This is an optimization exercise on Yosys and OpenROAD, whose aim is small area, not a production implementation. Only simulation tests tie the RTL to the original design; equivalence was not proved. Not every run is shown, and edits may drop behaviour that the tests do not exercise.

===== config.mk =====
export PLATFORM = sky130hd
export DESIGN_NAME = top
export DESIGN_NICKNAME = top
export VERILOG_FILES = /design/flow/design.v
export SDC_FILE = /design/flow/constraint.sdc
export NUM_CORES = 8
export LEC_CHECK = 0
export CAP_MARGIN = 20
export CORE_MARGIN = 2
export CORE_UTILIZATION = 40
export SLEW_MARGIN = 20

===== constraint.sdc =====
create_clock -name core_clock -period 120.0 [get_ports {clk}]
set_input_delay 24.0000 -clock core_clock [delete_from_list [all_inputs] [get_ports {clk}]]
set_output_delay 24.0000 -clock core_clock [all_outputs]
set_load 0.01 [all_outputs]

===== design.v =====
`timescale 1ns / 1ps
module top(
    input          clk     ,  
    input          rst_n   ,  
    output         trig    ,  
    input          echo    ,  
    output [3:0]   sel     ,  
    output [7:0]   seg     ,  
    output [2:0]   led     ,
    input          key     ,
    output [3:0]   sel_1   ,
    output [7:0]   seg_1   
    );
    wire [13:0]   distance  ;  
    wire             key_value   ;
   key_debounce  key_debounce(
    	.sys_clk     (clk),           
    	.sys_rst_n  (rst_n),         
    	.key           (key),               
    	.key_flag   (),          
	.key_value (key_value)          
    );  
    tube tube_0(
        .clk    (clk)  ,
        .rst_n  (rst_n)  ,
        .dis_data(distance),
        .sel_reg     (sel)   ,
        .seg_reg     (seg)
    );
    super_dis super_dis_0(
        .clk    (clk)    ,
        .rst_n  (rst_n)  ,
        .trig   (trig)   ,
        .echo   (echo)   ,
        .distance(distance)
    );
    speed_top speed_top(
        .clk     (clk),
        .rst_n   (rst_n),
        .key     (key_value),
        .distance(distance),
        .led      (led      ) ,
        .sel   (sel_1),
        .seg   (seg_1)
    );
endmodule
module key_debounce(
    input            sys_clk,           
    input            sys_rst_n,         
    input            key,               
    output reg       key_flag,          
    output reg       key_value          
    );
reg [10:0] delay_cnt;
reg        key_reg;
always @(posedge sys_clk or negedge sys_rst_n) begin
    if (!sys_rst_n) begin
        key_reg   <= 1'b1;
        delay_cnt <= 11'd0;
    end
    else begin
        key_reg <= key;
        if(key_reg != key)              
            delay_cnt <= 11'd2000;      
        else if(key_reg == key) begin   
                 if(delay_cnt > 11'd0)
                     delay_cnt <= delay_cnt - 1'b1;
                 else
                     delay_cnt <= delay_cnt;
             end
    end
end
always @(posedge sys_clk or negedge sys_rst_n) begin
    if (!sys_rst_n) begin
        key_flag  <= 1'b0;
        key_value <= 1'b1;
    end
    else begin
        if(delay_cnt == 11'd1) begin    
            key_flag  <= 1'b1;          
            key_value <= key;           
        end
        else begin
            key_flag  <= 1'b0;
            key_value <= key_value;
        end
    end
end
endmodule
`timescale 1ns / 1ps
module tube(
    input         clk     ,
    input         rst_n   ,
    input [13:0]  dis_data,  
    output [3:0]  sel_reg     , 
    output [7:0]  seg_reg       
    );
    wire [3:0]    dis_g   ; 
    wire [3:0]    dis_s   ;
    wire [3:0]    dis_b   ;
    wire [3:0]    dis_q   ;
    reg [6:0]     cnt0    ;
    wire          add_cnt0;
    wire          end_cnt0;
    reg [1:0]     cnt1    ;
    wire          add_cnt1;
    wire          end_cnt1;
    reg [3:0]     data    ; 
    reg [3:0]     sel     ;
    reg [7:0]     seg     ;
    assign sel_reg = ~sel ;
    assign seg_reg = ~seg ;
    assign dis_g = dis_data%10;
    assign dis_s = (dis_data/10)%10;
    assign dis_b = (dis_data/100)%10;
    assign dis_q = (dis_data/1000)%10;
    always@(posedge clk or negedge rst_n)begin 
        if(!rst_n)begin 
            cnt0 <= 1'b0 ;
        end
        else if(add_cnt0)begin 
            if(end_cnt0)
                cnt0 <= 1'b0 ;
            else 
                cnt0 <= cnt0 + 1'b1;
        end
    end
    assign add_cnt0 = 1 ;
    assign end_cnt0 = add_cnt0 && cnt0==100-1 ; 
    always@(posedge clk or negedge rst_n)begin
        if(!rst_n)begin 
            cnt1 <= 1'b0; 
        end
        else if(add_cnt1)begin 
            if(end_cnt1)
                cnt1 <= 1'b0 ;
            else 
                cnt1 <= cnt1 + 1'b1 ;
        end
    end
    assign add_cnt1 = end_cnt0 ;
    assign end_cnt1 = add_cnt1 && cnt1==4-1 ; 
    always@(*)begin 
        case(cnt1)
            0:begin 
                sel = 4'b1110 ;
                data = dis_q ;
            end 
            1:begin 
                sel = 4'b1101 ;
                data = dis_b ;
            end
            2:begin 
                sel = 4'b1011 ;
                data = dis_s ;
            end 
            default:begin 
                sel = 4'b0111 ;
                data = dis_g ;
            end        
        endcase
    end 
    always  @(*)begin
        if(sel==4'b1011)begin 
            case(data)
                0:seg = 8'b01000000;
                1:seg = 8'b01111001;
                2:seg = 8'b00100100;
                3:seg = 8'b00110000;
                4:seg = 8'b00011001;
                5:seg = 8'b00010010;
                6:seg = 8'b00000010;
                7:seg = 8'b01111000;
                8:seg = 8'b00000000;
                9:seg = 8'b00010000;
                default:seg = 8'b00000000;
            endcase
        end
        else begin  
            case(data)
                0:seg = 8'b11000000;
                1:seg = 8'b11111001;
                2:seg = 8'b10100100;
                3:seg = 8'b10110000;
                4:seg = 8'b10011001;
                5:seg = 8'b10010010;
                6:seg = 8'b10000010;
                7:seg = 8'b11111000;
                8:seg = 8'b10000000;
                9:seg = 8'b10010000;
                default:seg = 8'b10000000;
            endcase
        end 
    end
endmodule
`timescale 1ns / 1ps
module super_dis(
    input            clk     ,  
    input            rst_n   ,  
    output           trig    ,  
    input            echo    ,  
    output reg [13:0]    distance  
    );
    reg [13:0]        cnt        ;
    wire              add_cnt    ;
    wire              end_cnt    ; 
    reg [2:0]         cnt_d      ;
    wire              add_cnt_d  ;
    wire              end_cnt_d  ;
    reg [16:0]        cnt_echo   ;
    wire              add_cnt_echo;
    wire              end_cnt_echo; 
    reg [20:0]        distance_1  ;
    always@(posedge clk or negedge rst_n)begin 
        if(!rst_n)
            cnt <= 1'b0;
        else if(add_cnt)begin 
            if(end_cnt)
                cnt <= 1'b0;
            else 
                cnt <= cnt + 1'b1;
        end
    end
    assign add_cnt = 1;
    assign end_cnt = add_cnt && cnt==10_000-1 ;  
    assign trig = (cnt>=1&&cnt<=2) ? 1'b1 : 1'b0 ;  
    always@(posedge clk or negedge rst_n)begin 
        if(!rst_n)
            cnt_d <= 1'b0 ;
        else if(add_cnt_d)begin 
            if(end_cnt_d)
                cnt_d <= 1'b0 ;
            else 
                cnt_d <= cnt_d + 1'b1 ;
        end
    end
    assign add_cnt_d = end_cnt ;
    assign end_cnt_d = add_cnt_d && cnt_d==5-1 ;
    always@(posedge clk or negedge rst_n)begin 
        if(!rst_n)
            cnt_echo <= 1'b0;
        else if(echo)
            cnt_echo <= cnt_echo + 1'b1;
        else if(end_cnt)
            cnt_echo <= 1'b0;
    end 
    always@(posedge clk or negedge rst_n)begin  
        if(!rst_n)
            distance_1 <= 1'b0;
        else if(cnt==10_000-5)
            distance_1 <= (cnt_echo*17)/10 + distance_1; 
        else if(end_cnt_d)begin 
            distance_1 <= 0 ;
        end
    end
    always@(posedge clk or negedge rst_n)begin 
        if(!rst_n)
            distance <= 1'b0 ;
        else if(cnt_d==4&&cnt==10_000-4)begin 
            distance <= distance_1 / 5 ;
        end 
        else 
            distance <= distance ;
    end
endmodule
`timescale 1ns / 1ps
module speed_gen(
    input     clk     ,
    input     rst_n   ,
    input     key     ,
    input [13:0]   distance  ,
    output [2:0]   led    ,
    output reg [13:0]   tube_data    
    );
    reg          key_1       ;
    reg          key_2       ;
    wire         key_neg     ;
    reg [2:0]    state       ;
    reg [13:0]   data_1      ;
    reg [13:0]   data_2      ;
    reg [20:0]   dis_time    ;
    wire [30:0]   speed_data  ; 
    assign led = state ;
    always@(posedge clk or negedge rst_n)begin 
        if(!rst_n)begin 
            key_1 <= 0 ;
            key_2 <= 0 ;
        end 
        else begin 
            key_1 <= key ;
            key_2 <= key_1 ;
        end 
    end 
    assign key_neg = key_1==0 && key_2==1 ;
    always@(posedge clk or negedge rst_n)begin 
        if(!rst_n)begin 
            state <= 0 ;
            data_1 <= 0 ;
            data_2 <= 0 ;
        end 
        else begin 
            case(state)
                0:begin 
                    if(key_neg)begin 
                        data_1 <= distance ;
                        state <= 1 ;
                    end 
                    else begin 
                        state <= 0 ;
                    end 
                end 
                1:begin 
                    if(key_neg)begin 
                        data_2 <= distance ;
                        state <= 2 ;
                    end 
                    else begin 
                        state <= 1 ;
                    end 
                end 
                2:begin 
                    if(key_neg)begin
                        state <= 0 ;
                    end 
                    else begin 
                        state <= 2 ; 
                    end 
                end 
            endcase 
        end 
    end 
    always@(posedge clk or negedge rst_n)begin 
        if(!rst_n)begin 
            dis_time <= 0 ;
        end 
        else if(state==1)begin 
            dis_time <= dis_time + 1 ;
        end 
        else if(state==0&&key_neg)begin 
            dis_time <= 0  ;
        end 
        else begin 
            dis_time <= dis_time ;
        end 
    end 
    wire [13:0]    time_data    ;
    assign time_data = dis_time / 10_000 ;
    reg [13:0]   data_cha   ;
    always@(posedge clk or negedge rst_n)begin  
        if(!rst_n)begin 
            data_cha <= 0 ;
        end 
        else if(data_2>=data_1)begin 
            data_cha <= data_2 - data_1 ;
        end 
        else begin 
            data_cha <= data_1 - data_2 ;
        end 
    end 
    assign speed_data = (time_data == 0) ? 31'd0 : data_cha / time_data ;
    always@(posedge clk or negedge rst_n)begin  
        if(!rst_n)begin 
            tube_data <= 0 ;
        end 
        else if(state==0)begin 
            tube_data <= speed_data[13:0] ;
        end 
        else if(state==1)begin 
            tube_data <= data_1 ;
        end 
        else if(state==2)begin 
            tube_data <= data_2 ;
        end 
    end 
endmodule
`timescale 1ns / 1ps
module speed_top(
    input     clk     ,
    input     rst_n   ,
    input     key     ,
    input [13:0]   distance  ,
    output [2:0]   led    ,
    output [3:0]   sel   ,
    output [7:0]   seg   
    );
    wire [13:0]   tube_data   ;
    speed_gen speed_gen(
        .clk      (clk      ) ,
        .rst_n    (rst_n    ) ,
        .key      (key      ) ,
        .distance (distance ) ,
        .led      (led      ) ,
        .tube_data(tube_data)    
    );
    tube tube_0(
         .clk    (clk)  ,
         .rst_n  (rst_n)  ,
         .dis_data(tube_data),
         .sel_reg     (sel)   ,
         .seg_reg     (seg)
        );
endmodule

===== run.sh =====
#!/bin/bash
# synth_recipe.tcl (not shown) runs the flow's synth.tcl, then flattens the netlist and writes it again
# the make line also repeats each setting of config.mk as NAME=value (left out here)
make -C /OpenROAD-flow-scripts/flow DESIGN_CONFIG=/design/flow/config.mk WORK_HOME=/design/flow/orfs CLKGATE_MAP_FILE= SYNTH_SCRIPT=/design/flow/synth_recipe.tcl finish

==> results.json, run 1 <==
{
  "yosysUniqueCellTypes": 198,
  "drive_gt1_frac": 0.0853,
  "finClkSkew_ns": 0.0173,
  "fin_cells": 13700,
  "grt_use_total": 0.239,
  "worst-slew-pin-transition_ns": 1.09,
  "grt_start_max_net_pins": 69,
  "cts-root-buf": "clkbuf_16",
  "antenna_found_initial": 3,
  "final_common_cell": "nor2_1",
  "layout_common_cells": "nor2_1 (1213), nand2_1 (1027), a21oi_1 (772)",
  "path_max_fanout": 33,
  "drc_errors": 0,
  "tns_ns": 0,
  "seq_area_frac_synth": 0.0575,
  "core_mm2": 0.195,
  "status": "complete, no violations",
  "grt_setup_unrepaired": "false",
  "clkSinkCount": 181,
  "portBuffers": 30,
  "path_delay_family": "simple AND/OR/NAND/NOR gates",
  "vias_per_cell": 6.20,
  "place_hpwl_um": 201000,
  "dieWidth_um": 448,
  "synthToLayoutAreaGrowth_pct": 4.29,
  "ctsHoldBuffers": 0,
  "place_inst": 13700,
  "crit_required_ns": 96.00,
  "finalSetupViolCount": 0,
  "h-tree-depth": 4,
  "max_freq_mhz": 9.41,
  "drtAntennaViolNets": 0,
  "start_util": 0.403,
  "period_minus_slack_ns": 106.29,
  "cts_buffers": 17,
  "min_path_type": "flip-flop to flip-flop",
  "ioPinCount": 32,
  "ys_ff_latch": 181,
  "drv_cap": 0,
  "largest_registers": "speed_top.speed_gen.dis_time x21, super_dis_0.distance_1 x21, super_dis_0.cnt_echo x17",
  "grt_overflow": 0,
  "crit_type": "flip-flop to output pin",
  "clkTransAtPathRegs_ns": 0.08,
  "cts_tree": "built",
  "hold_viol": 0,
  "grt_pass1_wl_um": 409000,
  "syn_area_per_cell_um2": 7.00,
  "syn_inst": 11300,
  "utilization": 0.420,
  "dr.pass1.iters": 8,
  "cts_setup_buffers": 0,
  "drt-initial-drc-count": 6133,
  "synth-main-ff-cell": "dfrtp_1",
  "clk_latency_ns": 0.52,
  "die_y_um": 448,
  "grt_pass1_vias": 79900,
  "cpPeakStageDelay_ns": 0.79,
  "arrival_ns": 82.29,
  "dieArea_mm2": 0.201,
  "clockBufferDepth": 2,
  "crit_path_end_kind": "output pin",
  "wire_per_inst_um": 18.2,
  "fin_nets": 11900,
  "path_common_cell": "ha_1",
  "ys_warn_count": 4,
  "worst-path-buf-inv": 16,
  "netlist_area_mm2": 0.0788,
  "gp_congestion": 0.929,
  "synth_edf_count": 0,
  "drv_slew": 0,
  "slew_headroom": 0.270,
  "postCtsResizedCells": 0,
  "placementRows": 162,
  "critPathSlowestCell": "or3_1",
  "critPathLaunchType": "flip-flop",
  "post-route-period-util": 0.886,
  "ys_async_sr_fraction": 1.00
}
[run 1: through the flow]
stage | instance area (µm²) | worst slack, ns | hold WS [ns]
2_1_floorplan | 79000 | 28.06 | 0.354
3_3_place_gp | 81500 | 15.77 | 0.364
3_5_place_dp | 81500 | 15.41 | 0.371
4_1_cts | 82100 | 14.56 | 0.382
5_1_grt | 82200 | 6.79 | 0.387
6_report | 82200 | 13.71 | 0.380
[run 1: final cells by class]
cell class,count,area (µm²)
multi-input combinational,10300,71200
clock inverter,15,199
tap,2624,3280
clock buffer,17,425
timing repair buffer,110,902
inverter,434,1630
fill,20300,113000
antenna,1,2.50
sequential,181,4530
[run 1: final timing paths]
kind	from	to	slack, ns	cells after the start
max in group asynchronous	rst_n	speed_top.speed_gen.tube_data[0]	94.37	3
min in group asynchronous	rst_n	super_dis_0.cnt_echo[16]	23.47	1
worst max register to register	speed_top.speed_gen.dis_time[13]	speed_top.speed_gen.tube_data[0]	18.56	437
worst max-delay path	tube_0.cnt1[0]	seg[4]	13.71	298
worst min-delay path	speed_top.speed_gen.key_1	speed_top.speed_gen.key_2	0.38	0
worst min register to register	speed_top.speed_gen.key_1	speed_top.speed_gen.key_2	0.38	0
[run 1: cell usage after synthesis (33+ instances only)]
cell type	instances	area share
a211o_1	39	0.0043
a211oi_1	144	0.014
a21boi_0	37	0.0035
a21o_1	185	0.018
a21oi_1	775	0.049
a22oi_1	37	0.0035
a31o_2	37	0.0041
a31oi_1	147	0.012
and2_1	117	0.0093
and3_1	117	0.0093
and4_1	33	0.0037
buf_2	43	0.0027
clkbuf_1	228	0.011
dfrtp_1	179	0.057
ha_1	775	0.12
inv_1	428	0.020
mux2_2	194	0.028
mux2i_1	242	0.031
nand2_1	1028	0.049
nand2b_1	158	0.013
nand3_1	352	0.022
nand3b_1	46	0.0044
nand4_1	155	0.012
nand4b_1	36	0.0040
nor2_1	1214	0.058
nor2b_1	150	0.012
nor3_1	472	0.030
nor3b_1	53	0.0051
nor4_1	95	0.0075
o2111ai_1	46	0.0051
o211a_1	33	0.0042
o211ai_1	114	0.011
o21a_1	314	0.030
o21ai_0	697	0.044
o21ai_1	69	0.0044
o21bai_1	70	0.0067
o22ai_1	53	0.0042
o31a_1	34	0.0038
o31ai_1	108	0.010
or2_2	123	0.0098
or3_1	140	0.011
or4_1	42	0.0040
xnor2_1	518	0.058
xor2_1	284	0.032
[run 1: metal layers]
| layer | global-route usage | wire, µm | vias up | part of all wire |
|---|---|---|---|---|
| met3 | 0.0136 | 9500 | 351 | 0.038 |
| met2 | 0.419 | 118000 | 2115 | 0.47 |
| met4 | 0.0605 | 6000 | 0 | 0.024 |
| met5 | 0 | 0 | - | 0 |
| li1 | - | - | 42000 | - |
| met1 | 0.316 | 116000 | 40700 | 0.46 |
[run 1: cell families (layout without fill, tap and decap cells)]
family,count (synthesis),count (layout),share of synthesized area
buffers and inverters,782,576,0.0432
flip-flops,181,181,0.0575
adder cells (fa/ha/maj),801,801,0.127
XOR/XNOR,809,809,0.0908
AO/OA/AOI/OAI,3583,3583,0.317
multiplexers,453,453,0.0615
AND/OR/NAND/NOR,4649,4649,0.303
other,1,55,0.0000476
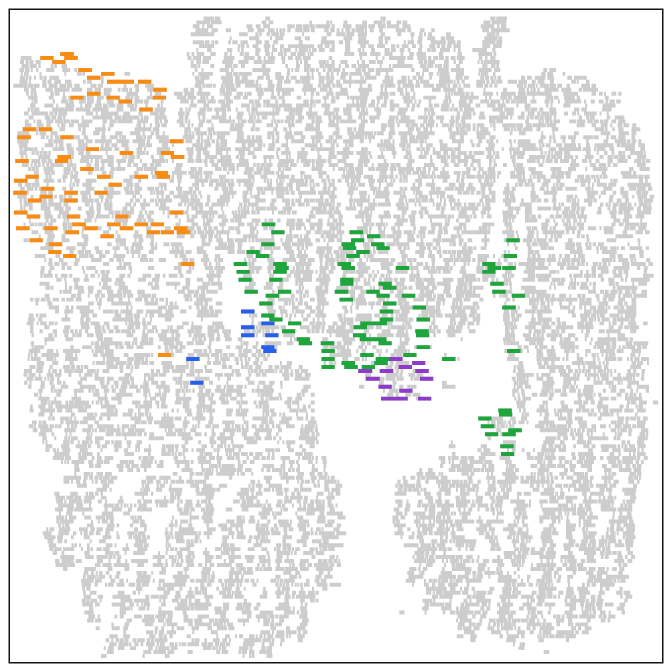
Run 1: hierarchy map of the flops
legend:
  `tube_0`:
    color: blue
    placed_flops: 9
  `super_dis_0`:
    color: orange
    placed_flops: 69
    where: north-west
  `speed_top`:
    color: green
    placed_flops: 90
    where: center
  `key_debounce`:
    color: purple
    placed_flops: 13
    where: center

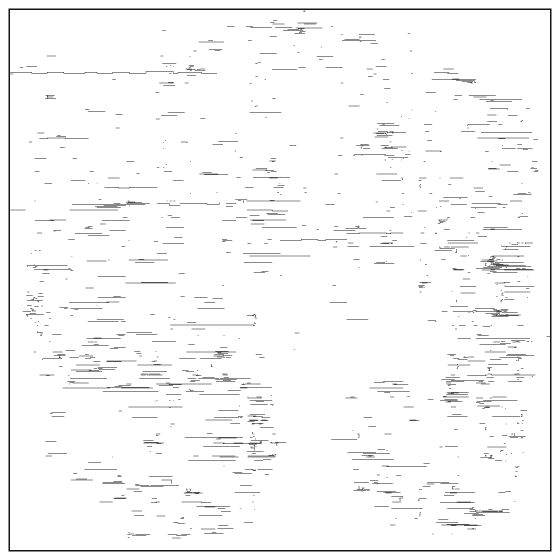
Run 1: met3 routing
main direction: horizontal
wire length on this layer: 9500 µm
met3 Use GR: 0.0136
vias: 85100
WL final: 250000 µm

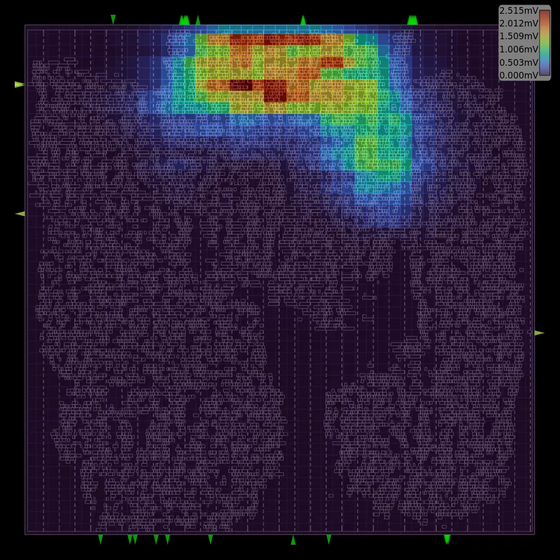
Run 1: supply voltage drop heat map

==> run 2: a larger rewrite; changed files in full <==
==> design.v <==
`timescale 1ns / 1ps
module top(
    input          clk     ,
    input          rst_n   ,
    output         trig    ,
    input          echo    ,
    output [3:0]   sel     ,
    output [7:0]   seg     ,
    output [2:0]   led     ,
    input          key     ,
    output [3:0]   sel_1   ,
    output [7:0]   seg_1
    );
    reg [6:0] lo;
    reg [1:0] k;
    reg [4:0] hh;
    reg [2:0] wd;
    wire lo_end  = lo == 7'd99;
    wire last    = (hh == 5'd24) & (k == 2'd3);
    wire win_end = last & lo_end;
    wire c9995   = last & (lo == 7'd95);
    wire c9996   = last & (lo == 7'd96);
    wire grp     = wd == 3'd4;
    always @(posedge clk or negedge rst_n) begin
        if (!rst_n) begin
            lo <= 7'd0; k <= 2'd0; hh <= 5'd0; wd <= 3'd0;
        end else begin
            lo <= lo_end ? 7'd0 : lo + 7'd1;
            if (lo_end) k <= k + 2'd1;
            if (lo_end & (k == 2'd3)) hh <= (hh == 5'd24) ? 5'd0 : hh + 5'd1;
            if (win_end) wd <= grp ? 3'd0 : wd + 3'd1;
        end
    end
    assign trig = (hh == 5'd0) & (k == 2'd0) & ((lo == 7'd1) | (lo == 7'd2));
    reg [5:0]  j;
    reg [15:0] G;
    reg        jinc;
    reg [2:0]  jh;
    always @(*) begin
    case (j)
      6'd0: begin jinc = 1'b0; jh = 3'd0; end
      6'd1: begin jinc = 1'b0; jh = 3'd1; end
      6'd2: begin jinc = 1'b1; jh = 3'd3; end
      6'd3: begin jinc = 1'b0; jh = 3'd0; end
      6'd4: begin jinc = 1'b0; jh = 3'd1; end
      6'd5: begin jinc = 1'b1; jh = 3'd3; end
      6'd6: begin jinc = 1'b0; jh = 3'd0; end
      6'd7: begin jinc = 1'b0; jh = 3'd1; end
      6'd8: begin jinc = 1'b1; jh = 3'd3; end
      6'd9: begin jinc = 1'b0; jh = 3'd0; end
      6'd10: begin jinc = 1'b0; jh = 3'd2; end
      6'd11: begin jinc = 1'b1; jh = 3'd3; end
      6'd12: begin jinc = 1'b0; jh = 3'd0; end
      6'd13: begin jinc = 1'b0; jh = 3'd2; end
      6'd14: begin jinc = 1'b1; jh = 3'd3; end
      6'd15: begin jinc = 1'b0; jh = 3'd0; end
      6'd16: begin jinc = 1'b0; jh = 3'd2; end
      6'd17: begin jinc = 1'b1; jh = 3'd3; end
      6'd18: begin jinc = 1'b0; jh = 3'd0; end
      6'd19: begin jinc = 1'b0; jh = 3'd2; end
      6'd20: begin jinc = 1'b1; jh = 3'd4; end
      6'd21: begin jinc = 1'b0; jh = 3'd0; end
      6'd22: begin jinc = 1'b0; jh = 3'd2; end
      6'd23: begin jinc = 1'b1; jh = 3'd4; end
      6'd24: begin jinc = 1'b0; jh = 3'd0; end
      6'd25: begin jinc = 1'b0; jh = 3'd2; end
      6'd26: begin jinc = 1'b1; jh = 3'd4; end
      6'd27: begin jinc = 1'b0; jh = 3'd0; end
      6'd28: begin jinc = 1'b0; jh = 3'd2; end
      6'd29: begin jinc = 1'b1; jh = 3'd4; end
      6'd30: begin jinc = 1'b0; jh = 3'd1; end
      6'd31: begin jinc = 1'b0; jh = 3'd2; end
      6'd32: begin jinc = 1'b1; jh = 3'd4; end
      6'd33: begin jinc = 1'b0; jh = 3'd1; end
      6'd34: begin jinc = 1'b0; jh = 3'd2; end
      6'd35: begin jinc = 1'b1; jh = 3'd4; end
      6'd36: begin jinc = 1'b0; jh = 3'd1; end
      6'd37: begin jinc = 1'b0; jh = 3'd2; end
      6'd38: begin jinc = 1'b1; jh = 3'd4; end
      6'd39: begin jinc = 1'b0; jh = 3'd1; end
      6'd40: begin jinc = 1'b0; jh = 3'd3; end
      6'd41: begin jinc = 1'b1; jh = 3'd4; end
      6'd42: begin jinc = 1'b0; jh = 3'd1; end
      6'd43: begin jinc = 1'b0; jh = 3'd3; end
      6'd44: begin jinc = 1'b1; jh = 3'd4; end
      6'd45: begin jinc = 1'b0; jh = 3'd1; end
      6'd46: begin jinc = 1'b0; jh = 3'd3; end
      6'd47: begin jinc = 1'b1; jh = 3'd4; end
      6'd48: begin jinc = 1'b0; jh = 3'd1; end
      6'd49: begin jinc = 1'b1; jh = 3'd3; end
      default: begin jinc = 1'b0; jh = 3'd0; end
    endcase
    end
    wire ewrap = (j == 6'd21) & (G == 16'd44564);
    always @(posedge clk or negedge rst_n) begin
        if (!rst_n) begin
            j <= 6'd0; G <= 16'd0;
        end else if (echo) begin
            if (ewrap) begin
                j <= 6'd0; G <= 16'd0;
            end else begin
                j <= (j == 6'd49) ? 6'd0 : j + 6'd1;
                G <= G + {15'd0, jinc};
            end
        end else if (win_end) begin
            j <= 6'd0; G <= 16'd0;
        end
    end
    reg [13:0] Q;
    reg [2:0]  R;
    reg [13:0] dreg;
    wire [3:0] rh = {1'b0, R} + {1'b0, jh};
    wire       cy = rh >= 4'd5;
    always @(posedge clk or negedge rst_n) begin
        if (!rst_n) begin
            Q <= 14'd0; R <= 3'd0; dreg <= 14'd0;
        end else begin
            if (c9995) begin
                Q <= Q + G[13:0] + {13'd0, cy};
                R <= cy ? rh[2:0] - 3'd5 : rh[2:0];
            end else if (win_end & grp) begin
                Q <= 14'd0; R <= 3'd0;
            end
            if (c9996 & grp) dreg <= Q;
        end
    end
    reg        key_reg, key_value;
    reg [10:0] L;
    wire       lone = L == 11'b10000000000;
    wire       lfb  = (L[10] ^ L[8]) & ~lone;
    always @(posedge clk or negedge rst_n) begin
        if (!rst_n) begin
            key_reg <= 1'b1; key_value <= 1'b1; L <= 11'd0;
        end else begin
            key_reg <= key;
            L <= (key_reg != key) ? 11'd13 : {L[9:0], lfb};
            if (lone) key_value <= key;
        end
    end
    reg        k1, k2;
    wire       kneg = ~k1 & k2;
    reg [1:0]  st, sd;
    reg [13:0] s;
    reg [13:0] d1, d2;
    reg [7:0]  u;
    always @(posedge clk or negedge rst_n) begin
        if (!rst_n) begin
            k1 <= 1'b0; k2 <= 1'b0; st <= 2'd0; sd <= 2'd0;
        end else begin
            k1 <= key_value; k2 <= k1;
            sd <= st;
            if (kneg) st <= (st == 2'd2) ? 2'd0 : st + 2'd1;
        end
    end
    wire        sfb   = ~(s[13] ^ s[0]);
    wire [13:0] snext = {s[12:0], sfb};
    wire        s9999 = s == 14'd13647;
    wire        s7151 = s == 14'd12571;
    wire [3:0]  dc    = d1[11:8];
    wire [8:0]  P     = {d1[7:0], s[13]};
    wire [9:0]  df    = {1'b0, P} - {2'b0, u};
    wire        nb    = ~df[9] & (u != 8'd0);
    wire [13:0] ad    = (d2 >= d1) ? d2 - d1 : d1 - d2;
    always @(posedge clk or negedge rst_n) begin
        if (!rst_n) begin
            s <= 14'd0;
        end else if (st == 2'd1) begin
            if (sd == 2'd0) s <= 14'd1;
            else if ((u == 8'd209) & s7151) s <= 14'd0;
            else if (s9999) s <= 14'd0;
            else s <= snext;
        end else if (st == 2'd2) begin
            if (sd == 2'd1) s <= ad;
            else if (dc != 4'd14) s <= {s[12:0], nb};
        end
    end
    always @(posedge clk) begin
        if (st == 2'd1) begin
            if (sd == 2'd0) u <= 8'd0;
            else if ((u == 8'd209) & s7151) u <= 8'd0;
            else if (s9999) u <= u + 8'd1;
        end
    end
    always @(posedge clk) begin
        if (st == 2'd0) begin
            if (kneg) d1 <= dreg;
        end else if (st == 2'd2) begin
            if (sd == 2'd1) begin
                d1[7:0] <= 8'd0; d1[11:8] <= 4'd0;
            end else if (dc != 4'd14) begin
                d1[7:0]  <= nb ? df[7:0] : P[7:0];
                d1[11:8] <= dc + 4'd1;
            end
        end
        if ((st == 2'd1) & kneg) d2 <= dreg;
    end
    assign led = {1'b0, st};
    wire [13:0] v1 = (sd == 2'd1) ? d1 : (sd == 2'd2) ? d2 : s;
    function [3:0] digit;
        input [13:0] v;
        input [1:0]  kk;
        reg [7:0] hi, p;
        reg [6:0] lo2;
        reg [4:0] t;
        begin
            hi  = v / 100;
            lo2 = v % 100;
            p   = kk[1] ? {1'b0, lo2} : hi;
            t   = p / 10;
            if (kk[0]) digit = p % 10;
            else       digit = (t >= 5'd10) ? t - 5'd10 : t[3:0];
        end
    endfunction
    function [6:0] seg7;
        input [3:0] d;
        begin
            case (d)
                4'd0: seg7 = 7'b0111111;
                4'd1: seg7 = 7'b0000110;
                4'd2: seg7 = 7'b1011011;
                4'd3: seg7 = 7'b1001111;
                4'd4: seg7 = 7'b1100110;
                4'd5: seg7 = 7'b1101101;
                4'd6: seg7 = 7'b1111101;
                4'd7: seg7 = 7'b0000111;
                4'd8: seg7 = 7'b1111111;
                4'd9: seg7 = 7'b1101111;
                default: seg7 = 7'b1111111;
            endcase
        end
    endfunction
    wire [3:0] selv = 4'b0001 << k;
    assign sel   = selv;
    assign sel_1 = selv;
    assign seg   = {k == 2'd2, seg7(digit(dreg, k))};
    assign seg_1 = {k == 2'd2, seg7(digit(v1, k))};
endmodule
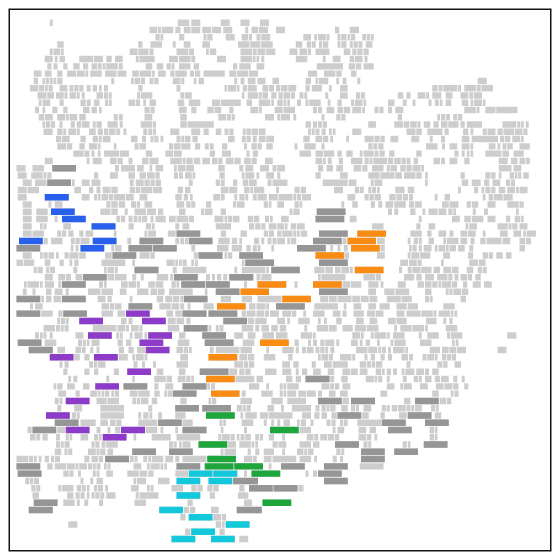
Run 2: sequential cells grouped by signal name
legend:
  `u`:
    color: green
    placed_flops: 8
    where: south
  `lo`:
    color: blue
    placed_flops: 7
    where: west
  `G`:
    color: purple
    placed_flops: 16
  `d1`:
    color: orange
    placed_flops: 14
    where: center
  `L`:
    color: cyan
    placed_flops: 11

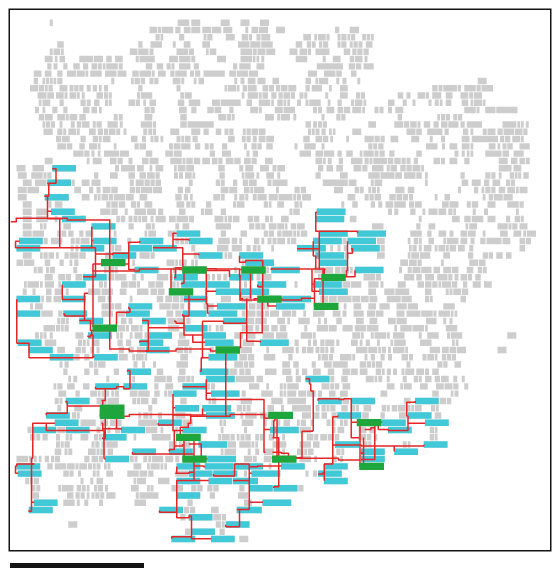
Run 2: clock network drawn from the DEF
Bar = 50 µm.
legend:
  clock wires:
    color: red
    length: 1960 µm
  clock-net drivers:
    color: green
    count: 17
  flip-flops:
    color: cyan
    count: 139
routed clock nets: 18

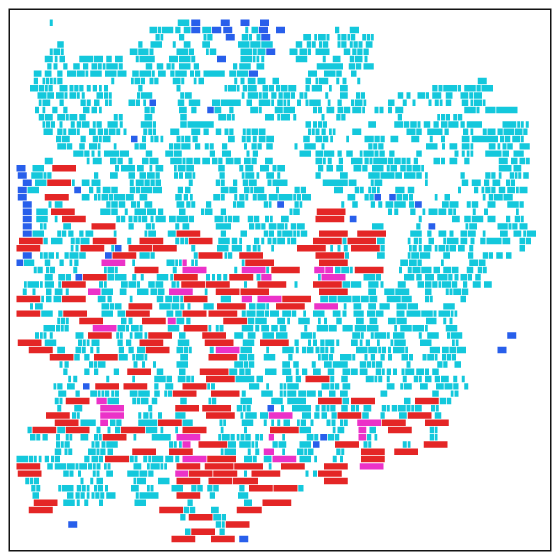
Run 2: placement by cell class
legend:
  registers:
    color: red
    cells: 139
    share_of_their_area: 23%
  remaining buffers and delay cells:
    color: blue
    cells: 47
    share_of_their_area: 2.6%
  clock drivers and dummy loads:
    color: magenta
    cells: 32
    share_of_their_area: 3.5%
  remaining logic cells:
    color: cyan
    cells: 1697
    share_of_their_area: 71%
fin area: 0.0168 mm²
area of the core: 0.0386 mm²
Seq/total area: 0.218
standard-cell rows: 72
Core Util, Final: 0.436

==> run 2 against run 1 <==
  * Final cell count down 82%
  * Sequential share of layout area up 16 points
  * Global-route usage down 2.2 points
  * Worst hold slack better by 0.0014 ns
  * Critical path type unchanged
  * Highest routed layer unchanged
  * Utilization up 1.5 points
==> results.json, run 2 <==
{
  "status": "complete, no violations",
  "grt_setup_unrepaired": "false",
  "ctsHoldBuffers": 0,
  "synthXorXnorAreaFrac": 0.0508,
  "hold_viol": 0,
  "arrival_ns": 15.13,
  "yosysTopAreaCell": "dfrtp_1",
  "wl_um": 44200,
  "synth_adder_area_share": 0.0936,
  "max_freq_mhz": 25.6,
  "cts_buffers": 17,
  "dr.pass1.iters": 5,
  "seq_area_mm2": 0.00366,
  "start_util": 0.406,
  "critPathSlowestCell": "a2bb2oi_1",
  "ys_warn_count": 1,
  "post-route-period-util": 0.326,
  "path_max_fanout": 27,
  "netlist_area_mm2": 0.0157,
  "synthSimpleGateAreaFrac": 0.223,
  "synth_edf_count": 36,
  "reg2regPathDepth": 31,
  "drv_cap": 0,
  "worst-slew-pin-transition_ns": 1.08,
  "syn_inst": 1939,
  "drt-initial-drc-count": 1214,
  "cpPeakStageDelay_ns": 0.87,
  "synth_mux_area_frac": 0.0354,
  "vias": 15000,
  "synth_top_area_frac": 0.161,
  "tns_ns": 0,
  "grt_start_max_net_pins": 53,
  "yosysUniqueCellTypes": 128,
  "grt_pass1_vias": 14500,
  "layout_common_cells": "nand2_1 (191), o21ai_0 (164), nor2_1 (136)",
  "whs_path_depth": 0,
  "clockBufferDepth": 2,
  "synth_top_cells_by_count": "nand2_1 (191), o21ai_0 (164), nor2_1 (136), ha_1 (106), inv_1 (104)",
  "ys_ff_latch": 139,
  "ys_async_sr_fraction": 0.741,
  "synth_top_family_by_area": "compound AO/OA/AOI/OAI gates",
  "crit_required_ns": 96.00,
  "drtAntennaViolNets": 0,
  "slew_headroom": 0.281,
  "seq_area_frac_synth": 0.234,
  "gp_congestion": 0.951,
  "dieWidth_um": 202,
  "postCtsResizedCells": 0,
  "fin_nets": 2018,
  "yosysMostFrequentCell": "nand2_1",
  "clkTransAtPathRegs_ns": 0.07,
  "drive_gt1_frac": 0.0971,
  "vias_per_cell": 6.16,
  "finClkSkew_ns": 0.0125,
  "synth_compound_area_frac": 0.306,
  "drc_errors": 0,
  "cts_tree": "built",
  "crit_path_end_kind": "output pin",
  "final_common_cell": "nand2_1",
  "synthTopCellsByArea": "dfrtp_1 (16%), ha_1 (8.5%), edfxtp_1 (6.9%)",
  "hold-worst-slack_ns": 0.381
}
run 2: logic make-up (layout without fill, tap and decap cells):
kind of cell    Yosys count  count (layout)
compound gates          664             664
xor+xnor                 87              87
other cells               1               1
mux                      51              51
fa+ha+maj               114             114
flops                   139             139
buf+inv                 209             185
simple gates            674             674
run 2: worst paths after layout:
check	start	endpoint	slack (ns)
max	sd[0]	seg_1[4]	80.87
min	k1	k2	0.38
max reg2reg	d1[2]	s[13]	112.96
min reg2reg	k1	k2	0.38
max in group asynchronous	rst_n	s[6]	95.27
min in group asynchronous	rst_n	lo[1]	23.59
run 2: worst max-delay path, delay by kind of cell (launching register included):
family                     cells  cell delay, ns
AOI/OAI and AO/OA             18            6.22
and+or+nand+nor               19            4.42
adders and majority gates      6            1.58
xor gates and xnor gates       3            0.85
buffers and inverters          2            0.72
DFF                            1            0.70
muxes                          1            0.16
run 2: layer usage:
metal	share of wire	GRT usage	up-vias
met5	0	0	-
met4	0.016	0.0578	0
met3	0.047	0.0247	57
met2	0.48	0.370	464
met1	0.46	0.289	7257
li1	-	-	7210
run 2: metrics by stage:
stage / worst slack (ns) / std cells
floorplan: 85.06 / 1939
CTS: 81.25 / 2433
finish: 80.87 / 2433
global route: 79.72 / 2433
global placement: 82.11 / 2401
detailed placement: 81.77 / 2401
run 2: final cells by class:
type | count | area share
Sequential cell | 139 | 0.218
Tap cell | 518 | 0.0385
Clock inverter | 13 | 0.00714
Timing Repair Buffer | 47 | 0.0253
Multi-Input combinational cell | 1591 | 0.661
Inverter | 106 | 0.0236
Clock buffer | 19 | 0.0269
--- run 3 (changed files replaced; the others as in run 2) ---
removed: run.sh
==> design.v <==
`timescale 1ns / 1ps
module top(
    input          clk     ,
    input          rst_n   ,
    output         trig    ,
    input          echo    ,
    output [3:0]   sel     ,
    output [7:0]   seg     ,
    output [2:0]   led     ,
    input          key     ,
    output [3:0]   sel_1   ,
    output [7:0]   seg_1
    );
    reg [6:0] lo;
    reg [1:0] k;
    reg [4:0] hh;
    reg [2:0] wd;
    wire lo_end = lo[6] & ~lo[5] & ~lo[4] & lo[3] & ~lo[2] & lo[1] & lo[0];     
    wire lo_95  = ~lo[6] & ~lo[5] & lo[3] & lo[2] & ~lo[1] & ~lo[0];            
    wire lo_96  = ~lo[6] & lo[4] & lo[3] & ~lo[2] & ~lo[1] & lo[0];             
    wire lo_1   = ~lo[6] & ~lo[5] & ~lo[3] & ~lo[2] & ~lo[1] & lo[0];           
    wire lo_2   = ~lo[6] & ~lo[4] & ~lo[3] & ~lo[2] & lo[1] & lo[0];            
    wire hh_0   = ~hh[3] & ~hh[2] & ~hh[1] & ~hh[0];                            
    wire hh_24  = hh[4] & ~hh[3] & ~hh[1] & ~hh[0];                             
    wire grp    = wd[2] & wd[0];                                                 
    wire last    = hh_24 & (k == 2'd3);
    wire win_end = last & lo_end;
    wire c9995   = last & lo_95;
    wire c9996   = last & lo_96;
    always @(posedge clk or negedge rst_n) begin
        if (!rst_n) begin
            lo <= 7'd0; k <= 2'd0; hh <= 5'd0; wd <= 3'd0;
        end else begin
            lo <= lo_end ? 7'd0 : {lo[5:0], ~(lo[6] ^ lo[5])};
            if (lo_end) k <= k + 2'd1;
            if (lo_end & (k == 2'd3)) hh <= hh_24 ? 5'd0 : {hh[3:0], ~(hh[4] ^ hh[2])};
            if (win_end) wd <= grp ? 3'd0 : {wd[1:0], ~(wd[2] ^ wd[1])};
        end
    end
    assign trig = hh_0 & (k == 2'd0) & (lo_1 | lo_2);
    reg [5:0]  j;
    reg [15:0] G;
    reg        jinc;
    reg [2:0]  jh;
    always @(*) begin
    case (j)
      6'd0: begin jinc = 1'b0; jh = 3'd0; end
      6'd1: begin jinc = 1'b0; jh = 3'd1; end
      6'd2: begin jinc = 1'b1; jh = 3'd3; end
      6'd3: begin jinc = 1'b0; jh = 3'd0; end
      6'd4: begin jinc = 1'b0; jh = 3'd1; end
      6'd5: begin jinc = 1'b1; jh = 3'd3; end
      6'd6: begin jinc = 1'b0; jh = 3'd0; end
      6'd7: begin jinc = 1'b0; jh = 3'd1; end
      6'd8: begin jinc = 1'b1; jh = 3'd3; end
      6'd9: begin jinc = 1'b0; jh = 3'd0; end
      6'd10: begin jinc = 1'b0; jh = 3'd2; end
      6'd11: begin jinc = 1'b1; jh = 3'd3; end
      6'd12: begin jinc = 1'b0; jh = 3'd0; end
      6'd13: begin jinc = 1'b0; jh = 3'd2; end
      6'd14: begin jinc = 1'b1; jh = 3'd3; end
      6'd15: begin jinc = 1'b0; jh = 3'd0; end
      6'd16: begin jinc = 1'b0; jh = 3'd2; end
      6'd17: begin jinc = 1'b1; jh = 3'd3; end
      6'd18: begin jinc = 1'b0; jh = 3'd0; end
      6'd19: begin jinc = 1'b0; jh = 3'd2; end
      6'd20: begin jinc = 1'b1; jh = 3'd4; end
      6'd21: begin jinc = 1'b0; jh = 3'd0; end
      6'd22: begin jinc = 1'b0; jh = 3'd2; end
      6'd23: begin jinc = 1'b1; jh = 3'd4; end
      6'd24: begin jinc = 1'b0; jh = 3'd0; end
      6'd25: begin jinc = 1'b0; jh = 3'd2; end
      6'd26: begin jinc = 1'b1; jh = 3'd4; end
      6'd27: begin jinc = 1'b0; jh = 3'd0; end
      6'd28: begin jinc = 1'b0; jh = 3'd2; end
      6'd29: begin jinc = 1'b1; jh = 3'd4; end
      6'd30: begin jinc = 1'b0; jh = 3'd1; end
      6'd31: begin jinc = 1'b0; jh = 3'd2; end
      6'd32: begin jinc = 1'b1; jh = 3'd4; end
      6'd33: begin jinc = 1'b0; jh = 3'd1; end
      6'd34: begin jinc = 1'b0; jh = 3'd2; end
      6'd35: begin jinc = 1'b1; jh = 3'd4; end
      6'd36: begin jinc = 1'b0; jh = 3'd1; end
      6'd37: begin jinc = 1'b0; jh = 3'd2; end
      6'd38: begin jinc = 1'b1; jh = 3'd4; end
      6'd39: begin jinc = 1'b0; jh = 3'd1; end
      6'd40: begin jinc = 1'b0; jh = 3'd3; end
      6'd41: begin jinc = 1'b1; jh = 3'd4; end
      6'd42: begin jinc = 1'b0; jh = 3'd1; end
      6'd43: begin jinc = 1'b0; jh = 3'd3; end
      6'd44: begin jinc = 1'b1; jh = 3'd4; end
      6'd45: begin jinc = 1'b0; jh = 3'd1; end
      6'd46: begin jinc = 1'b0; jh = 3'd3; end
      6'd47: begin jinc = 1'b1; jh = 3'd4; end
      6'd48: begin jinc = 1'b0; jh = 3'd1; end
      6'd49: begin jinc = 1'b1; jh = 3'd3; end
      default: begin jinc = 1'b0; jh = 3'd0; end
    endcase
    end
    wire ewrap = G[15] & G[13] & G[11] & G[10] & G[9] & G[4] & G[2];
    always @(posedge clk or negedge rst_n) begin
        if (!rst_n) begin
            j <= 6'd0; G <= 16'd0;
        end else if (echo) begin
            if (ewrap) begin
                j <= 6'd0; G <= 16'd0;
            end else begin
                j <= (j == 6'd49) ? 6'd0 : j + 6'd1;
                G <= G + {15'd0, jinc};
            end
        end else if (win_end) begin
            j <= 6'd0; G <= 16'd0;
        end
    end
    reg [13:0] Q;
    reg [2:0]  R;
    reg [13:0] dreg;
    wire [3:0] rh = {1'b0, R} + {1'b0, jh};
    wire       cy = rh >= 4'd5;
    always @(posedge clk or negedge rst_n) begin
        if (!rst_n) begin
            Q <= 14'd0; R <= 3'd0; dreg <= 14'd0;
        end else begin
            if (c9995) begin
                Q <= Q + G[13:0] + {13'd0, cy};
                R <= cy ? rh[2:0] - 3'd5 : rh[2:0];
            end else if (win_end & grp) begin
                Q <= 14'd0; R <= 3'd0;
            end
            if (c9996 & grp) dreg <= Q;
        end
    end
    reg        key_reg, key_value;
    reg [10:0] L;
    wire       lone = L[10] & ~L[9] & ~L[8] & ~L[7] & ~L[6] & ~L[5] & ~L[4] & ~L[3] & ~L[2] & ~L[1] & ~L[0];
    wire       lfb  = (L[10] ^ L[8]) & ~lone;
    always @(posedge clk or negedge rst_n) begin
        if (!rst_n) begin
            key_reg <= 1'b1; key_value <= 1'b1; L <= 11'd0;
        end else begin
            key_reg <= key;
            L <= (key_reg != key) ? 11'd13 : {L[9:0], lfb};
            if (lone) key_value <= key;
        end
    end
    reg        k1, k2;
    wire       kneg = ~k1 & k2;
    reg [1:0]  st, sd;
    reg [13:0] s;
    reg [13:0] d1, d2;
    reg [7:0]  nu;           
    reg        p2;
    always @(posedge clk or negedge rst_n) begin
        if (!rst_n) begin
            k1 <= 1'b0; k2 <= 1'b0; st <= 2'd0; sd <= 2'd0;
        end else begin
            k1 <= key_value; k2 <= k1;
            sd <= st;
            if (kneg) st <= (st == 2'd2) ? 2'd0 : st + 2'd1;
        end
    end
    wire        st0 = (st == 2'd0), st1 = (st == 2'd1), st2 = (st == 2'd2);
    wire        sfb   = ~(s[13] ^ s[0]);
    wire        s9999 = s[13] & s[12] & ~s[11] & s[10] & ~s[9] & s[8] & s[6] & ~s[5] & ~s[4] & s[2] & s[1] & s[0];
    wire        s7151 = s[13] & s[12] & ~s[10] & ~s[9] & s[8] & ~s[7] & ~s[6] & ~s[5] & s[4] & s[3] & ~s[2] & s[1];
    wire        u209  = ~nu[7] & ~nu[6] & ~nu[4] & ~nu[0];
    wire        twrap = u209 & s7151;
    wire        pass1 = st2 & (sd == 2'd1);
    wire        pass2 = st2 & p2;
    wire [14:0] ad    = {1'b0, d2} + {1'b0, ~d1} + {14'd0, pass1 | s[0]};
    wire [3:0]  dc    = d1[11:8];
    wire        dcend = dc[3] & ~dc[2] & ~dc[1] & ~dc[0];
    wire        dbit  = s[13] ^ ~d1[12];
    wire [8:0]  P     = {d1[7:0], dbit};
    wire [9:0]  df    = {1'b0, P} + {2'b01, nu} + 10'd1;
    wire        nb    = df[9] & ~(&nu);
    wire        dstep = st2 & ~pass1 & ~pass2 & ~dcend;
    always @(posedge clk) begin
        p2 <= pass1;
    end
    always @(posedge clk or negedge rst_n) begin
        if (!rst_n) begin
            s <= 14'd0;
        end else if (st1) begin
            if (sd == 2'd0) s <= 14'd1;
            else if (twrap | s9999) s <= 14'd0;
            else s <= {s[12:0], sfb};
        end else if (pass1 | pass2) begin
            s <= pass1 ? {ad[13:1], ad[14]} : ad[13:0];
        end else if (dstep) begin
            s <= {s[12:0], nb};
        end
    end
    always @(posedge clk) begin
        if (st1) begin
            if ((sd == 2'd0) | twrap) nu <= 8'hff;
            else if (s9999) nu <= nu - 8'd1;
        end
    end
    always @(posedge clk) begin
        if (st0 & kneg) d1 <= dreg;
        else if (pass2) begin
            d1[7:0]  <= 8'd0;
            d1[11:8] <= 4'd0;
            d1[12]   <= s[0];
        end else if (dstep) begin
            d1[7:0]  <= nb ? df[7:0] : P[7:0];
            d1[11:8] <= {dc[2:0], ~(dc[3] ^ dc[2])};
        end
        if (st1 & kneg) d2 <= dreg;
    end
    assign led = {1'b0, st};
    wire [13:0] v1 = (sd == 2'd1) ? d1 : (sd == 2'd2) ? d2 : s;
    function [3:0] digit;
        input [13:0] v;
        input [1:0]  kk;
        reg [7:0] hi, p;
        reg [6:0] lo2;
        reg [4:0] t;
        begin
            hi  = v / 100;
            lo2 = v % 100;
            p   = kk[1] ? {1'b0, lo2} : hi;
            t   = p / 10;
            if (kk[0]) digit = p % 10;
            else       digit = (t >= 5'd10) ? t - 5'd10 : t[3:0];
        end
    endfunction
    function [6:0] seg7;
        input [3:0] d;
        begin
            case (d)
                4'd0: seg7 = 7'b0111111;
                4'd1: seg7 = 7'b0000110;
                4'd2: seg7 = 7'b1011011;
                4'd3: seg7 = 7'b1001111;
                4'd4: seg7 = 7'b1100110;
                4'd5: seg7 = 7'b1101101;
                4'd6: seg7 = 7'b1111101;
                4'd7: seg7 = 7'b0000111;
                4'd8: seg7 = 7'b1111111;
                4'd9: seg7 = 7'b1101111;
                default: seg7 = 7'b1111111;
            endcase
        end
    endfunction
    wire [3:0] selv = {k == 2'd3, k == 2'd2, k == 2'd1, k == 2'd0};
    assign sel   = selv;
    assign sel_1 = selv;
    assign seg   = {selv[2], seg7(digit(dreg, k))};
    assign seg_1 = {selv[2], seg7(digit(v1, k))};
endmodule
==> flow/run.sh <==
#!/bin/bash
# Own layout flow: the standard flow, except that the synthesis maps the
# logic with an area-only ABC script and without yosys's adder extraction.
# The registers are those of the standard synthesis (checked below); if they
# differ, the standard synthesis is used instead.
set -euo pipefail
W=$PWD
F=$W/flow
R=$W/orfs/results/$FLOW_PLATFORM/top/base

bash standard.sh synth > std_synth.log 2>&1
cp $R/1_2_yosys.v std_1_2_yosys.v

# 2. own synthesis: same script, area-only mapping
# layout options: small clock buffers without dummy loads, small port buffers
EXTRA="CTS_ARGS='-sink_clustering_enable -repair_clock_nets -buf_list sky130_fd_sc_hd__clkbuf_8 -dont_use_dummy_load'"
EXTRA="$EXTRA BUFFER_PORTS_ARGS='-buffer_cell sky130_fd_sc_hd__buf_1'"
sed "s#SYNTH_SCRIPT=[^ ]*#SYNTH_SCRIPT=$F/my_synth.tcl ADDER_MAP_FILE= $EXTRA#" standard.sh > my_standard.sh
bash $F/mksynth.sh $W/synth_mod.tcl
export MY_SYNTH_TCL=$W/synth_mod.tcl
export MY_ABC_SCRIPT=$F/area.abc
rm -f $R/1_2_yosys.v $R/1_2_yosys.sdc $R/1_synth.odb $R/1_synth.sdc
if bash my_standard.sh synth > my_synth.log 2>&1 && \
   python3 $F/flops.py std_1_2_yosys.v $R/1_2_yosys.v > flops_check.log 2>&1; then
    echo "own synthesis used" >> flops_check.log
else
    echo "own synthesis failed or changed the registers: standard synthesis used" >> flops_check.log
    rm -f $R/1_synth.odb $R/1_synth.sdc
    cp std_1_2_yosys.v $R/1_2_yosys.v
    touch $R/1_2_yosys.v
    bash standard.sh synth > std_synth2.log 2>&1
fi

# 3. the rest of the standard flow
bash my_standard.sh > my_flow.log 2>&1
==> flow/area.abc <==
strash
&get -n
&deepsyn -T 20
&put
dch -f
amap
topo
==> flow/flops.py <==
import re, sys
def flops(path):
    txt = open(path).read()
    res = {}
    for m in re.finditer(r'^\s*(sky130_fd_sc_hd__\w+)\s+(\S+)\s*\(', txt, re.M):
        cell, inst = m.group(1), m.group(2)
        base = re.sub(r'_\d+$', '', cell.replace('sky130_fd_sc_hd__', ''))
        if base.startswith(('df', 'edf', 'sdf', 'dl', 'sedf')):
            res[inst] = base
    return res
a, b = flops(sys.argv[1]), flops(sys.argv[2])
bad = 0
for k in sorted(set(a) | set(b)):
    if a.get(k) != b.get(k):
        bad += 1
        if bad <= 10: print("DIFF", k, a.get(k), b.get(k))
print("flops", len(a), len(b), "mismatches", bad)
sys.exit(1 if bad else 0)
==> flow/mksynth.sh <==
#!/bin/bash
# writes $1 (a copy of ORFS synth.tcl whose abc step runs $MY_ABC_SCRIPT for area only)
sed 's#log_cmd abc {\*}$abc_args#log_cmd abc -script $::env(MY_ABC_SCRIPT) {*}$lib_args {*}$lib_dont_use_args#' \
    $FLOW_HOME/scripts/synth.tcl > $1
grep -q 'MY_ABC_SCRIPT' $1
==> flow/my_synth.tcl <==
# The standard flow's synthesis (synth_recipe.tcl) with only the abc mapping step changed
proc synth {args} { yosys synth -nofsm -noshare {*}$args }
source $::env(MY_SYNTH_TCL)
# left out here: clear keep_hierarchy, flatten, clean up, hide names made inside functions, write 1_2_yosys.v
==> standard.sh <==
#!/bin/bash
# synth_recipe.tcl (not shown) runs the flow's synth.tcl, then flattens the netlist and writes it again
# the make line also repeats each setting of config.mk as NAME=value (left out here)
make -C /OpenROAD-flow-scripts/flow DESIGN_CONFIG=/design/flow/config.mk WORK_HOME=/design/flow/orfs CLKGATE_MAP_FILE= SYNTH_SCRIPT=/design/flow/synth_recipe.tcl "${@:-finish}"
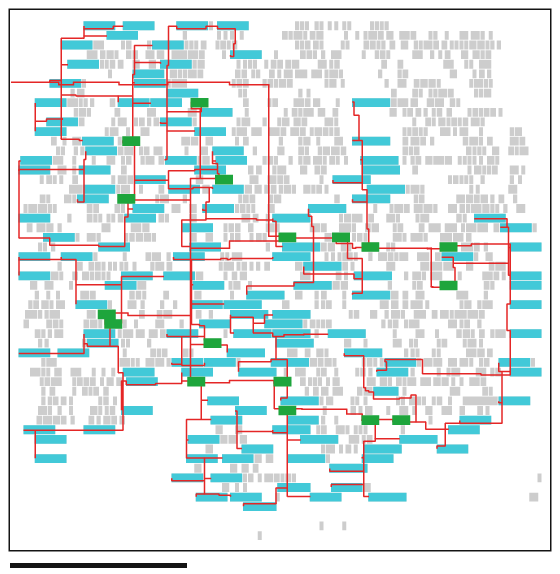
Run 3: clock network drawn from the DEF
Bar = 50 µm.
legend:
  clock wires:
    color: red
    length: 1940 µm
  clock-net drivers:
    color: green
    count: 17
  flip-flops:
    color: cyan
    count: 140
routed clock nets: 18

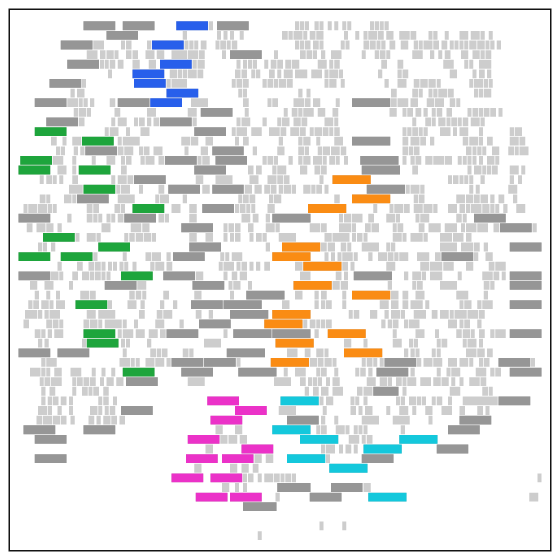
Run 3: sequential cells grouped by signal name
Seq/total area: 0.385
Core Util, Final: 0.439

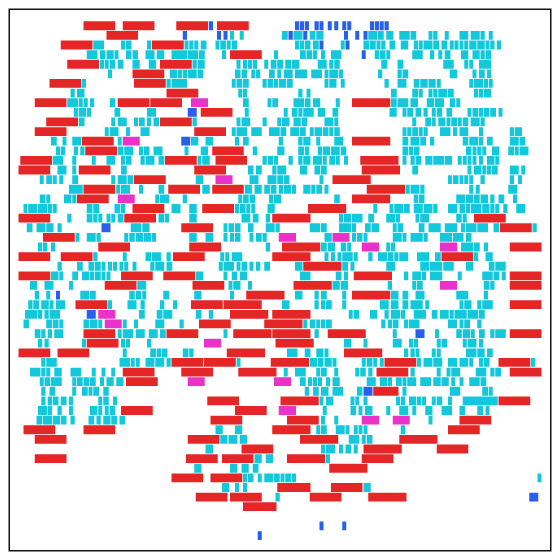
Run 3: placement by cell class
legend:
  clock-net drivers:
    color: magenta
    cells: 17
    share_of_their_area: 2.5%
  registers:
    color: red
    cells: 140
    share_of_their_area: 40%
  remaining buffers and delay cells:
    color: blue
    cells: 36
    share_of_their_area: 1.8%
  remaining logic cells:
    color: cyan
    cells: 994
    share_of_their_area: 56%

==> run 3 against run 2 <==
  * Still clean
  * Clock-buffer cell count shrank 2
  * Final area fell by 43%
  * Area after synthesis shrank 44%
  * Maximum frequency shrank 0.39%
  * Register-to-register slack lost 0.32 ns
  * Sequential cell count increased by 1
  * Die area down 43%
  * Synthesized cell count fell by 41%
  * Utilization grew 0.38 points
==> results.json, run 3 <==
{
  "status": "complete, no violations",
  "ctsHoldBuffers": 0,
  "vias_per_cell": 5.70,
  "fin_nets": 1193,
  "m1WireLength_um": 11000,
  "clk_latency_ns": 0.46,
  "wl_um": 22900,
  "hold_viol": 0,
  "crit_path_end_kind": "output pin",
  "cpPeakStageDelay_ns": 0.76,
  "setup_slack_ns": 80.72,
  "layout_common_cells": "nor2_1 (196), clkinv_1 (181), o21ai_0 (119)",
  "finClkSkew_ns": 0.0368,
  "netlist_area_mm2": 0.00884,
  "vias": 8356,
  "clkTransAtPathRegs_ns": 0.06,
  "path_max_fanout": 14,
  "ys_warn_count": 1,
  "holdPathEnd": "k2",
  "dr.max_layer_used": "met4",
  "h-tree-depth": 4,
  "syn_inst": 1144,
  "cts_buffers": 17,
  "worst-path-buf-inv": 12,
  "synthTopCellsByArea": "dfrtp_1 (29%), edfxtp_1 (12%), nor2_1 (8.3%)",
  "n_antenna_cell": 0,
  "drive_gt1_frac": 0.0244,
  "dieWidth_um": 153,
  "dr.pass1.iters": 8,
  "cts_tree": "built",
  "start_util": 0.406,
  "critPathSlowestCell": "nor2_1",
  "grt_start_max_net_pins": 69,
  "crit_required_ns": 96.00,
  "core_mm2": 0.0218,
  "synth_top_cells_by_count": "nor2_1 (196), clkinv_1 (181), o21ai_0 (119), dfrtp_1 (101), nand2_1 (81)",
  "largest_reg_flops": 16,
  "post-route-period-util": 0.327,
  "tns_ns": 0,
  "gp_congestion": 0.897,
  "worstHoldStart": "k1",
  "synth_top_area_frac": 0.286,
  "whs_path_depth": 0,
  "pre_cts_slack_ns": 81.41,
  "arrival_ns": 15.28,
  "final_common_cell": "nor2_1",
  "seq_area_frac_synth": 0.416,
  "grt_setup_unrepaired": "false",
  "drt-initial-drc-count": 619,
  "yosysTopAreaCell": "dfrtp_1",
  "slew_headroom": 0.373,
  "postCtsResizedCells": 0,
  "ys_async_sr_fraction": 0.736,
  "placementRows": 54,
  "reg2regPathDepth": 46,
  "ys_ff_latch": 140,
  "max_freq_mhz": 25.5,
  "yosysMostFrequentCell": "nor2_1",
  "clockBufferDepth": 2,
  "drc_errors": 0,
  "grt_pass1_vias": 7787,
  "synth_edf_count": 36,
  "drv_cap": 0,
  "r2r-start": "j[0]",
  "dr_wl_met2_um": 10400,
  "wl_met3_um": 865,
  "path_delay_family": "simple AND/OR/NAND/NOR gates",
  "hold-worst-slack_ns": 0.394,
  "worst-slew-pin-transition_ns": 0.917,
  "drtAntennaViolNets": 0,
  "r2r_end": "Q[13]",
  "yosysUniqueCellTypes": 50,
  "ff2ff_setup_slack_ns": 112.64
}
[run 3: kinds of logic after synthesis]
group / synth area share
flip-flops: 0.416
buffers and inverters: 0.0840
other: 0.000424
XOR/XNOR: 0.000991
AND/OR/NAND/NOR: 0.207
AO/OA/AOI/OAI: 0.291
[run 3: area by class of cell]
cell class | instances | area [µm²] | area share
Tap cell | 280 | 350 | 0.0367
Multi-Input combinational cell | 813 | 4450 | 0.466
Clock buffer | 17 | 234 | 0.0245
Sequential cell | 140 | 3680 | 0.385
Timing Repair Buffer | 36 | 161 | 0.0169
Inverter | 181 | 679 | 0.0711
[run 3: metrics by stage]
step / cell area, µm² / instances
finish: 9560 / 1467
global route: 9560 / 1467
CTS: 9550 / 1467
detailed placement: 9310 / 1450
global placement: 9310 / 1450
floorplan: 8840 / 1144
[run 3: layer usage]
layer / GRT usage / up-vias
li1: - / 4232
met1: 0.270 / 3898
met2: 0.319 / 184
met3: 0.0358 / 42
met4: 0.0714 / 0
met5: 0 / -
[run 3: worst max path at each step]
| stage | end | cells past startpoint | startpoint | slack [ns] |
|---|---|---|---|---|
| 4_1_cts | seg_1[3] | 72 | sd[1] | 80.87 |
| 5_1_grt | seg_1[3] | 75 | sd[1] | 78.48 |
| 6_report | seg_1[3] | 72 | sd[1] | 80.72 |
| 3_5_place_dp | seg_1[3] | 72 | sd[1] | 81.41 |
| 3_3_place_gp | seg_1[3] | 72 | sd[1] | 82.07 |
| 2_1_floorplan | seg_1[3] | 70 | sd[1] | 83.39 |
==> inputs of run 4 (changes only) <==
--- a/flow/run.sh
+++ b/flow/run.sh
@@ -12,10 +12,7 @@
 cp $R/1_2_yosys.v std_1_2_yosys.v
 
 # 2. own synthesis: same script, area-only mapping
-# layout options: small clock buffers without dummy loads, small port buffers
-EXTRA="CTS_ARGS='-sink_clustering_enable -repair_clock_nets -buf_list sky130_fd_sc_hd__clkbuf_8 -dont_use_dummy_load'"
-EXTRA="$EXTRA BUFFER_PORTS_ARGS='-buffer_cell sky130_fd_sc_hd__buf_1'"
-sed "s#SYNTH_SCRIPT=[^ ]*#SYNTH_SCRIPT=$F/my_synth.tcl ADDER_MAP_FILE= $EXTRA#" standard.sh > my_standard.sh
+sed "s#SYNTH_SCRIPT=[^ ]*#SYNTH_SCRIPT=$F/my_synth.tcl ADDER_MAP_FILE=#" standard.sh > my_standard.sh
 bash $F/mksynth.sh $W/synth_mod.tcl
 export MY_SYNTH_TCL=$W/synth_mod.tcl
 export MY_ABC_SCRIPT=$F/area.abc
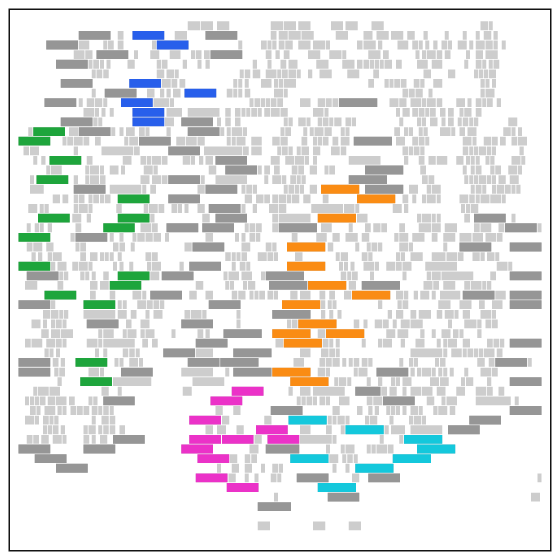
Run 4: sequential cells grouped by signal name
legend:
  `lo`:
    color: blue
    placed_flops: 7
    where: north-west
  `L`:
    color: magenta
    placed_flops: 11
    where: south
  `G`:
    color: green
    placed_flops: 16
  `nu`:
    color: cyan
    placed_flops: 8
  `d1`:
    color: orange
    placed_flops: 14
    where: center
not colored: 84

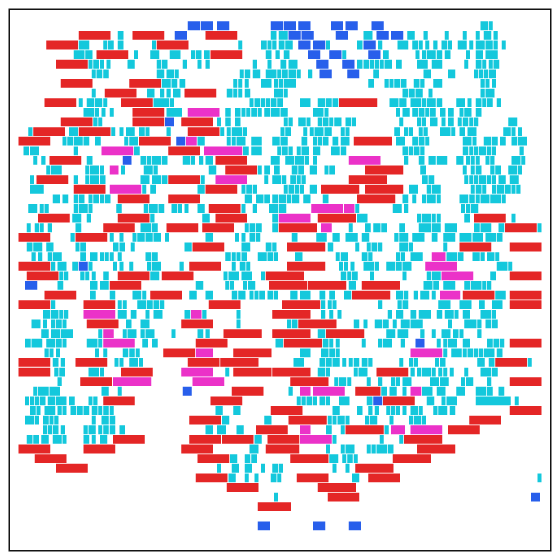
Run 4: placement by cell class
legend:
  remaining logic cells:
    color: cyan
    cells: 994
    share_of_their_area: 52%
  clock drivers and dummy loads:
    color: magenta
    cells: 32
    share_of_their_area: 6.3%
  remaining buffers and delay cells:
    color: blue
    cells: 37
    share_of_their_area: 3.6%
  registers:
    color: red
    cells: 140
    share_of_their_area: 38%

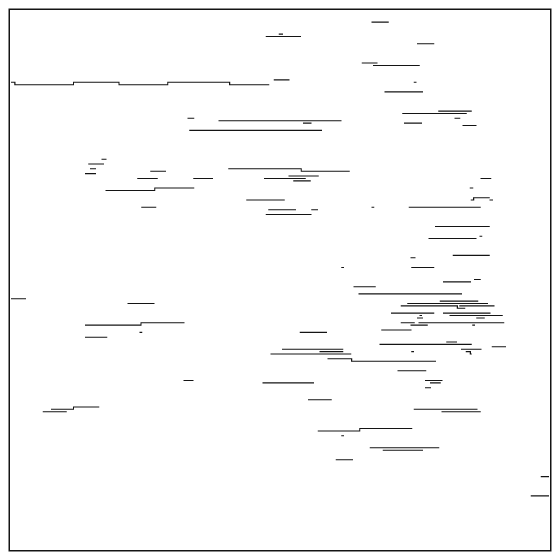
Run 4: met3 routing
met3 Use GR: 0.0324
vias: 8369
WL final: 23300 µm

==> run 4 against run 3 <==
  * Still clean
  * Non-clock buffer count rose by 1
  * Area after synthesis is the same
  * Routed wire length up 1.3%
  * Worst hold slack got worse by 0.013 ns
  * Die area did not move
  * Highest routed layer unchanged
==> results.json, run 4 <==
{
  "pre_cts_slack_ns": 81.10,
  "postCtsResizedCells": 0,
  "grt_setup_unrepaired": "false",
  "path_common_cell": "nor2_1",
  "grt_use_total": 0.205,
  "ys_async_sr_fraction": 0.736,
  "setup_slack_ns": 80.34,
  "tns_ns": 0,
  "max_freq_mhz": 25.2,
  "period_minus_slack_ns": 39.66,
  "start_util": 0.406,
  "layout_common_cells": "nor2_1 (196), clkinv_1 (181), o21ai_0 (119)",
  "post-route-period-util": 0.330,
  "synth-main-ff-cell": "dfrtp_1",
  "clkSinkCount": 140,
  "drv_slew": 0,
  "clkTransAtPathRegs_ns": 0.07,
  "drive_gt1_frac": 0.0374,
  "grt_pass1_wl_um": 39000,
  "ys_ff_latch": 140,
  "finClkSkew_ns": 0.0232,
  "dieArea_mm2": 0.0233,
  "multi_input_area_mm2": 0.00445,
  "synthTopCellsByArea": "dfrtp_1 (29%), edfxtp_1 (12%), nor2_1 (8.3%)",
  "synth_edf_count": 36,
  "grt_pass1_vias": 7873,
  "cpPeakStageDelay_ns": 0.77,
  "dr.pass1.iters": 7,
  "wire_per_inst_um": 15.7,
  "syn_inst": 1144,
  "cp-startpoint": "sd[1]",
  "grt_start_max_net_pins": 62,
  "clk_latency_ns": 0.44,
  "placementRows": 54,
  "grt_overflow": 0,
  "cts-root-buf": "clkbuf_16",
  "synth_compound_area_frac": 0.291,
  "critPathLaunchType": "flip-flop",
  "drtAntennaViolNets": 0,
  "hold_viol": 0,
  "synth_top_cells_by_count": "nor2_1 (196), clkinv_1 (181), o21ai_0 (119), dfrtp_1 (101), nand2_1 (81)",
  "finalSetupViolCount": 0,
  "netlist_area_mm2": 0.00884,
  "synthXorXnorAreaFrac": 0.000990,
  "synthToLayoutAreaGrowth_pct": 14.5,
  "drc_errors": 0,
  "cts_buffers": 17,
  "slew_headroom": 0.335,
  "top_register": "G",
  "yosysUniqueCellTypes": 50,
  "antenna_found_initial": 0,
  "synth_top_family_by_area": "compound AO/OA/AOI/OAI gates",
  "place_hpwl_um": 17800,
  "worst-slew-pin-transition_ns": 0.987,
  "n_antenna_cell": 0,
  "cts_setup_buffers": 0,
  "gp_congestion": 0.897,
  "fin_cells": 1483,
  "crit_type": "flip-flop to output pin",
  "seq_area_frac_synth": 0.416,
  "synthSimpleGateAreaFrac": 0.207,
  "min_path_type": "flip-flop to flip-flop",
  "synth_top_area_frac": 0.286,
  "h-tree-depth": 4,
  "cts_tree": "built",
  "place_inst": 1451,
  "largest_reg_flops": 16,
  "arrival_ns": 15.66,
  "ctsHoldBuffers": 0,
  "fin_nets": 1194,
  "clockBufferDepth": 2,
  "yosysTopAreaCell": "dfrtp_1",
  "yosysMostFrequentCell": "nor2_1",
  "critPathSlowestCell": "nor2_1",
  "vias_per_cell": 5.64,
  "fill_cells": 2189,
  "worstHoldStart": "k1",
  "ys_warn_count": 1,
  "crit_required_ns": 96.00,
  "crit_path_end_kind": "output pin",
  "ioPinCount": 32,
  "syn_area_per_cell_um2": 7.73,
  "drv_cap": 0,
  "synth_mux_area_frac": 0,
  "path_max_fanout": 14,
  "synth_adder_area_share": 0,
  "core_mm2": 0.0218,
  "drt-initial-drc-count": 601,
  "r2r-start": "j[0]",
  "portBuffers": 30,
  "status": "complete, no violations",
  "die_y_um": 153,
  "dieWidth_um": 153,
  "final_common_cell": "nor2_1",
  "seq_area_mm2": 0.00368
}
[run 4: stage by stage]
stage	util	hold WS [ns]	cell area (µm²)
final	0.465	0.381	10100
after global routing	0.465	0.402	10100
after CTS	0.465	0.386	10100
after detailed placement	0.437	0.368	9500
after global placement	0.437	0.366	9500
after floorplan	-	0.354	8840
[run 4: final timing paths]
path,endpoint,slack [ns],depth (start not counted)
max,seg_1[3],80.34,75
min,k2,0.38,0
max reg2reg,Q[13],112.80,46
min reg2reg,k2,0.38,0
max in group asynchronous,k[0],95.23,2
min in group asynchronous,s[12],23.55,1
[run 4: cell type report]
type                       instances  area share
clock buffer                      18      0.0434
multi-input combinational        813       0.439
inverter                         181      0.0671
tap                              280      0.0346
clock inverter                    14      0.0174
sequential                       140       0.363
timing repair buffer              37      0.0346
[run 4: cell families (layout without fill, tap and decap cells)]
group / count (synthesis) / in the layout
AOI/OAI and AO/OA: 397 / 397
and+or+nand+nor: 414 / 414
DFF: 140 / 140
buffers and inverters: 191 / 250
other: 1 / 1
xor gates and xnor gates: 1 / 1
[run 4: per-layer routing]
metal	GRT usage	part of all wire	vias to the layer above	wire, µm
met2	0.333	0.46	178	10600
met3	0.0324	0.042	39	980
met4	0.0767	0.025	0	575
met5	0	0	-	0
met1	0.277	0.48	3905	11100
li1	-	-	4247	-
[run 4: worst max-delay path, delay by kind of cell (launching register included)]
kind	cells	cell delay, ns
AOI/OAI and AO/OA	20	4.55
buffers and inverters	14	2.64
DFF	1	0.35
and+or+nand+nor	41	7.70
==> inputs of run 5 (changes only) <==
--- a/design.v
+++ b/design.v
@@ -115,20 +115,20 @@
     reg [13:0] Q;
     reg [2:0]  R;
     reg [13:0] dreg;
-    wire [3:0] rh = {1'b0, R} + {1'b0, jh};
+    wire       first = ~wd[2] & ~wd[0];                                         
+    wire [13:0] Qa = first ? 14'd0 : Q;
+    wire [2:0]  Ra = first ? 3'd0 : R;
+    wire [3:0] rh = {1'b0, Ra} + {1'b0, jh};
     wire       cy = rh >= 4'd5;
-    always @(posedge clk or negedge rst_n) begin
-        if (!rst_n) begin
-            Q <= 14'd0; R <= 3'd0; dreg <= 14'd0;
-        end else begin
-            if (c9995) begin
-                Q <= Q + G[13:0] + {13'd0, cy};
-                R <= cy ? rh[2:0] - 3'd5 : rh[2:0];
-            end else if (win_end & grp) begin
-                Q <= 14'd0; R <= 3'd0;
-            end
-            if (c9996 & grp) dreg <= Q;
-        end
+    always @(posedge clk) begin
+        if (c9995) begin
+            Q <= Qa + G[13:0] + {13'd0, cy};
+            R <= cy ? rh[2:0] - 3'd5 : rh[2:0];
+        end
+    end
+    always @(posedge clk or negedge rst_n) begin
+        if (!rst_n) dreg <= 14'd0;
+        else if (c9996 & grp) dreg <= Q;
     end
     reg        key_reg, key_value;
     reg [10:0] L;
@@ -146,10 +146,9 @@
     reg        k1, k2;
     wire       kneg = ~k1 & k2;
     reg [1:0]  st, sd;
-    reg [13:0] s;
-    reg [13:0] d1, d2;
+    reg [13:0] A, B, s;
     reg [7:0]  nu;           
-    reg        p2;
+    reg        sg;           
     always @(posedge clk or negedge rst_n) begin
         if (!rst_n) begin
             k1 <= 1'b0; k2 <= 1'b0; st <= 2'd0; sd <= 2'd0;
@@ -160,57 +159,50 @@
         end
     end
     wire        st0 = (st == 2'd0), st1 = (st == 2'd1), st2 = (st == 2'd2);
+    wire        moved = st != sd;
     wire        sfb   = ~(s[13] ^ s[0]);
     wire        s9999 = s[13] & s[12] & ~s[11] & s[10] & ~s[9] & s[8] & s[6] & ~s[5] & ~s[4] & s[2] & s[1] & s[0];
     wire        s7151 = s[13] & s[12] & ~s[10] & ~s[9] & s[8] & ~s[7] & ~s[6] & ~s[5] & s[4] & s[3] & ~s[2] & s[1];
     wire        u209  = ~nu[7] & ~nu[6] & ~nu[4] & ~nu[0];
     wire        twrap = u209 & s7151;
-    wire        pass1 = st2 & (sd == 2'd1);
-    wire        pass2 = st2 & p2;
-    wire [14:0] ad    = {1'b0, d2} + {1'b0, ~d1} + {14'd0, pass1 | s[0]};
-    wire [3:0]  dc    = d1[11:8];
+    wire        start = st2 & (sd == 2'd1);
+    wire        ge    = B >= A;
+    wire [13:0] ad    = B + ~A + {13'd0, ge};
+    wire [3:0]  dc    = s[11:8];
     wire        dcend = dc[3] & ~dc[2] & ~dc[1] & ~dc[0];
-    wire        dbit  = s[13] ^ ~d1[12];
-    wire [8:0]  P     = {d1[7:0], dbit};
+    wire        dbit  = B[13] ^ ~sg;
+    wire [8:0]  P     = {s[7:0], dbit};
     wire [9:0]  df    = {1'b0, P} + {2'b01, nu} + 10'd1;
     wire        nb    = df[9] & ~(&nu);
-    wire        dstep = st2 & ~pass1 & ~pass2 & ~dcend;
-    always @(posedge clk) begin
-        p2 <= pass1;
-    end
-    always @(posedge clk or negedge rst_n) begin
-        if (!rst_n) begin
+    wire        dstep = st2 & (sd == 2'd2) & ~dcend;
+    always @(posedge clk) begin
+        if (st0 & kneg) begin
             s <= 14'd0;
         end else if (st1) begin
-            if (sd == 2'd0) s <= 14'd1;
-            else if (twrap | s9999) s <= 14'd0;
+            if (twrap | s9999) s <= 14'd0;
             else s <= {s[12:0], sfb};
-        end else if (pass1 | pass2) begin
-            s <= pass1 ? {ad[13:1], ad[14]} : ad[13:0];
+        end else if (start) begin
+            s[11:0] <= 12'd0;
         end else if (dstep) begin
-            s <= {s[12:0], nb};
-        end
-    end
-    always @(posedge clk) begin
-        if (st1) begin
-            if ((sd == 2'd0) | twrap) nu <= 8'hff;
-            else if (s9999) nu <= nu - 8'd1;
-        end
-    end
-    always @(posedge clk) begin
-        if (st0 & kneg) d1 <= dreg;
-        else if (pass2) begin
-            d1[7:0]  <= 8'd0;
-            d1[11:8] <= 4'd0;
-            d1[12]   <= s[0];
-        end else if (dstep) begin
-            d1[7:0]  <= nb ? df[7:0] : P[7:0];
-            d1[11:8] <= {dc[2:0], ~(dc[3] ^ dc[2])};
-        end
-        if (st1 & kneg) d2 <= dreg;
+            s[7:0]  <= nb ? df[7:0] : P[7:0];
+            s[11:8] <= {dc[2:0], ~(dc[3] ^ dc[2])};
+        end
+    end
+    always @(posedge clk) begin
+        if ((st0 & kneg) | (st1 & twrap)) nu <= 8'hff;
+        else if (st1 & s9999) nu <= nu - 8'd1;
+    end
+    always @(posedge clk) begin
+        if (kneg & ~st2) B <= dreg;
+        else if (start) B <= ad;
+        else if (dstep) B <= {B[12:0], nb};
+        if (start) sg <= ge;
+    end
+    always @(posedge clk or negedge rst_n) begin
+        if (!rst_n) A <= 14'd0;
+        else if (moved) A <= B;
     end
     assign led = {1'b0, st};
-    wire [13:0] v1 = (sd == 2'd1) ? d1 : (sd == 2'd2) ? d2 : s;
     function [3:0] digit;
         input [13:0] v;
         input [1:0]  kk;
@@ -248,5 +240,5 @@
     assign sel   = selv;
     assign sel_1 = selv;
     assign seg   = {selv[2], seg7(digit(dreg, k))};
-    assign seg_1 = {selv[2], seg7(digit(v1, k))};
+    assign seg_1 = {selv[2], seg7(digit(A, k))};
 endmodule
--- a/flow/run.sh
+++ b/flow/run.sh
@@ -12,7 +12,10 @@
 cp $R/1_2_yosys.v std_1_2_yosys.v
 
 # 2. own synthesis: same script, area-only mapping
-sed "s#SYNTH_SCRIPT=[^ ]*#SYNTH_SCRIPT=$F/my_synth.tcl ADDER_MAP_FILE=#" standard.sh > my_standard.sh
+# layout options: small clock buffers without dummy loads, small port buffers
+EXTRA="CTS_ARGS='-sink_clustering_enable -repair_clock_nets -buf_list sky130_fd_sc_hd__clkbuf_8 -dont_use_dummy_load'"
+EXTRA="$EXTRA BUFFER_PORTS_ARGS='-buffer_cell sky130_fd_sc_hd__buf_1'"
+sed "s#SYNTH_SCRIPT=[^ ]*#SYNTH_SCRIPT=$F/my_synth.tcl ADDER_MAP_FILE= SYNTH_OPERATIONS_ARGS=-noshare $EXTRA#" standard.sh > my_standard.sh
 bash $F/mksynth.sh $W/synth_mod.tcl
 export MY_SYNTH_TCL=$W/synth_mod.tcl
 export MY_ABC_SCRIPT=$F/area.abc
==> flow/area.abc (replaced) <==
strash
&get -n
&deepsyn -T 60
&put
dch -f
amap
topo
==> flow/mksynth.sh (replaced) <==
#!/bin/bash
# writes $1: a copy of ORFS synth.tcl whose abc step runs $MY_ABC_SCRIPT for
# area only (the adder extraction is switched off by ADDER_MAP_FILE= on the make line)
sed 's#log_cmd abc {\*}$abc_args#log_cmd abc -script $::env(MY_ABC_SCRIPT) {*}$lib_args {*}$lib_dont_use_args#' \
    $FLOW_HOME/scripts/synth.tcl > $1
grep -q 'MY_ABC_SCRIPT' $1
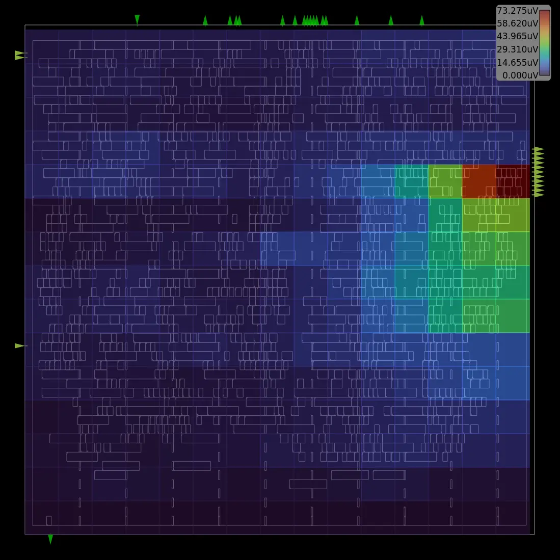
Run 5: supply voltage drop heat map

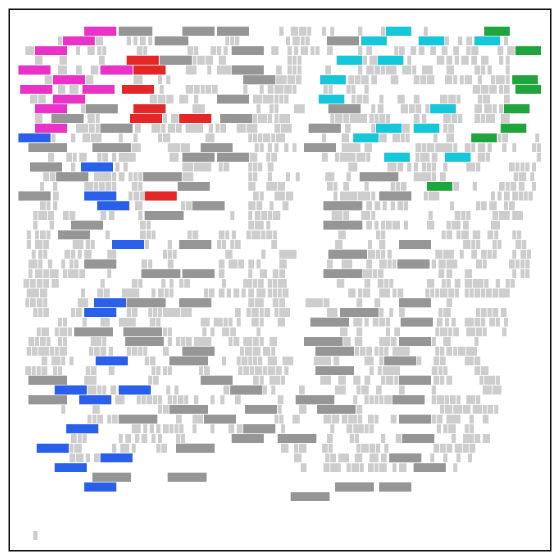
Run 5: sequential cells grouped by signal name
legend:
  `nu`:
    color: green
    placed_flops: 8
    where: north-east
  `G`:
    color: blue
    placed_flops: 16
  `L`:
    color: magenta
    placed_flops: 11
    where: north-west
  `s`:
    color: cyan
    placed_flops: 14
  `lo`:
    color: red
    placed_flops: 7
    where: north-west
FF+latch area: 0.00356 mm²
Core Util, Final: 0.444
Seq/total area: 0.378

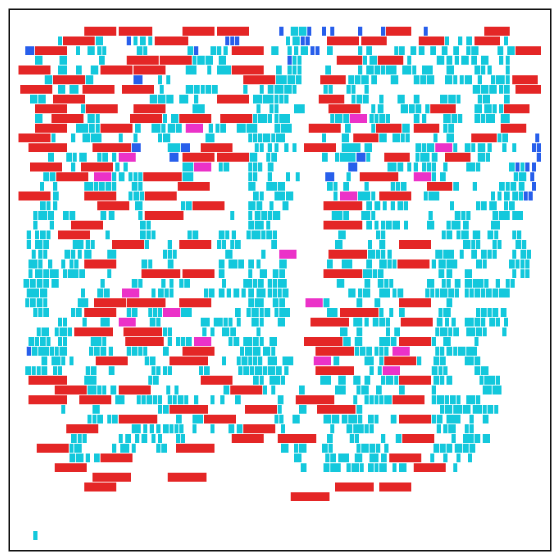
Run 5: placement by cell class
fin area: 0.00940 mm²
standard-cell rows: 53
area of the core: 0.0212 mm²

==> run 5 against run 4 <==
  * Clock-buffer cell count decreased by 1
  * Sequential cell count unchanged
  * Final area shrank 7.2%
  * Register-to-register slack got worse by 0.48 ns
  * Critical path depth down 11
  * Still clean
  * Critical path type unchanged
==> results.json, run 5 <==
{
  "status": "complete, no violations",
  "drive_gt1_frac": 0.0244,
  "wl_um": 20600,
  "tns_ns": 0,
  "crit_path_end_kind": "output pin",
  "reg2regPathDepth": 47,
  "critPathCapture": "seg[3]",
  "seq_area_frac_synth": 0.409,
  "layout_common_cells": "nor2_1 (257), clkinv_1 (150), a21oi_1 (111)",
  "die_y_um": 151,
  "vias": 8159,
  "postCtsResizedCells": 0,
  "grt_pass1_wl_um": 35200,
  "ff2ff_setup_slack_ns": 112.32,
  "n_antenna_cell": 0,
  "worst-slew-pin-transition_ns": 0.903,
  "synth_edf_count": 32,
  "path_delay_family": "compound AO/OA/AOI/OAI gates",
  "slew_headroom": 0.391,
  "h-tree-depth": 4,
  "worst-path-buf-inv": 11,
  "cpPeakStageDelay_ns": 0.62,
  "synthTopCellsByArea": "dfrtp_1 (24%), nor2_1 (11%), edfxtp_1 (11%)",
  "portBuffers": 30,
  "ctsHoldBuffers": 0,
  "drtAntennaViolNets": 0,
  "cts-root-buf": "clkbuf_8",
  "grt_setup_unrepaired": "false",
  "critPathLaunchType": "flip-flop",
  "drv_slew": 0,
  "placed_cell_area_mm2": 0.00917,
  "grt_pass1_vias": 7492,
  "cp-startpoint": "dreg[10]",
  "crit_type": "flip-flop to output pin",
  "path_max_fanout": 6,
  "drv_cap": 0,
  "place_hpwl_um": 15800,
  "period_minus_slack_ns": 37.17,
  "cts_tree": "built",
  "drc_errors": 0,
  "pre_cts_slack_ns": 83.27,
  "clkTransAtPathRegs_ns": 0.10,
  "top_register": "G",
  "critical_path_cell_count": 64,
  "synth_top_area_frac": 0.242,
  "fin_nets": 1235,
  "synth_top_cells_by_count": "nor2_1 (257), clkinv_1 (150), a21oi_1 (111), nand2_1 (96), o21ai_0 (93)",
  "max_freq_mhz": 26.9,
  "clk_latency_ns": 0.46,
  "largest_reg_flops": 16,
  "syn_area_per_cell_um2": 7.34,
  "min_path_type": "flip-flop to flip-flop",
  "arrival_ns": 13.17,
  "fill_cells": 2158,
  "wire_per_inst_um": 13.7,
  "grt_use_total": 0.189,
  "cts_buffers": 17,
  "setup_slack_ns": 82.83,
  "grt_start_max_net_pins": 59,
  "ys_async_sr_fraction": 0.614,
  "final_common_cell": "nor2_1",
  "grt_overflow": 0,
  "r2r-start": "j[1]",
  "hold-worst-slack_ns": 0.369,
  "dieArea_mm2": 0.0229,
  "yosysTopAreaCell": "dfrtp_1",
  "synth-main-ff-cell": "dfrtp_1",
  "vias_per_cell": 5.42,
  "ys_warn_count": 1,
  "clkSinkCount": 140,
  "yosysUniqueCellTypes": 52,
  "path_common_cell": "nor2_1",
  "cts_setup_buffers": 0,
  "netlist_area_mm2": 0.00870,
  "clockBufferDepth": 2,
  "post-route-period-util": 0.310,
  "drt-initial-drc-count": 427,
  "crit_required_ns": 96.00,
  "synthToLayoutAreaGrowth_pct": 8.05,
  "critPathSlowestCell": "o311ai_1",
  "syn_inst": 1185,
  "finalSetupViolCount": 0,
  "ys_ff_latch": 140,
  "dieWidth_um": 151,
  "start_util": 0.411,
  "hold_viol": 0,
  "ioPinCount": 32,
  "finClkSkew_ns": 0.0444,
  "r2r_end": "Q[13]",
  "gp_congestion": 0.879,
  "antenna_found_initial": 0,
  "dr.pass1.iters": 5,
  "yosysMostFrequentCell": "nor2_1"
}
run 5: through the flow:
| step | instances | utilization |
|---|---|---|
| finish | 1504 | 0.444 |
| global route | 1504 | 0.444 |
| CTS | 1504 | 0.444 |
| detailed placement | 1487 | 0.433 |
| global placement | 1487 | 0.433 |
| floorplan | 1185 | - |
run 5: kinds of logic (layout without fill, tap and decap cells):
kind of cell / Yosys count / in the layout / share of synthesized area
buffers and inverters: 160 / 204 / 0.0721
AND/OR/NAND/NOR: 510 / 510 / 0.257
XOR/XNOR: 1 / 1 / 0.00101
flip-flops: 140 / 140 / 0.409
AO/OA/AOI/OAI: 373 / 373 / 0.261
other: 1 / 1 / 0.000431
run 5: final cells by class:
cell class	count	area [µm²]	share of cell area
inverters	150	563	0.0599
multi-input cells	885	4530	0.482
well taps	275	344	0.0366
repair buffers	37	169	0.0180
clock buffers	17	234	0.0249
flip-flops and latches	140	3560	0.378
run 5: how the worst min path moves through the flow:
stage	startpoint	endpoint	slack (ns)	depth (start not counted)
after floorplan	k1	k2	0.35	0
after global placement	k1	k2	0.36	0
after detailed placement	k1	k2	0.38	0
after CTS	lo[2]	lo[3]	0.37	0
after global routing	lo[2]	lo[3]	0.38	0
final	lo[2]	lo[3]	0.37	0
run 5: routing by layer:
metal / track usage / vias to the layer above / routed length, µm
li1: - / 4299 / -
met1: 0.246 / 3703 / 9770
met2: 0.329 / 145 / 10000
met3: 0.0326 / 12 / 620
met4: 0.0449 / 0 / 159
met5: 0 / - / 0
## Run 6: files that changed since run 5, shown whole
==> design.v <==
`timescale 1ns / 1ps
module top(
    input          clk     ,
    input          rst_n   ,
    output         trig    ,
    input          echo    ,
    output [3:0]   sel     ,
    output [7:0]   seg     ,
    output [2:0]   led     ,
    input          key     ,
    output [3:0]   sel_1   ,
    output [7:0]   seg_1
    );
    reg [6:0] lo;
    reg [1:0] k;
    reg [4:0] hh;
    reg [2:0] wd;
    wire lo_end = lo[6] & ~lo[5] & ~lo[4] & lo[3] & ~lo[2] & lo[1] & lo[0];     
    wire lo_95  = ~lo[6] & ~lo[5] & lo[3] & lo[2] & ~lo[1] & ~lo[0];            
    wire lo_96  = ~lo[6] & lo[4] & lo[3] & ~lo[2] & ~lo[1] & lo[0];             
    wire lo_1   = ~lo[6] & ~lo[5] & ~lo[3] & ~lo[2] & ~lo[1] & lo[0];           
    wire lo_2   = ~lo[6] & ~lo[4] & ~lo[3] & ~lo[2] & lo[1] & lo[0];            
    wire hh_0   = ~hh[3] & ~hh[2] & ~hh[1] & ~hh[0];                            
    wire hh_24  = hh[4] & ~hh[3] & ~hh[1] & ~hh[0];                             
    wire grp    = wd[2] & wd[0];                                                 
    wire last    = hh_24 & (k == 2'd3);
    wire win_end = last & lo_end;
    wire c9995   = last & lo_95;
    wire c9996   = last & lo_96;
    always @(posedge clk or negedge rst_n) begin
        if (!rst_n) begin
            lo <= 7'd0; k <= 2'd0; hh <= 5'd0; wd <= 3'd0;
        end else begin
            lo <= lo_end ? 7'd0 : {lo[5:0], ~(lo[6] ^ lo[5])};
            if (lo_end) k <= k + 2'd1;
            if (lo_end & (k == 2'd3)) hh <= hh_24 ? 5'd0 : {hh[3:0], ~(hh[4] ^ hh[2])};
            if (win_end) wd <= grp ? 3'd0 : {wd[1:0], ~(wd[2] ^ wd[1])};
        end
    end
    assign trig = hh_0 & (k == 2'd0) & (lo_1 | lo_2);
    reg [3:0]  jr;
    reg [2:0]  jh;
    reg [15:0] G;
    wire       df2  = jr >= 4'd3;                       
    wire [3:0] hs   = {1'b0, jh} + {2'b0, df2, ~df2};   
    wire       jinc = hs >= 4'd5;
    wire       ewrap = G[15] & G[13] & G[11] & G[10] & G[9] & G[4] & G[2];
    always @(posedge clk or negedge rst_n) begin
        if (!rst_n) begin
            jr <= 4'd0; jh <= 3'd0; G <= 16'd0;
        end else if (echo) begin
            if (ewrap) begin
                jr <= 4'd0; jh <= 3'd0; G <= 16'd0;
            end else begin
                jr <= df2 ? jr - 4'd3 : jr + 4'd7;
                jh <= jinc ? hs[2:0] - 3'd5 : hs[2:0];
                G  <= G + {15'd0, jinc};
            end
        end else if (win_end) begin
            jr <= 4'd0; jh <= 3'd0; G <= 16'd0;
        end
    end
    reg [13:0] Q;
    reg [2:0]  R;
    reg [13:0] dreg;
    wire       first = ~wd[2] & ~wd[0];                                         
    wire [13:0] Qa = first ? 14'd0 : Q;
    wire [2:0]  Ra = first ? 3'd0 : R;
    wire [3:0] rh = {1'b0, Ra} + {1'b0, jh};
    wire       cy = rh >= 4'd5;
    always @(posedge clk) begin
        if (c9995) begin
            Q <= Qa + G[13:0] + {13'd0, cy};
            R <= cy ? rh[2:0] - 3'd5 : rh[2:0];
        end
    end
    always @(posedge clk or negedge rst_n) begin
        if (!rst_n) dreg <= 14'd0;
        else if (c9996 & grp) dreg <= Q;
    end
    reg        key_reg, key_value;
    reg [10:0] L;
    wire       lone = L[10] & ~L[9] & ~L[8] & ~L[7] & ~L[6] & ~L[5] & ~L[4] & ~L[3] & ~L[2] & ~L[1] & ~L[0];
    wire       lfb  = (L[10] ^ L[8]) & ~lone;
    always @(posedge clk or negedge rst_n) begin
        if (!rst_n) begin
            key_reg <= 1'b1; key_value <= 1'b1; L <= 11'd0;
        end else begin
            key_reg <= key;
            L <= (key_reg != key) ? 11'd13 : {L[9:0], lfb};
            if (lone) key_value <= key;
        end
    end
    reg        k1, k2, k3;
    wire       kneg  = ~k1 & k2;
    wire       moved = ~k2 & k3;     
    reg [1:0]  st;
    reg [13:0] A, B, s;
    reg [7:0]  nu;           
    reg        sg;           
    always @(posedge clk or negedge rst_n) begin
        if (!rst_n) begin
            k1 <= 1'b0; k2 <= 1'b0; k3 <= 1'b0; st <= 2'd0;
        end else begin
            k1 <= key_value; k2 <= k1; k3 <= k2;
            if (kneg) st <= (st == 2'd2) ? 2'd0 : st + 2'd1;
        end
    end
    wire        st0 = (st == 2'd0), st1 = (st == 2'd1), st2 = (st == 2'd2);
    wire        sfb   = ~(s[13] ^ s[0]);
    wire        s9999 = s[13] & s[12] & ~s[11] & s[10] & ~s[9] & s[8] & s[6] & ~s[5] & ~s[4] & s[2] & s[1] & s[0];
    wire        s7151 = s[13] & s[12] & ~s[10] & ~s[9] & s[8] & ~s[7] & ~s[6] & ~s[5] & s[4] & s[3] & ~s[2] & s[1];
    wire        u209  = ~nu[7] & ~nu[6] & ~nu[4] & ~nu[0];
    wire        twrap = u209 & s7151;
    wire        start = st2 & moved;
    wire        ge    = B >= A;
    wire [13:0] ad    = B + ~A + {13'd0, ge};
    wire [3:0]  dc    = s[11:8];
    wire        dcend = dc[3] & ~dc[2] & ~dc[1] & ~dc[0];
    wire        dbit  = B[13] ^ ~sg;
    wire [8:0]  P     = {s[7:0], dbit};
    wire [9:0]  df    = {1'b0, P} + {2'b01, nu} + 10'd1;
    wire        nb    = df[9] & ~(&nu);
    wire        dstep = st2 & ~moved & ~dcend;
    always @(posedge clk) begin
        if (st0 & kneg) begin
            s <= 14'd0;
        end else if (st1) begin
            if (twrap | s9999) s <= 14'd0;
            else s <= {s[12:0], sfb};
        end else if (start) begin
            s[11:0] <= 12'd0;
        end else if (dstep) begin
            s[7:0]  <= nb ? df[7:0] : P[7:0];
            s[11:8] <= {dc[2:0], ~(dc[3] ^ dc[2])};
        end
    end
    always @(posedge clk) begin
        if ((st0 & kneg) | (st1 & twrap)) nu <= 8'hff;
        else if (st1 & s9999) nu <= nu - 8'd1;
    end
    always @(posedge clk) begin
        if (kneg & ~st2) B <= dreg;
        else if (start) B <= ad;
        else if (dstep) B <= {B[12:0], nb};
        if (start) sg <= ge;
    end
    always @(posedge clk or negedge rst_n) begin
        if (!rst_n) A <= 14'd0;
        else if (moved) A <= B;
    end
    assign led = {1'b0, st};
    function [3:0] digit;
        input [13:0] v;
        input [1:0]  kk;
        reg [7:0] hi, p;
        reg [6:0] lo2;
        reg [4:0] t;
        begin
            hi  = v / 100;
            lo2 = v % 100;
            p   = kk[1] ? {1'b0, lo2} : hi;
            t   = p / 10;
            if (kk[0]) digit = p % 10;
            else       digit = (t >= 5'd10) ? t - 5'd10 : t[3:0];
        end
    endfunction
    function [6:0] seg7;
        input [3:0] d;
        begin
            case (d)
                4'd0: seg7 = 7'b0111111;
                4'd1: seg7 = 7'b0000110;
                4'd2: seg7 = 7'b1011011;
                4'd3: seg7 = 7'b1001111;
                4'd4: seg7 = 7'b1100110;
                4'd5: seg7 = 7'b1101101;
                4'd6: seg7 = 7'b1111101;
                4'd7: seg7 = 7'b0000111;
                4'd8: seg7 = 7'b1111111;
                4'd9: seg7 = 7'b1101111;
                default: seg7 = 7'b1111111;
            endcase
        end
    endfunction
    wire [3:0] selv = {k == 2'd3, k == 2'd2, k == 2'd1, k == 2'd0};
    assign sel   = selv;
    assign sel_1 = selv;
    assign seg   = {selv[2], seg7(digit(dreg, k))};
    assign seg_1 = {selv[2], seg7(digit(A, k))};
endmodule
==> flow/run.sh <==
#!/bin/bash
# Own layout flow: the standard flow with three changes.
#  - Synthesis: the same yosys script as the standard flow's, except that the logic is
#    mapped by an area-only ABC script (area.abc), without yosys's adder
#    extraction and without the Kogge-Stone carry map. It runs for several
#    ABC seeds and keeps the smallest netlist whose registers (names and cell
#    types) equal those of the standard synthesis, which runs first; if none
#    does, the standard synthesis is used.
#  - Clock tree: clkbuf_8 buffers only, no dummy loads.
#  - Port buffers: buf_1.
# Each tool's output goes to a log file in the work folder.
set -euo pipefail
W=$PWD
F=$W/flow
R=$W/orfs/results/$FLOW_PLATFORM/top/base
RB=results/$FLOW_PLATFORM/top/base
NS=6

bash standard.sh synth > std_synth.log 2>&1
cp $R/1_2_yosys.v std_1_2_yosys.v

# 2. own synthesis
EXTRA="CTS_ARGS='-sink_clustering_enable -repair_clock_nets -buf_list sky130_fd_sc_hd__clkbuf_8 -dont_use_dummy_load'"
EXTRA="$EXTRA BUFFER_PORTS_ARGS='-buffer_cell sky130_fd_sc_hd__buf_1'"
sed "s#SYNTH_SCRIPT=[^ ]*#SYNTH_SCRIPT=$F/my_synth.tcl ADDER_MAP_FILE= SYNTH_OPERATIONS_ARGS=-noshare $EXTRA#" standard.sh > my_standard.sh
bash $F/mksynth.sh $W/synth_mod.tcl
export MY_SYNTH_TCL=$W/synth_mod.tcl
for i in $(seq 1 $NS); do
    sed "s/-S 1\b/-S $i/" $F/area.abc > $W/area_$i.abc
    sed "s#WORK_HOME=[^ ]*#WORK_HOME=$W/try$i#" my_standard.sh > try_$i.sh
    (MY_ABC_SCRIPT=$W/area_$i.abc bash try_$i.sh synth > try_$i.log 2>&1 || true) &
done
wait
best=""
bestarea=""
: > flops_check.log
for i in $(seq 1 $NS); do
    f=$W/try$i/$RB/1_2_yosys.v
    st=$W/try$i/reports/$FLOW_PLATFORM/top/base/synth_stat.txt
    [[ -f $f && -f $st ]] || continue
    python3 $F/flops.py std_1_2_yosys.v $f >> flops_check.log 2>&1 || continue
    a=$(grep "Chip area" $st | awk '{print $NF}')
    echo "try $i: area $a" >> flops_check.log
    if [[ -z $best ]] || python3 -c "import sys; sys.exit(0 if $a < $bestarea else 1)"; then
        best=$i
        bestarea=$a
    fi
done
if [[ -n $best ]]; then
    cp $W/try$best/$RB/1_2_yosys.v $R/1_2_yosys.v
    echo "own synthesis used: try $best, area $bestarea" >> flops_check.log
else
    cp std_1_2_yosys.v $R/1_2_yosys.v
    echo "standard synthesis used" >> flops_check.log
fi
rm -f $R/1_synth.odb $R/1_synth.sdc
touch $R/1_2_yosys.v
bash standard.sh synth > odb_synth.log 2>&1

# 3. the rest of the flow
bash my_standard.sh > my_flow.log 2>&1
==> flow/area.abc <==
strash
&get -n
&deepsyn -T 60 -S 1
&put
dch -f
amap
topo
==> config.mk <==
export PLATFORM = sky130hd
export DESIGN_NAME = top
export DESIGN_NICKNAME = top
export VERILOG_FILES = /design/flow/design.v
export SDC_FILE = /design/flow/constraint.sdc
export NUM_CORES = 8
export LEC_CHECK = 0
export CAP_MARGIN = 20
export CORE_MARGIN = 2
export CORE_UTILIZATION = 60
export SLEW_MARGIN = 20
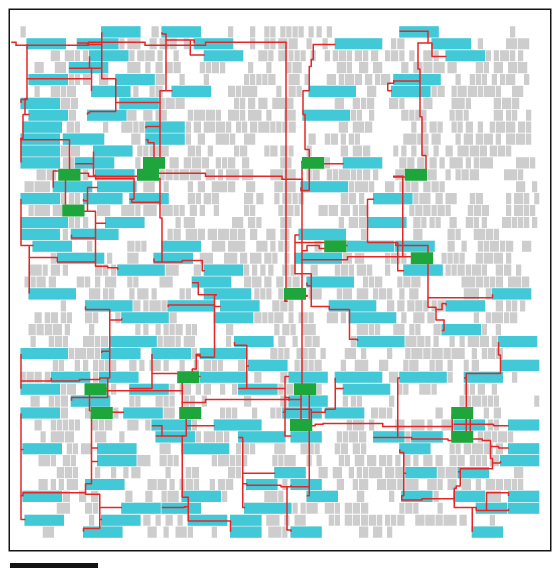
Run 6: clock network drawn from the DEF
Bar = 20 µm.
legend:
  clock-net drivers:
    color: green
    count: 17
  flip-flops:
    color: cyan
    count: 140
  clock wires:
    color: red
    length: 1630 µm
flops lie: spread over the die
routed clock nets: 18
Clock Skews: 0.0285 ns

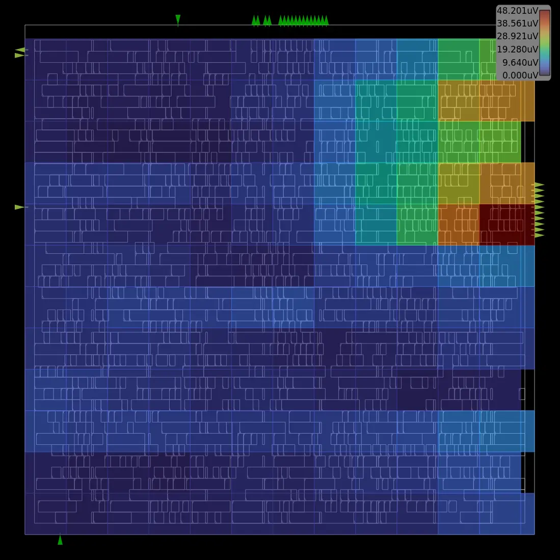
Run 6: supply voltage drop heat map

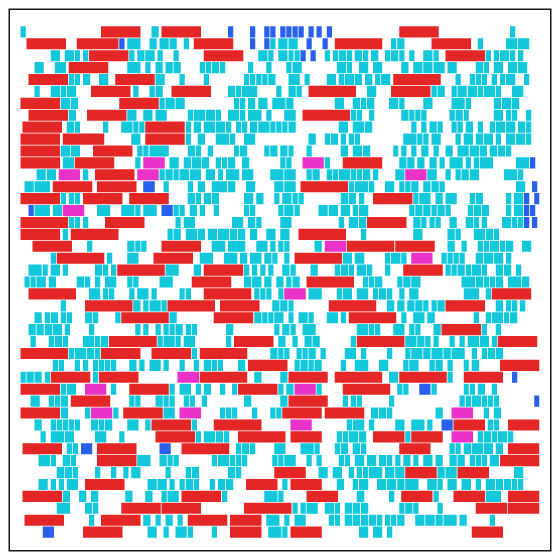
Run 6: placement by cell class
legend:
  remaining logic cells:
    color: cyan
    cells: 1000
    share_of_their_area: 56%
  remaining buffers and delay cells:
    color: blue
    cells: 36
    share_of_their_area: 1.8%
  clock-net drivers:
    color: magenta
    cells: 17
    share_of_their_area: 2.6%
  registers:
    color: red
    cells: 140
    share_of_their_area: 40%
standard-cell rows: 43
area of the core: 0.0139 mm²
Core Util, Final: 0.656
Seq/total area: 0.391

==> run 6 against run 5 <==
  * Critical path depth grew 2
  * Worst hold slack gained 0.013 ns
  * Area after synthesis shrank 1.8%
  * Largest cell class unchanged
  * Still clean
  * Via count is 1.6% lower
==> results.json, run 6 <==
{
  "status": "complete, no violations",
  "min_path_type": "flip-flop to flip-flop",
  "drv_cap": 0,
  "grt_setup_unrepaired": "false",
  "wl_um": 19600,
  "clk_latency_ns": 0.44,
  "cts_buffers": 17,
  "seq_area_mm2": 0.00356,
  "largest_reg_flops": 16,
  "vias_per_cell": 5.85,
  "path_max_fanout": 7,
  "critPathSlowestCell": "a222oi_1",
  "ff2ff_setup_slack_ns": 112.77,
  "die_y_um": 123,
  "drc_errors": 0,
  "reg2regPathDepth": 61,
  "grt_pass1_wl_um": 33100,
  "hold_viol": 0,
  "place_inst": 1356,
  "final_common_cell": "nor2_1",
  "portBuffers": 30,
  "cp-startpoint": "dreg[10]",
  "synthToLayoutAreaGrowth_pct": 6.59,
  "fill_cells": 1265,
  "finalSetupViolCount": 0,
  "arrival_ns": 13.07,
  "worstHoldStart": "lo[2]",
  "netlist_area_mm2": 0.00854,
  "clkSinkCount": 140,
  "crit_type": "flip-flop to output pin",
  "syn_area_per_cell_um2": 7.43,
  "ioPinCount": 32,
  "max_freq_mhz": 27.0,
  "fin_cells": 1373,
  "fin_nets": 1199,
  "post-route-period-util": 0.309,
  "worst-path-buf-inv": 8,
  "syn_inst": 1150,
  "postCtsResizedCells": 0,
  "period_minus_slack_ns": 37.07,
  "ctsHoldBuffers": 0,
  "whs_path_depth": 0,
  "clkTransAtPathRegs_ns": 0.08,
  "grt_overflow": 0,
  "path_common_cell": "nor2_1",
  "wire_per_inst_um": 14.3,
  "path_delay_family": "compound AO/OA/AOI/OAI gates",
  "place_hpwl_um": 14900,
  "drtAntennaViolNets": 0,
  "drive_gt1_frac": 0.0226,
  "vias": 8032,
  "layout_common_cells": "nor2_1 (227), clkinv_1 (149), nand2_1 (125)",
  "start_util": 0.615,
  "gp_congestion": 0.923,
  "cpPeakStageDelay_ns": 0.57,
  "h-tree-depth": 4,
  "slew_headroom": 0.397,
  "multi_input_area_mm2": 0.00437,
  "tns_ns": 0,
  "cts-root-buf": "clkbuf_8",
  "critical_path_cell_count": 66,
  "top_register": "G",
  "drt-initial-drc-count": 583,
  "n_antenna_cell": 0,
  "drv_slew": 0,
  "dr.pass1.iters": 7,
  "crit_path_end_kind": "output pin",
  "grt_pass1_vias": 7275,
  "critPathLaunchType": "flip-flop",
  "crit_required_ns": 96.00,
  "cts_tree": "built",
  "grt_start_max_net_pins": 71,
  "ys_warn_count": 1,
  "r2r-start": "wd[2]",
  "dieWidth_um": 123,
  "dieArea_mm2": 0.0152,
  "cts_setup_buffers": 0,
  "grt_use_total": 0.272,
  "antenna_found_initial": 0,
  "worst-slew-pin-transition_ns": 0.905,
  "clockBufferDepth": 2
}
-- run 6: path summary, 6_finish.rpt --
check | to
worst max-delay path | seg[3]
worst min-delay path | lo[3]
worst max register to register | Q[13]
worst min register to register | lo[3]
max in group asynchronous | A[4]
min in group asynchronous | jr[1]
-- run 6: final cells by class --
cell class,instances,area share
Clock buffer,17,0.0257
Inverter,149,0.0614
Multi-Input combinational cell,851,0.480
Sequential cell,140,0.391
Tap cell,180,0.0247
Timing Repair Buffer,36,0.0177
-- run 6: worst register-to-register path, delay by kind of cell, from the launching register on --
| kind | cells | cell delay, ns |
|---|---|---|
| AND/OR/NAND/NOR | 41 | 3.64 |
| AO/OA/AOI/OAI | 17 | 2.22 |
| buffers and inverters | 3 | 0.70 |
| flip-flops | 1 | 0.42 |
-- run 6: per-stage QoR --
| step | hold WS, ns | setup slack (ns) | instance area [µm²] |
|---|---|---|---|
| final | 0.381 | 82.93 | 9100 |
| after CTS | 0.383 | 83.03 | 9100 |
| after global routing | 0.402 | 80.95 | 9100 |
| after global placement | 0.365 | 83.65 | 8870 |
| after detailed placement | 0.367 | 83.51 | 8870 |
| after floorplan | 0.355 | 85.60 | 8540 |
-- run 6: layer usage --
| layer | wire, µm | GRT usage |
|---|---|---|
| met1 | 8960 | 0.355 |
| met5 | 0 | 0 |
| met3 | 859 | 0.0535 |
| met2 | 9440 | 0.465 |
| met4 | 326 | 0.0710 |
==> inputs of run 7 (changes only) <==
--- a/config.mk
+++ b/config.mk
@@ -7,5 +7,6 @@
 export LEC_CHECK = 0
 export CAP_MARGIN = 20
 export CORE_MARGIN = 2
-export CORE_UTILIZATION = 60
+export CORE_UTILIZATION = 75
+export PLACE_DENSITY = 0.85
 export SLEW_MARGIN = 20
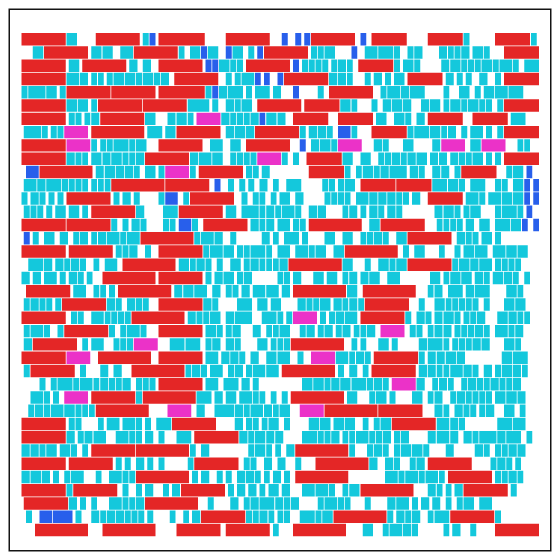
Run 7: placement by cell class
legend:
  registers:
    color: red
    cells: 140
    share_of_their_area: 40%
  clock-net drivers:
    color: magenta
    cells: 17
    share_of_their_area: 2.6%
  remaining logic cells:
    color: cyan
    cells: 1000
    share_of_their_area: 56%
  remaining buffers and delay cells:
    color: blue
    cells: 35
    share_of_their_area: 1.8%

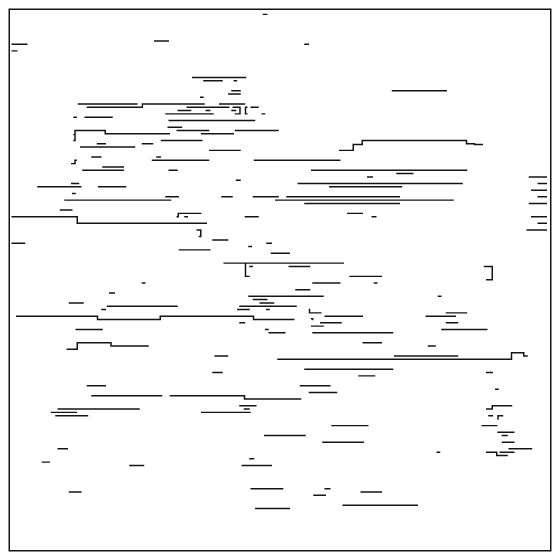
Run 7: met3 routing
wire length on this layer: 1140 µm
main direction: horizontal
longest straight run: 47.8 µm
nets with wire on the layer: 122
share of all routed wire: 5.7%
WL final: 20100 µm
vias: 8314
met3 Use GR: 0.0727

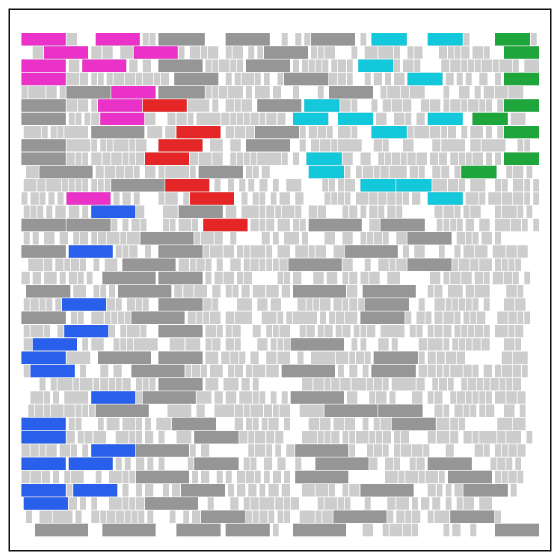
Run 7: sequential cells grouped by signal name
Core Util, Final: 0.824
Seq/total area: 0.393

==> run 7 against run 6 <==
  * Still clean on timing, DRC and antenna
  * Non-clock buffer count decreased by 1
  * Maximum frequency decreased by 1.4%
  * Clock skew increased by 0.0031 ns
  * Utilization increased by 17 points
  * First-iteration DRC count grew 35%
  * Critical path depth is the same
  * Sequential cell count did not move
  * Register-to-register slack worse by 0.38 ns
  * Global-route usage up 6.6 points
  * Area after synthesis did not move
  * Highest routed layer unchanged
==> results.json, run 7 <==
{
  "ioPinCount": 32,
  "syn_area_per_cell_um2": 7.43,
  "finClkSkew_ns": 0.0316,
  "gr-usage-met2": 0.582,
  "crit_type": "flip-flop to output pin",
  "dieWidth_um": 111,
  "arrival_ns": 13.60,
  "gp_congestion": 0.944,
  "netlist_area_mm2": 0.00854,
  "fin_nets": 1198,
  "n_antenna_cell": 0,
  "worst-slew-pin-transition_ns": 0.790,
  "finalSetupViolCount": 0,
  "critPathLaunchType": "flip-flop",
  "tns_ns": 0,
  "critPathSlowestCell": "a222oi_1",
  "die_y_um": 111,
  "hold_viol": 0,
  "core_mm2": 0.0110,
  "placementRows": 38,
  "vias_per_cell": 6.24,
  "post-route-period-util": 0.313,
  "grt_overflow": 0,
  "clk_latency_ns": 0.45,
  "start_util": 0.778,
  "period_minus_slack_ns": 37.60,
  "fill_cells": 740,
  "antenna_found_initial": 0,
  "ys_warn_count": 1,
  "status": "complete, no violations",
  "crit_required_ns": 96.00,
  "grt_pass1_wl_um": 34400,
  "top_register": "G",
  "cpPeakStageDelay_ns": 0.58,
  "drv_cap": 0,
  "synthToLayoutAreaGrowth_pct": 5.96,
  "path_common_cell": "nor2_1",
  "whs_path_depth": 0,
  "grt_setup_unrepaired": "false",
  "drv_slew": 0,
  "syn_inst": 1150,
  "wire_per_inst_um": 15.1,
  "grt_pass1_vias": 7526,
  "crit_path_end_kind": "output pin",
  "grt_start_max_net_pins": 87,
  "max_freq_mhz": 26.6,
  "final_common_cell": "nor2_1",
  "drc_errors": 0,
  "layout_common_cells": "nor2_1 (227), clkinv_1 (149), nand2_1 (125)",
  "cts_setup_buffers": 0,
  "drt-initial-drc-count": 789,
  "cts-root-buf": "clkbuf_8",
  "h-tree-depth": 4,
  "portBuffers": 30
}
## run 7: cell type report
cell class	instances	area, µm²	share of cell area
clock buffer	17	234	0.0259
inverter	149	559	0.0618
multi-input combinational	851	4370	0.483
sequential	140	3560	0.393
tap	140	175	0.0194
timing repair buffer	35	158	0.0174
## run 7: worst max-delay path, delay by kind of cell (launching register included)
family | cells | cell delay [ns]
AND/OR/NAND/NOR | 31 | 5.16
flip-flops | 1 | 0.41
AO/OA/AOI/OAI | 28 | 6.56
buffers and inverters | 7 | 1.03
## run 7: path summary, 6_finish.rpt
kind / to / from / slack (ns)
setup / recovery: seg[0] / dreg[10] / 82.40
min in group asynchronous: G[12] / rst_n / 23.72
setup reg to reg: Q[13] / wd[2] / 112.39
hold reg to reg: k3 / k2 / 0.39
hold / removal: k3 / k2 / 0.39
max in group asynchronous: st[0] / rst_n / 95.73
## run 7: metrics by stage
stage,cell area (µm²),util,hold WS (ns),setup WS [ns]
after CTS,9050,0.824,0.388,82.68
after detailed placement,8810,0.802,0.373,83.23
after global routing,9050,0.824,0.399,80.80
final,9050,0.824,0.387,82.40
after global placement,8810,0.802,0.364,83.56
after floorplan,8540,-,0.355,85.60
## run 7: per-layer routing
metal	part of all wire	routed length [µm]
met1	0.42	8350
met2	0.50	10000
met3	0.057	1140
met4	0.027	535
met5	0	0
==> inputs of run 8 (changes only) <==
--- a/config.mk
+++ b/config.mk
@@ -7,6 +7,5 @@
 export LEC_CHECK = 0
 export CAP_MARGIN = 20
 export CORE_MARGIN = 2
-export CORE_UTILIZATION = 75
-export PLACE_DENSITY = 0.85
+export CORE_UTILIZATION = 40
 export SLEW_MARGIN = 20
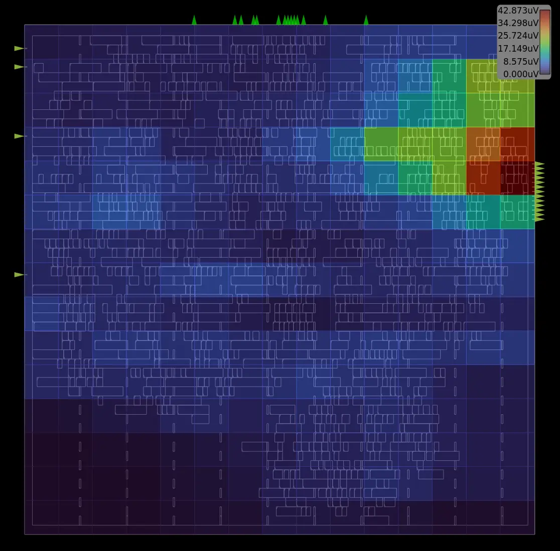
Run 8: supply voltage drop heat map

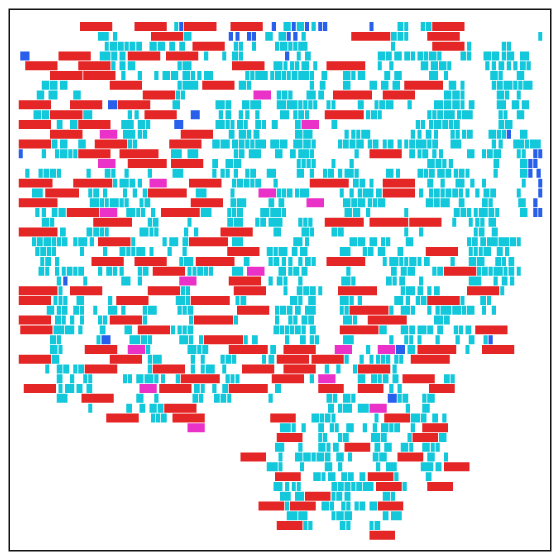
Run 8: placement by cell class
legend:
  remaining logic cells:
    color: cyan
    cells: 1000
    share_of_their_area: 56%
  clock-net drivers:
    color: magenta
    cells: 17
    share_of_their_area: 2.6%
  remaining buffers and delay cells:
    color: blue
    cells: 36
    share_of_their_area: 1.8%
  registers:
    color: red
    cells: 140
    share_of_their_area: 40%

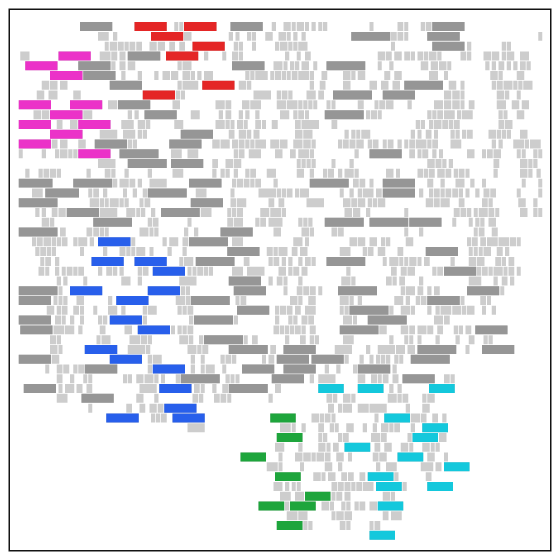
Run 8: sequential cells grouped by signal name
legend:
  `lo`:
    color: red
    placed_flops: 7
  `G`:
    color: blue
    placed_flops: 16
    where: west
  `L`:
    color: magenta
    placed_flops: 11
    where: north-west
  `s`:
    color: cyan
    placed_flops: 14
  `nu`:
    color: green
    placed_flops: 8
    where: south
not colored: 84

==> run 8 against run 7 <==
  * Register-to-register slack improved by 0.36 ns
  * Worst hold slack got worse by 0.0057 ns
  * Via count fell by 6.0%
  * Critical path type unchanged
  * Critical endpoint is now seg[3]
  * Largest cell class unchanged
==> results.json, run 8 <==
{
  "status": "complete, no violations",
  "netlist_area_mm2": 0.00854,
  "synthToLayoutAreaGrowth_pct": 7.98,
  "wl_um": 19600,
  "dieArea_mm2": 0.0225,
  "holdPathEnd": "k3",
  "arrival_ns": 13.20,
  "reg2regPathDepth": 61,
  "finClkSkew_ns": 0.0374,
  "postCtsResizedCells": 0,
  "r2r-start": "wd[2]",
  "drtAntennaViolNets": 0,
  "place_hpwl_um": 15100,
  "layout_common_cells": "nor2_1 (227), clkinv_1 (149), nand2_1 (125)",
  "syn_inst": 1150,
  "pre_cts_slack_ns": 83.31,
  "drt-initial-drc-count": 430,
  "ff2ff_setup_slack_ns": 112.75,
  "cts_setup_buffers": 0,
  "dieWidth_um": 150,
  "final_area_mm2": 0.00922,
  "ioPinCount": 32,
  "r2r_end": "Q[13]",
  "drv_cap": 0,
  "core_mm2": 0.0210,
  "vias": 7819,
  "cts-root-buf": "clkbuf_8",
  "worst-slew-pin-transition_ns": 0.768,
  "start_util": 0.406,
  "worstHoldStart": "k2",
  "critPathSlowestCell": "a222oi_1",
  "drc_errors": 0,
  "grt_use_total": 0.182,
  "min_path_type": "flip-flop to flip-flop",
  "tns_ns": 0,
  "crit_type": "flip-flop to output pin",
  "final_common_cell": "nor2_1",
  "path_max_fanout": 7,
  "grt_start_max_net_pins": 56,
  "critPathLaunchType": "flip-flop",
  "grt_setup_unrepaired": "false",
  "finalSetupViolCount": 0,
  "clkSinkCount": 140,
  "die_y_um": 150,
  "drive_gt1_frac": 0.0226,
  "dr.pass1.iters": 5,
  "drv_slew": 0,
  "seq_area_mm2": 0.00356,
  "n_antenna_cell": 0,
  "vias_per_cell": 5.33,
  "cpPeakStageDelay_ns": 0.57,
  "fin_nets": 1199,
  "fill_cells": 2141,
  "hold_viol": 0,
  "grt_pass1_vias": 7167,
  "clkTransAtPathRegs_ns": 0.06,
  "post-route-period-util": 0.310,
  "path_common_cell": "nor2_1",
  "grt_overflow": 0,
  "crit_required_ns": 96.00,
  "max_freq_mhz": 26.9,
  "crit_path_end_kind": "output pin",
  "period_minus_slack_ns": 37.20,
  "multi_input_area_mm2": 0.00437,
  "syn_area_per_cell_um2": 7.43,
  "portBuffers": 30,
  "antenna_found_initial": 0,
  "grt_pass1_wl_um": 33400,
  "top_register": "G",
  "whs_path_depth": 0,
  "h-tree-depth": 4,
  "wire_per_inst_um": 13.3,
  "ctsHoldBuffers": 0,
  "clk_latency_ns": 0.46,
  "placementRows": 53,
  "ys_warn_count": 1,
  "slew_headroom": 0.487,
  "gp_congestion": 0.829,
  "setup_slack_ns": 82.80,
  "placed_cell_area_mm2": 0.00899
}
==> run 8: worst max path at each step <==
| stage | slack (ns) | from | to | cells past startpoint |
|---|---|---|---|---|
| 2_1_floorplan | 85.60 | dreg[10] | seg[0] | 64 |
| 3_3_place_gp | 83.51 | dreg[10] | seg[0] | 65 |
| 3_5_place_dp | 83.31 | dreg[10] | seg[3] | 66 |
| 4_1_cts | 82.78 | dreg[10] | seg[3] | 66 |
| 5_1_grt | 80.86 | dreg[10] | seg[3] | 66 |
| 6_report | 82.80 | dreg[10] | seg[3] | 66 |
==> run 8: metal layers <==
metal | wire length, µm | vias up | part of all wire | global-route usage
li1 | - | 4135 | - | -
met1 | 9480 | 3554 | 0.48 | 0.241
met2 | 9300 | 108 | 0.48 | 0.310
met3 | 522 | 22 | 0.027 | 0.0276
met4 | 257 | 0 | 0.013 | 0.0533
met5 | 0 | - | 0 | 0
==> run 8: worst max-delay path: cells and delay by family (launching register included) <==
kind                   cells  cell delay, ns
AOI/OAI and AO/OA         27            6.23
buffers and inverters      8            1.10
DFF                        1            0.40
and+or+nand+nor           31            5.00
==> run 8: cell type report <==
| class | instances | share of cell area |
|---|---|---|
| timing repair buffer | 36 | 0.0175 |
| tap | 275 | 0.0373 |
| clock buffer | 17 | 0.0254 |
| inverter | 149 | 0.0606 |
| multi-input combinational | 851 | 0.474 |
| sequential | 140 | 0.386 |
==> run 8: metrics by stage <==
stage,instances,hold WS [ns],utilization
final,1468,0.381,0.439
after global routing,1468,0.387,0.439
after CTS,1468,0.383,0.439
after detailed placement,1451,0.368,0.428
after global placement,1451,0.365,0.428
after floorplan,1150,0.355,-

==> gallery <==
Clock network drawn from the DEF.
shot_01.png
Bar = 50 µm.
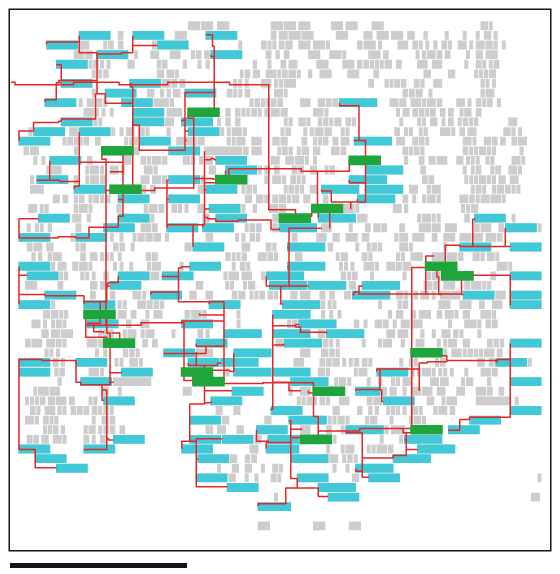
shot_02.png
Bar = 100 µm.
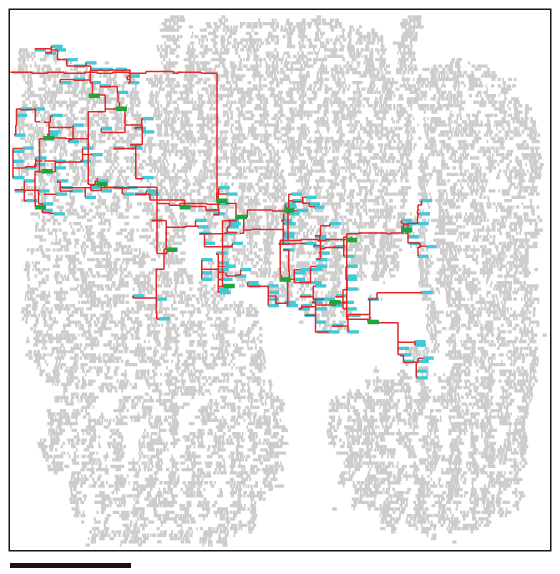
shot_03.png
Bar = 20 µm.
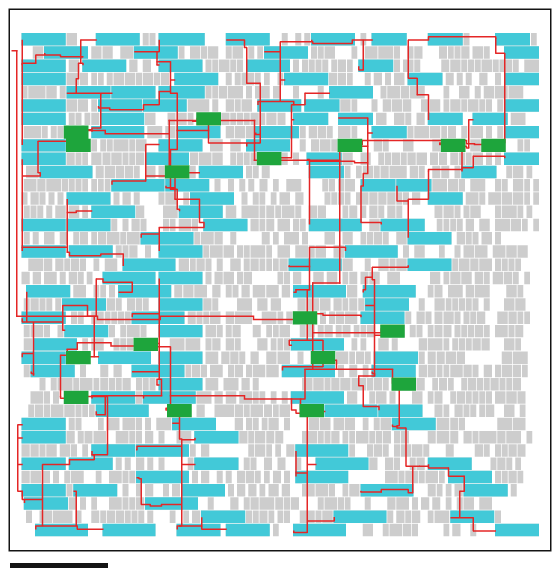
shot_04.png
Bar = 50 µm.
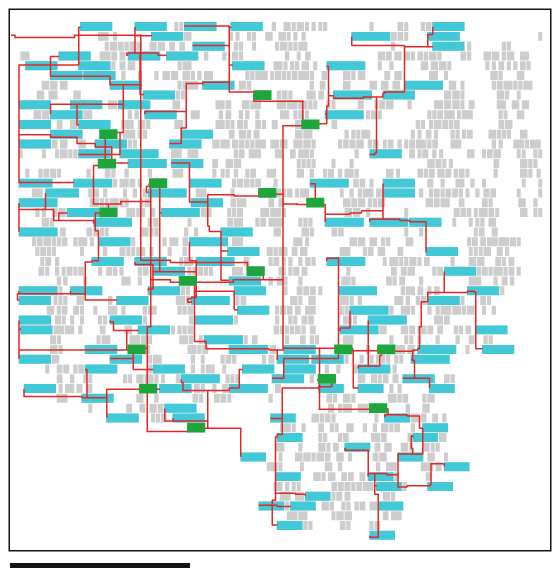
shot_04.png -> run 8
shot_01.png -> run 4
shot_03.png -> run 7
shot_02.png -> run 1
The one with the most sequential cells is shot_02.png.
The one with the smallest die is shot_03.png.


==> notes/layouts.md <==
Pictures saved along the way, in no particular order.

Met3 routing.
picture 1
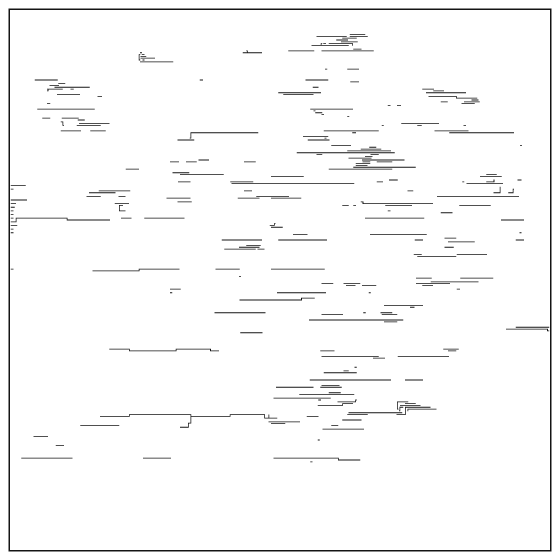
picture 2
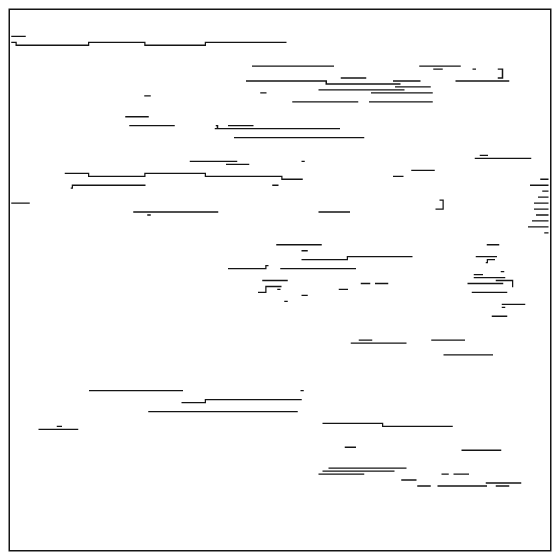
picture 3
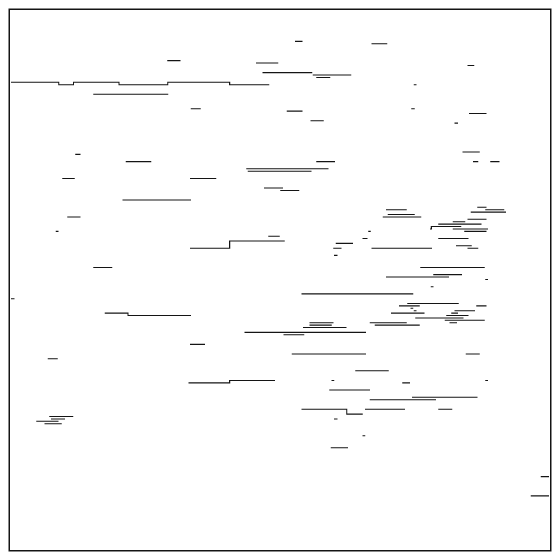
- picture 1 = run 2
- picture 2 = run 6
- picture 3 = run 3

Key to picture 1:
main direction: horizontal
share of all routed wire: 4.7%

-- port drivers added, routing unchanged --
The flow's constraints put no driver on any port. The routed layouts listed below were extracted and timed again, unchanged, in two steps.
Step 1: set_driving_cell puts a clkbuf_16 on clk and a buf_2 on each other input, an assumption about the parent block.
Step 2 adds t to the input delays and takes it off the output delays; t is the mean of the earliest and latest rising clock arrival at the registers after step 1. Input paths then give back, and output paths get back, about the clock's delay inside the block.
a / b / c = ideal / step 1 / step 2; a / b = the first two.
run	t, ns	setup slack, ns	cell pins on the clock port's net
run 1	0.581	13.709 / 13.638 / 14.219	1
run 2	0.462	80.872 / 80.828 / 81.290	1
run 3	0.473	80.718 / 80.680 / 81.153	1
run 4	0.468	80.342 / 80.299 / 80.766	1
run 5	0.475	82.833 / 82.791 / 83.266	1
run 6	0.463	82.931 / 82.891 / 83.354	1
run 7	0.476	82.397 / 82.360 / 82.836	1
run 8	0.478	82.800 / 82.761 / 83.238	1
After both steps every run listed still meets setup and hold.
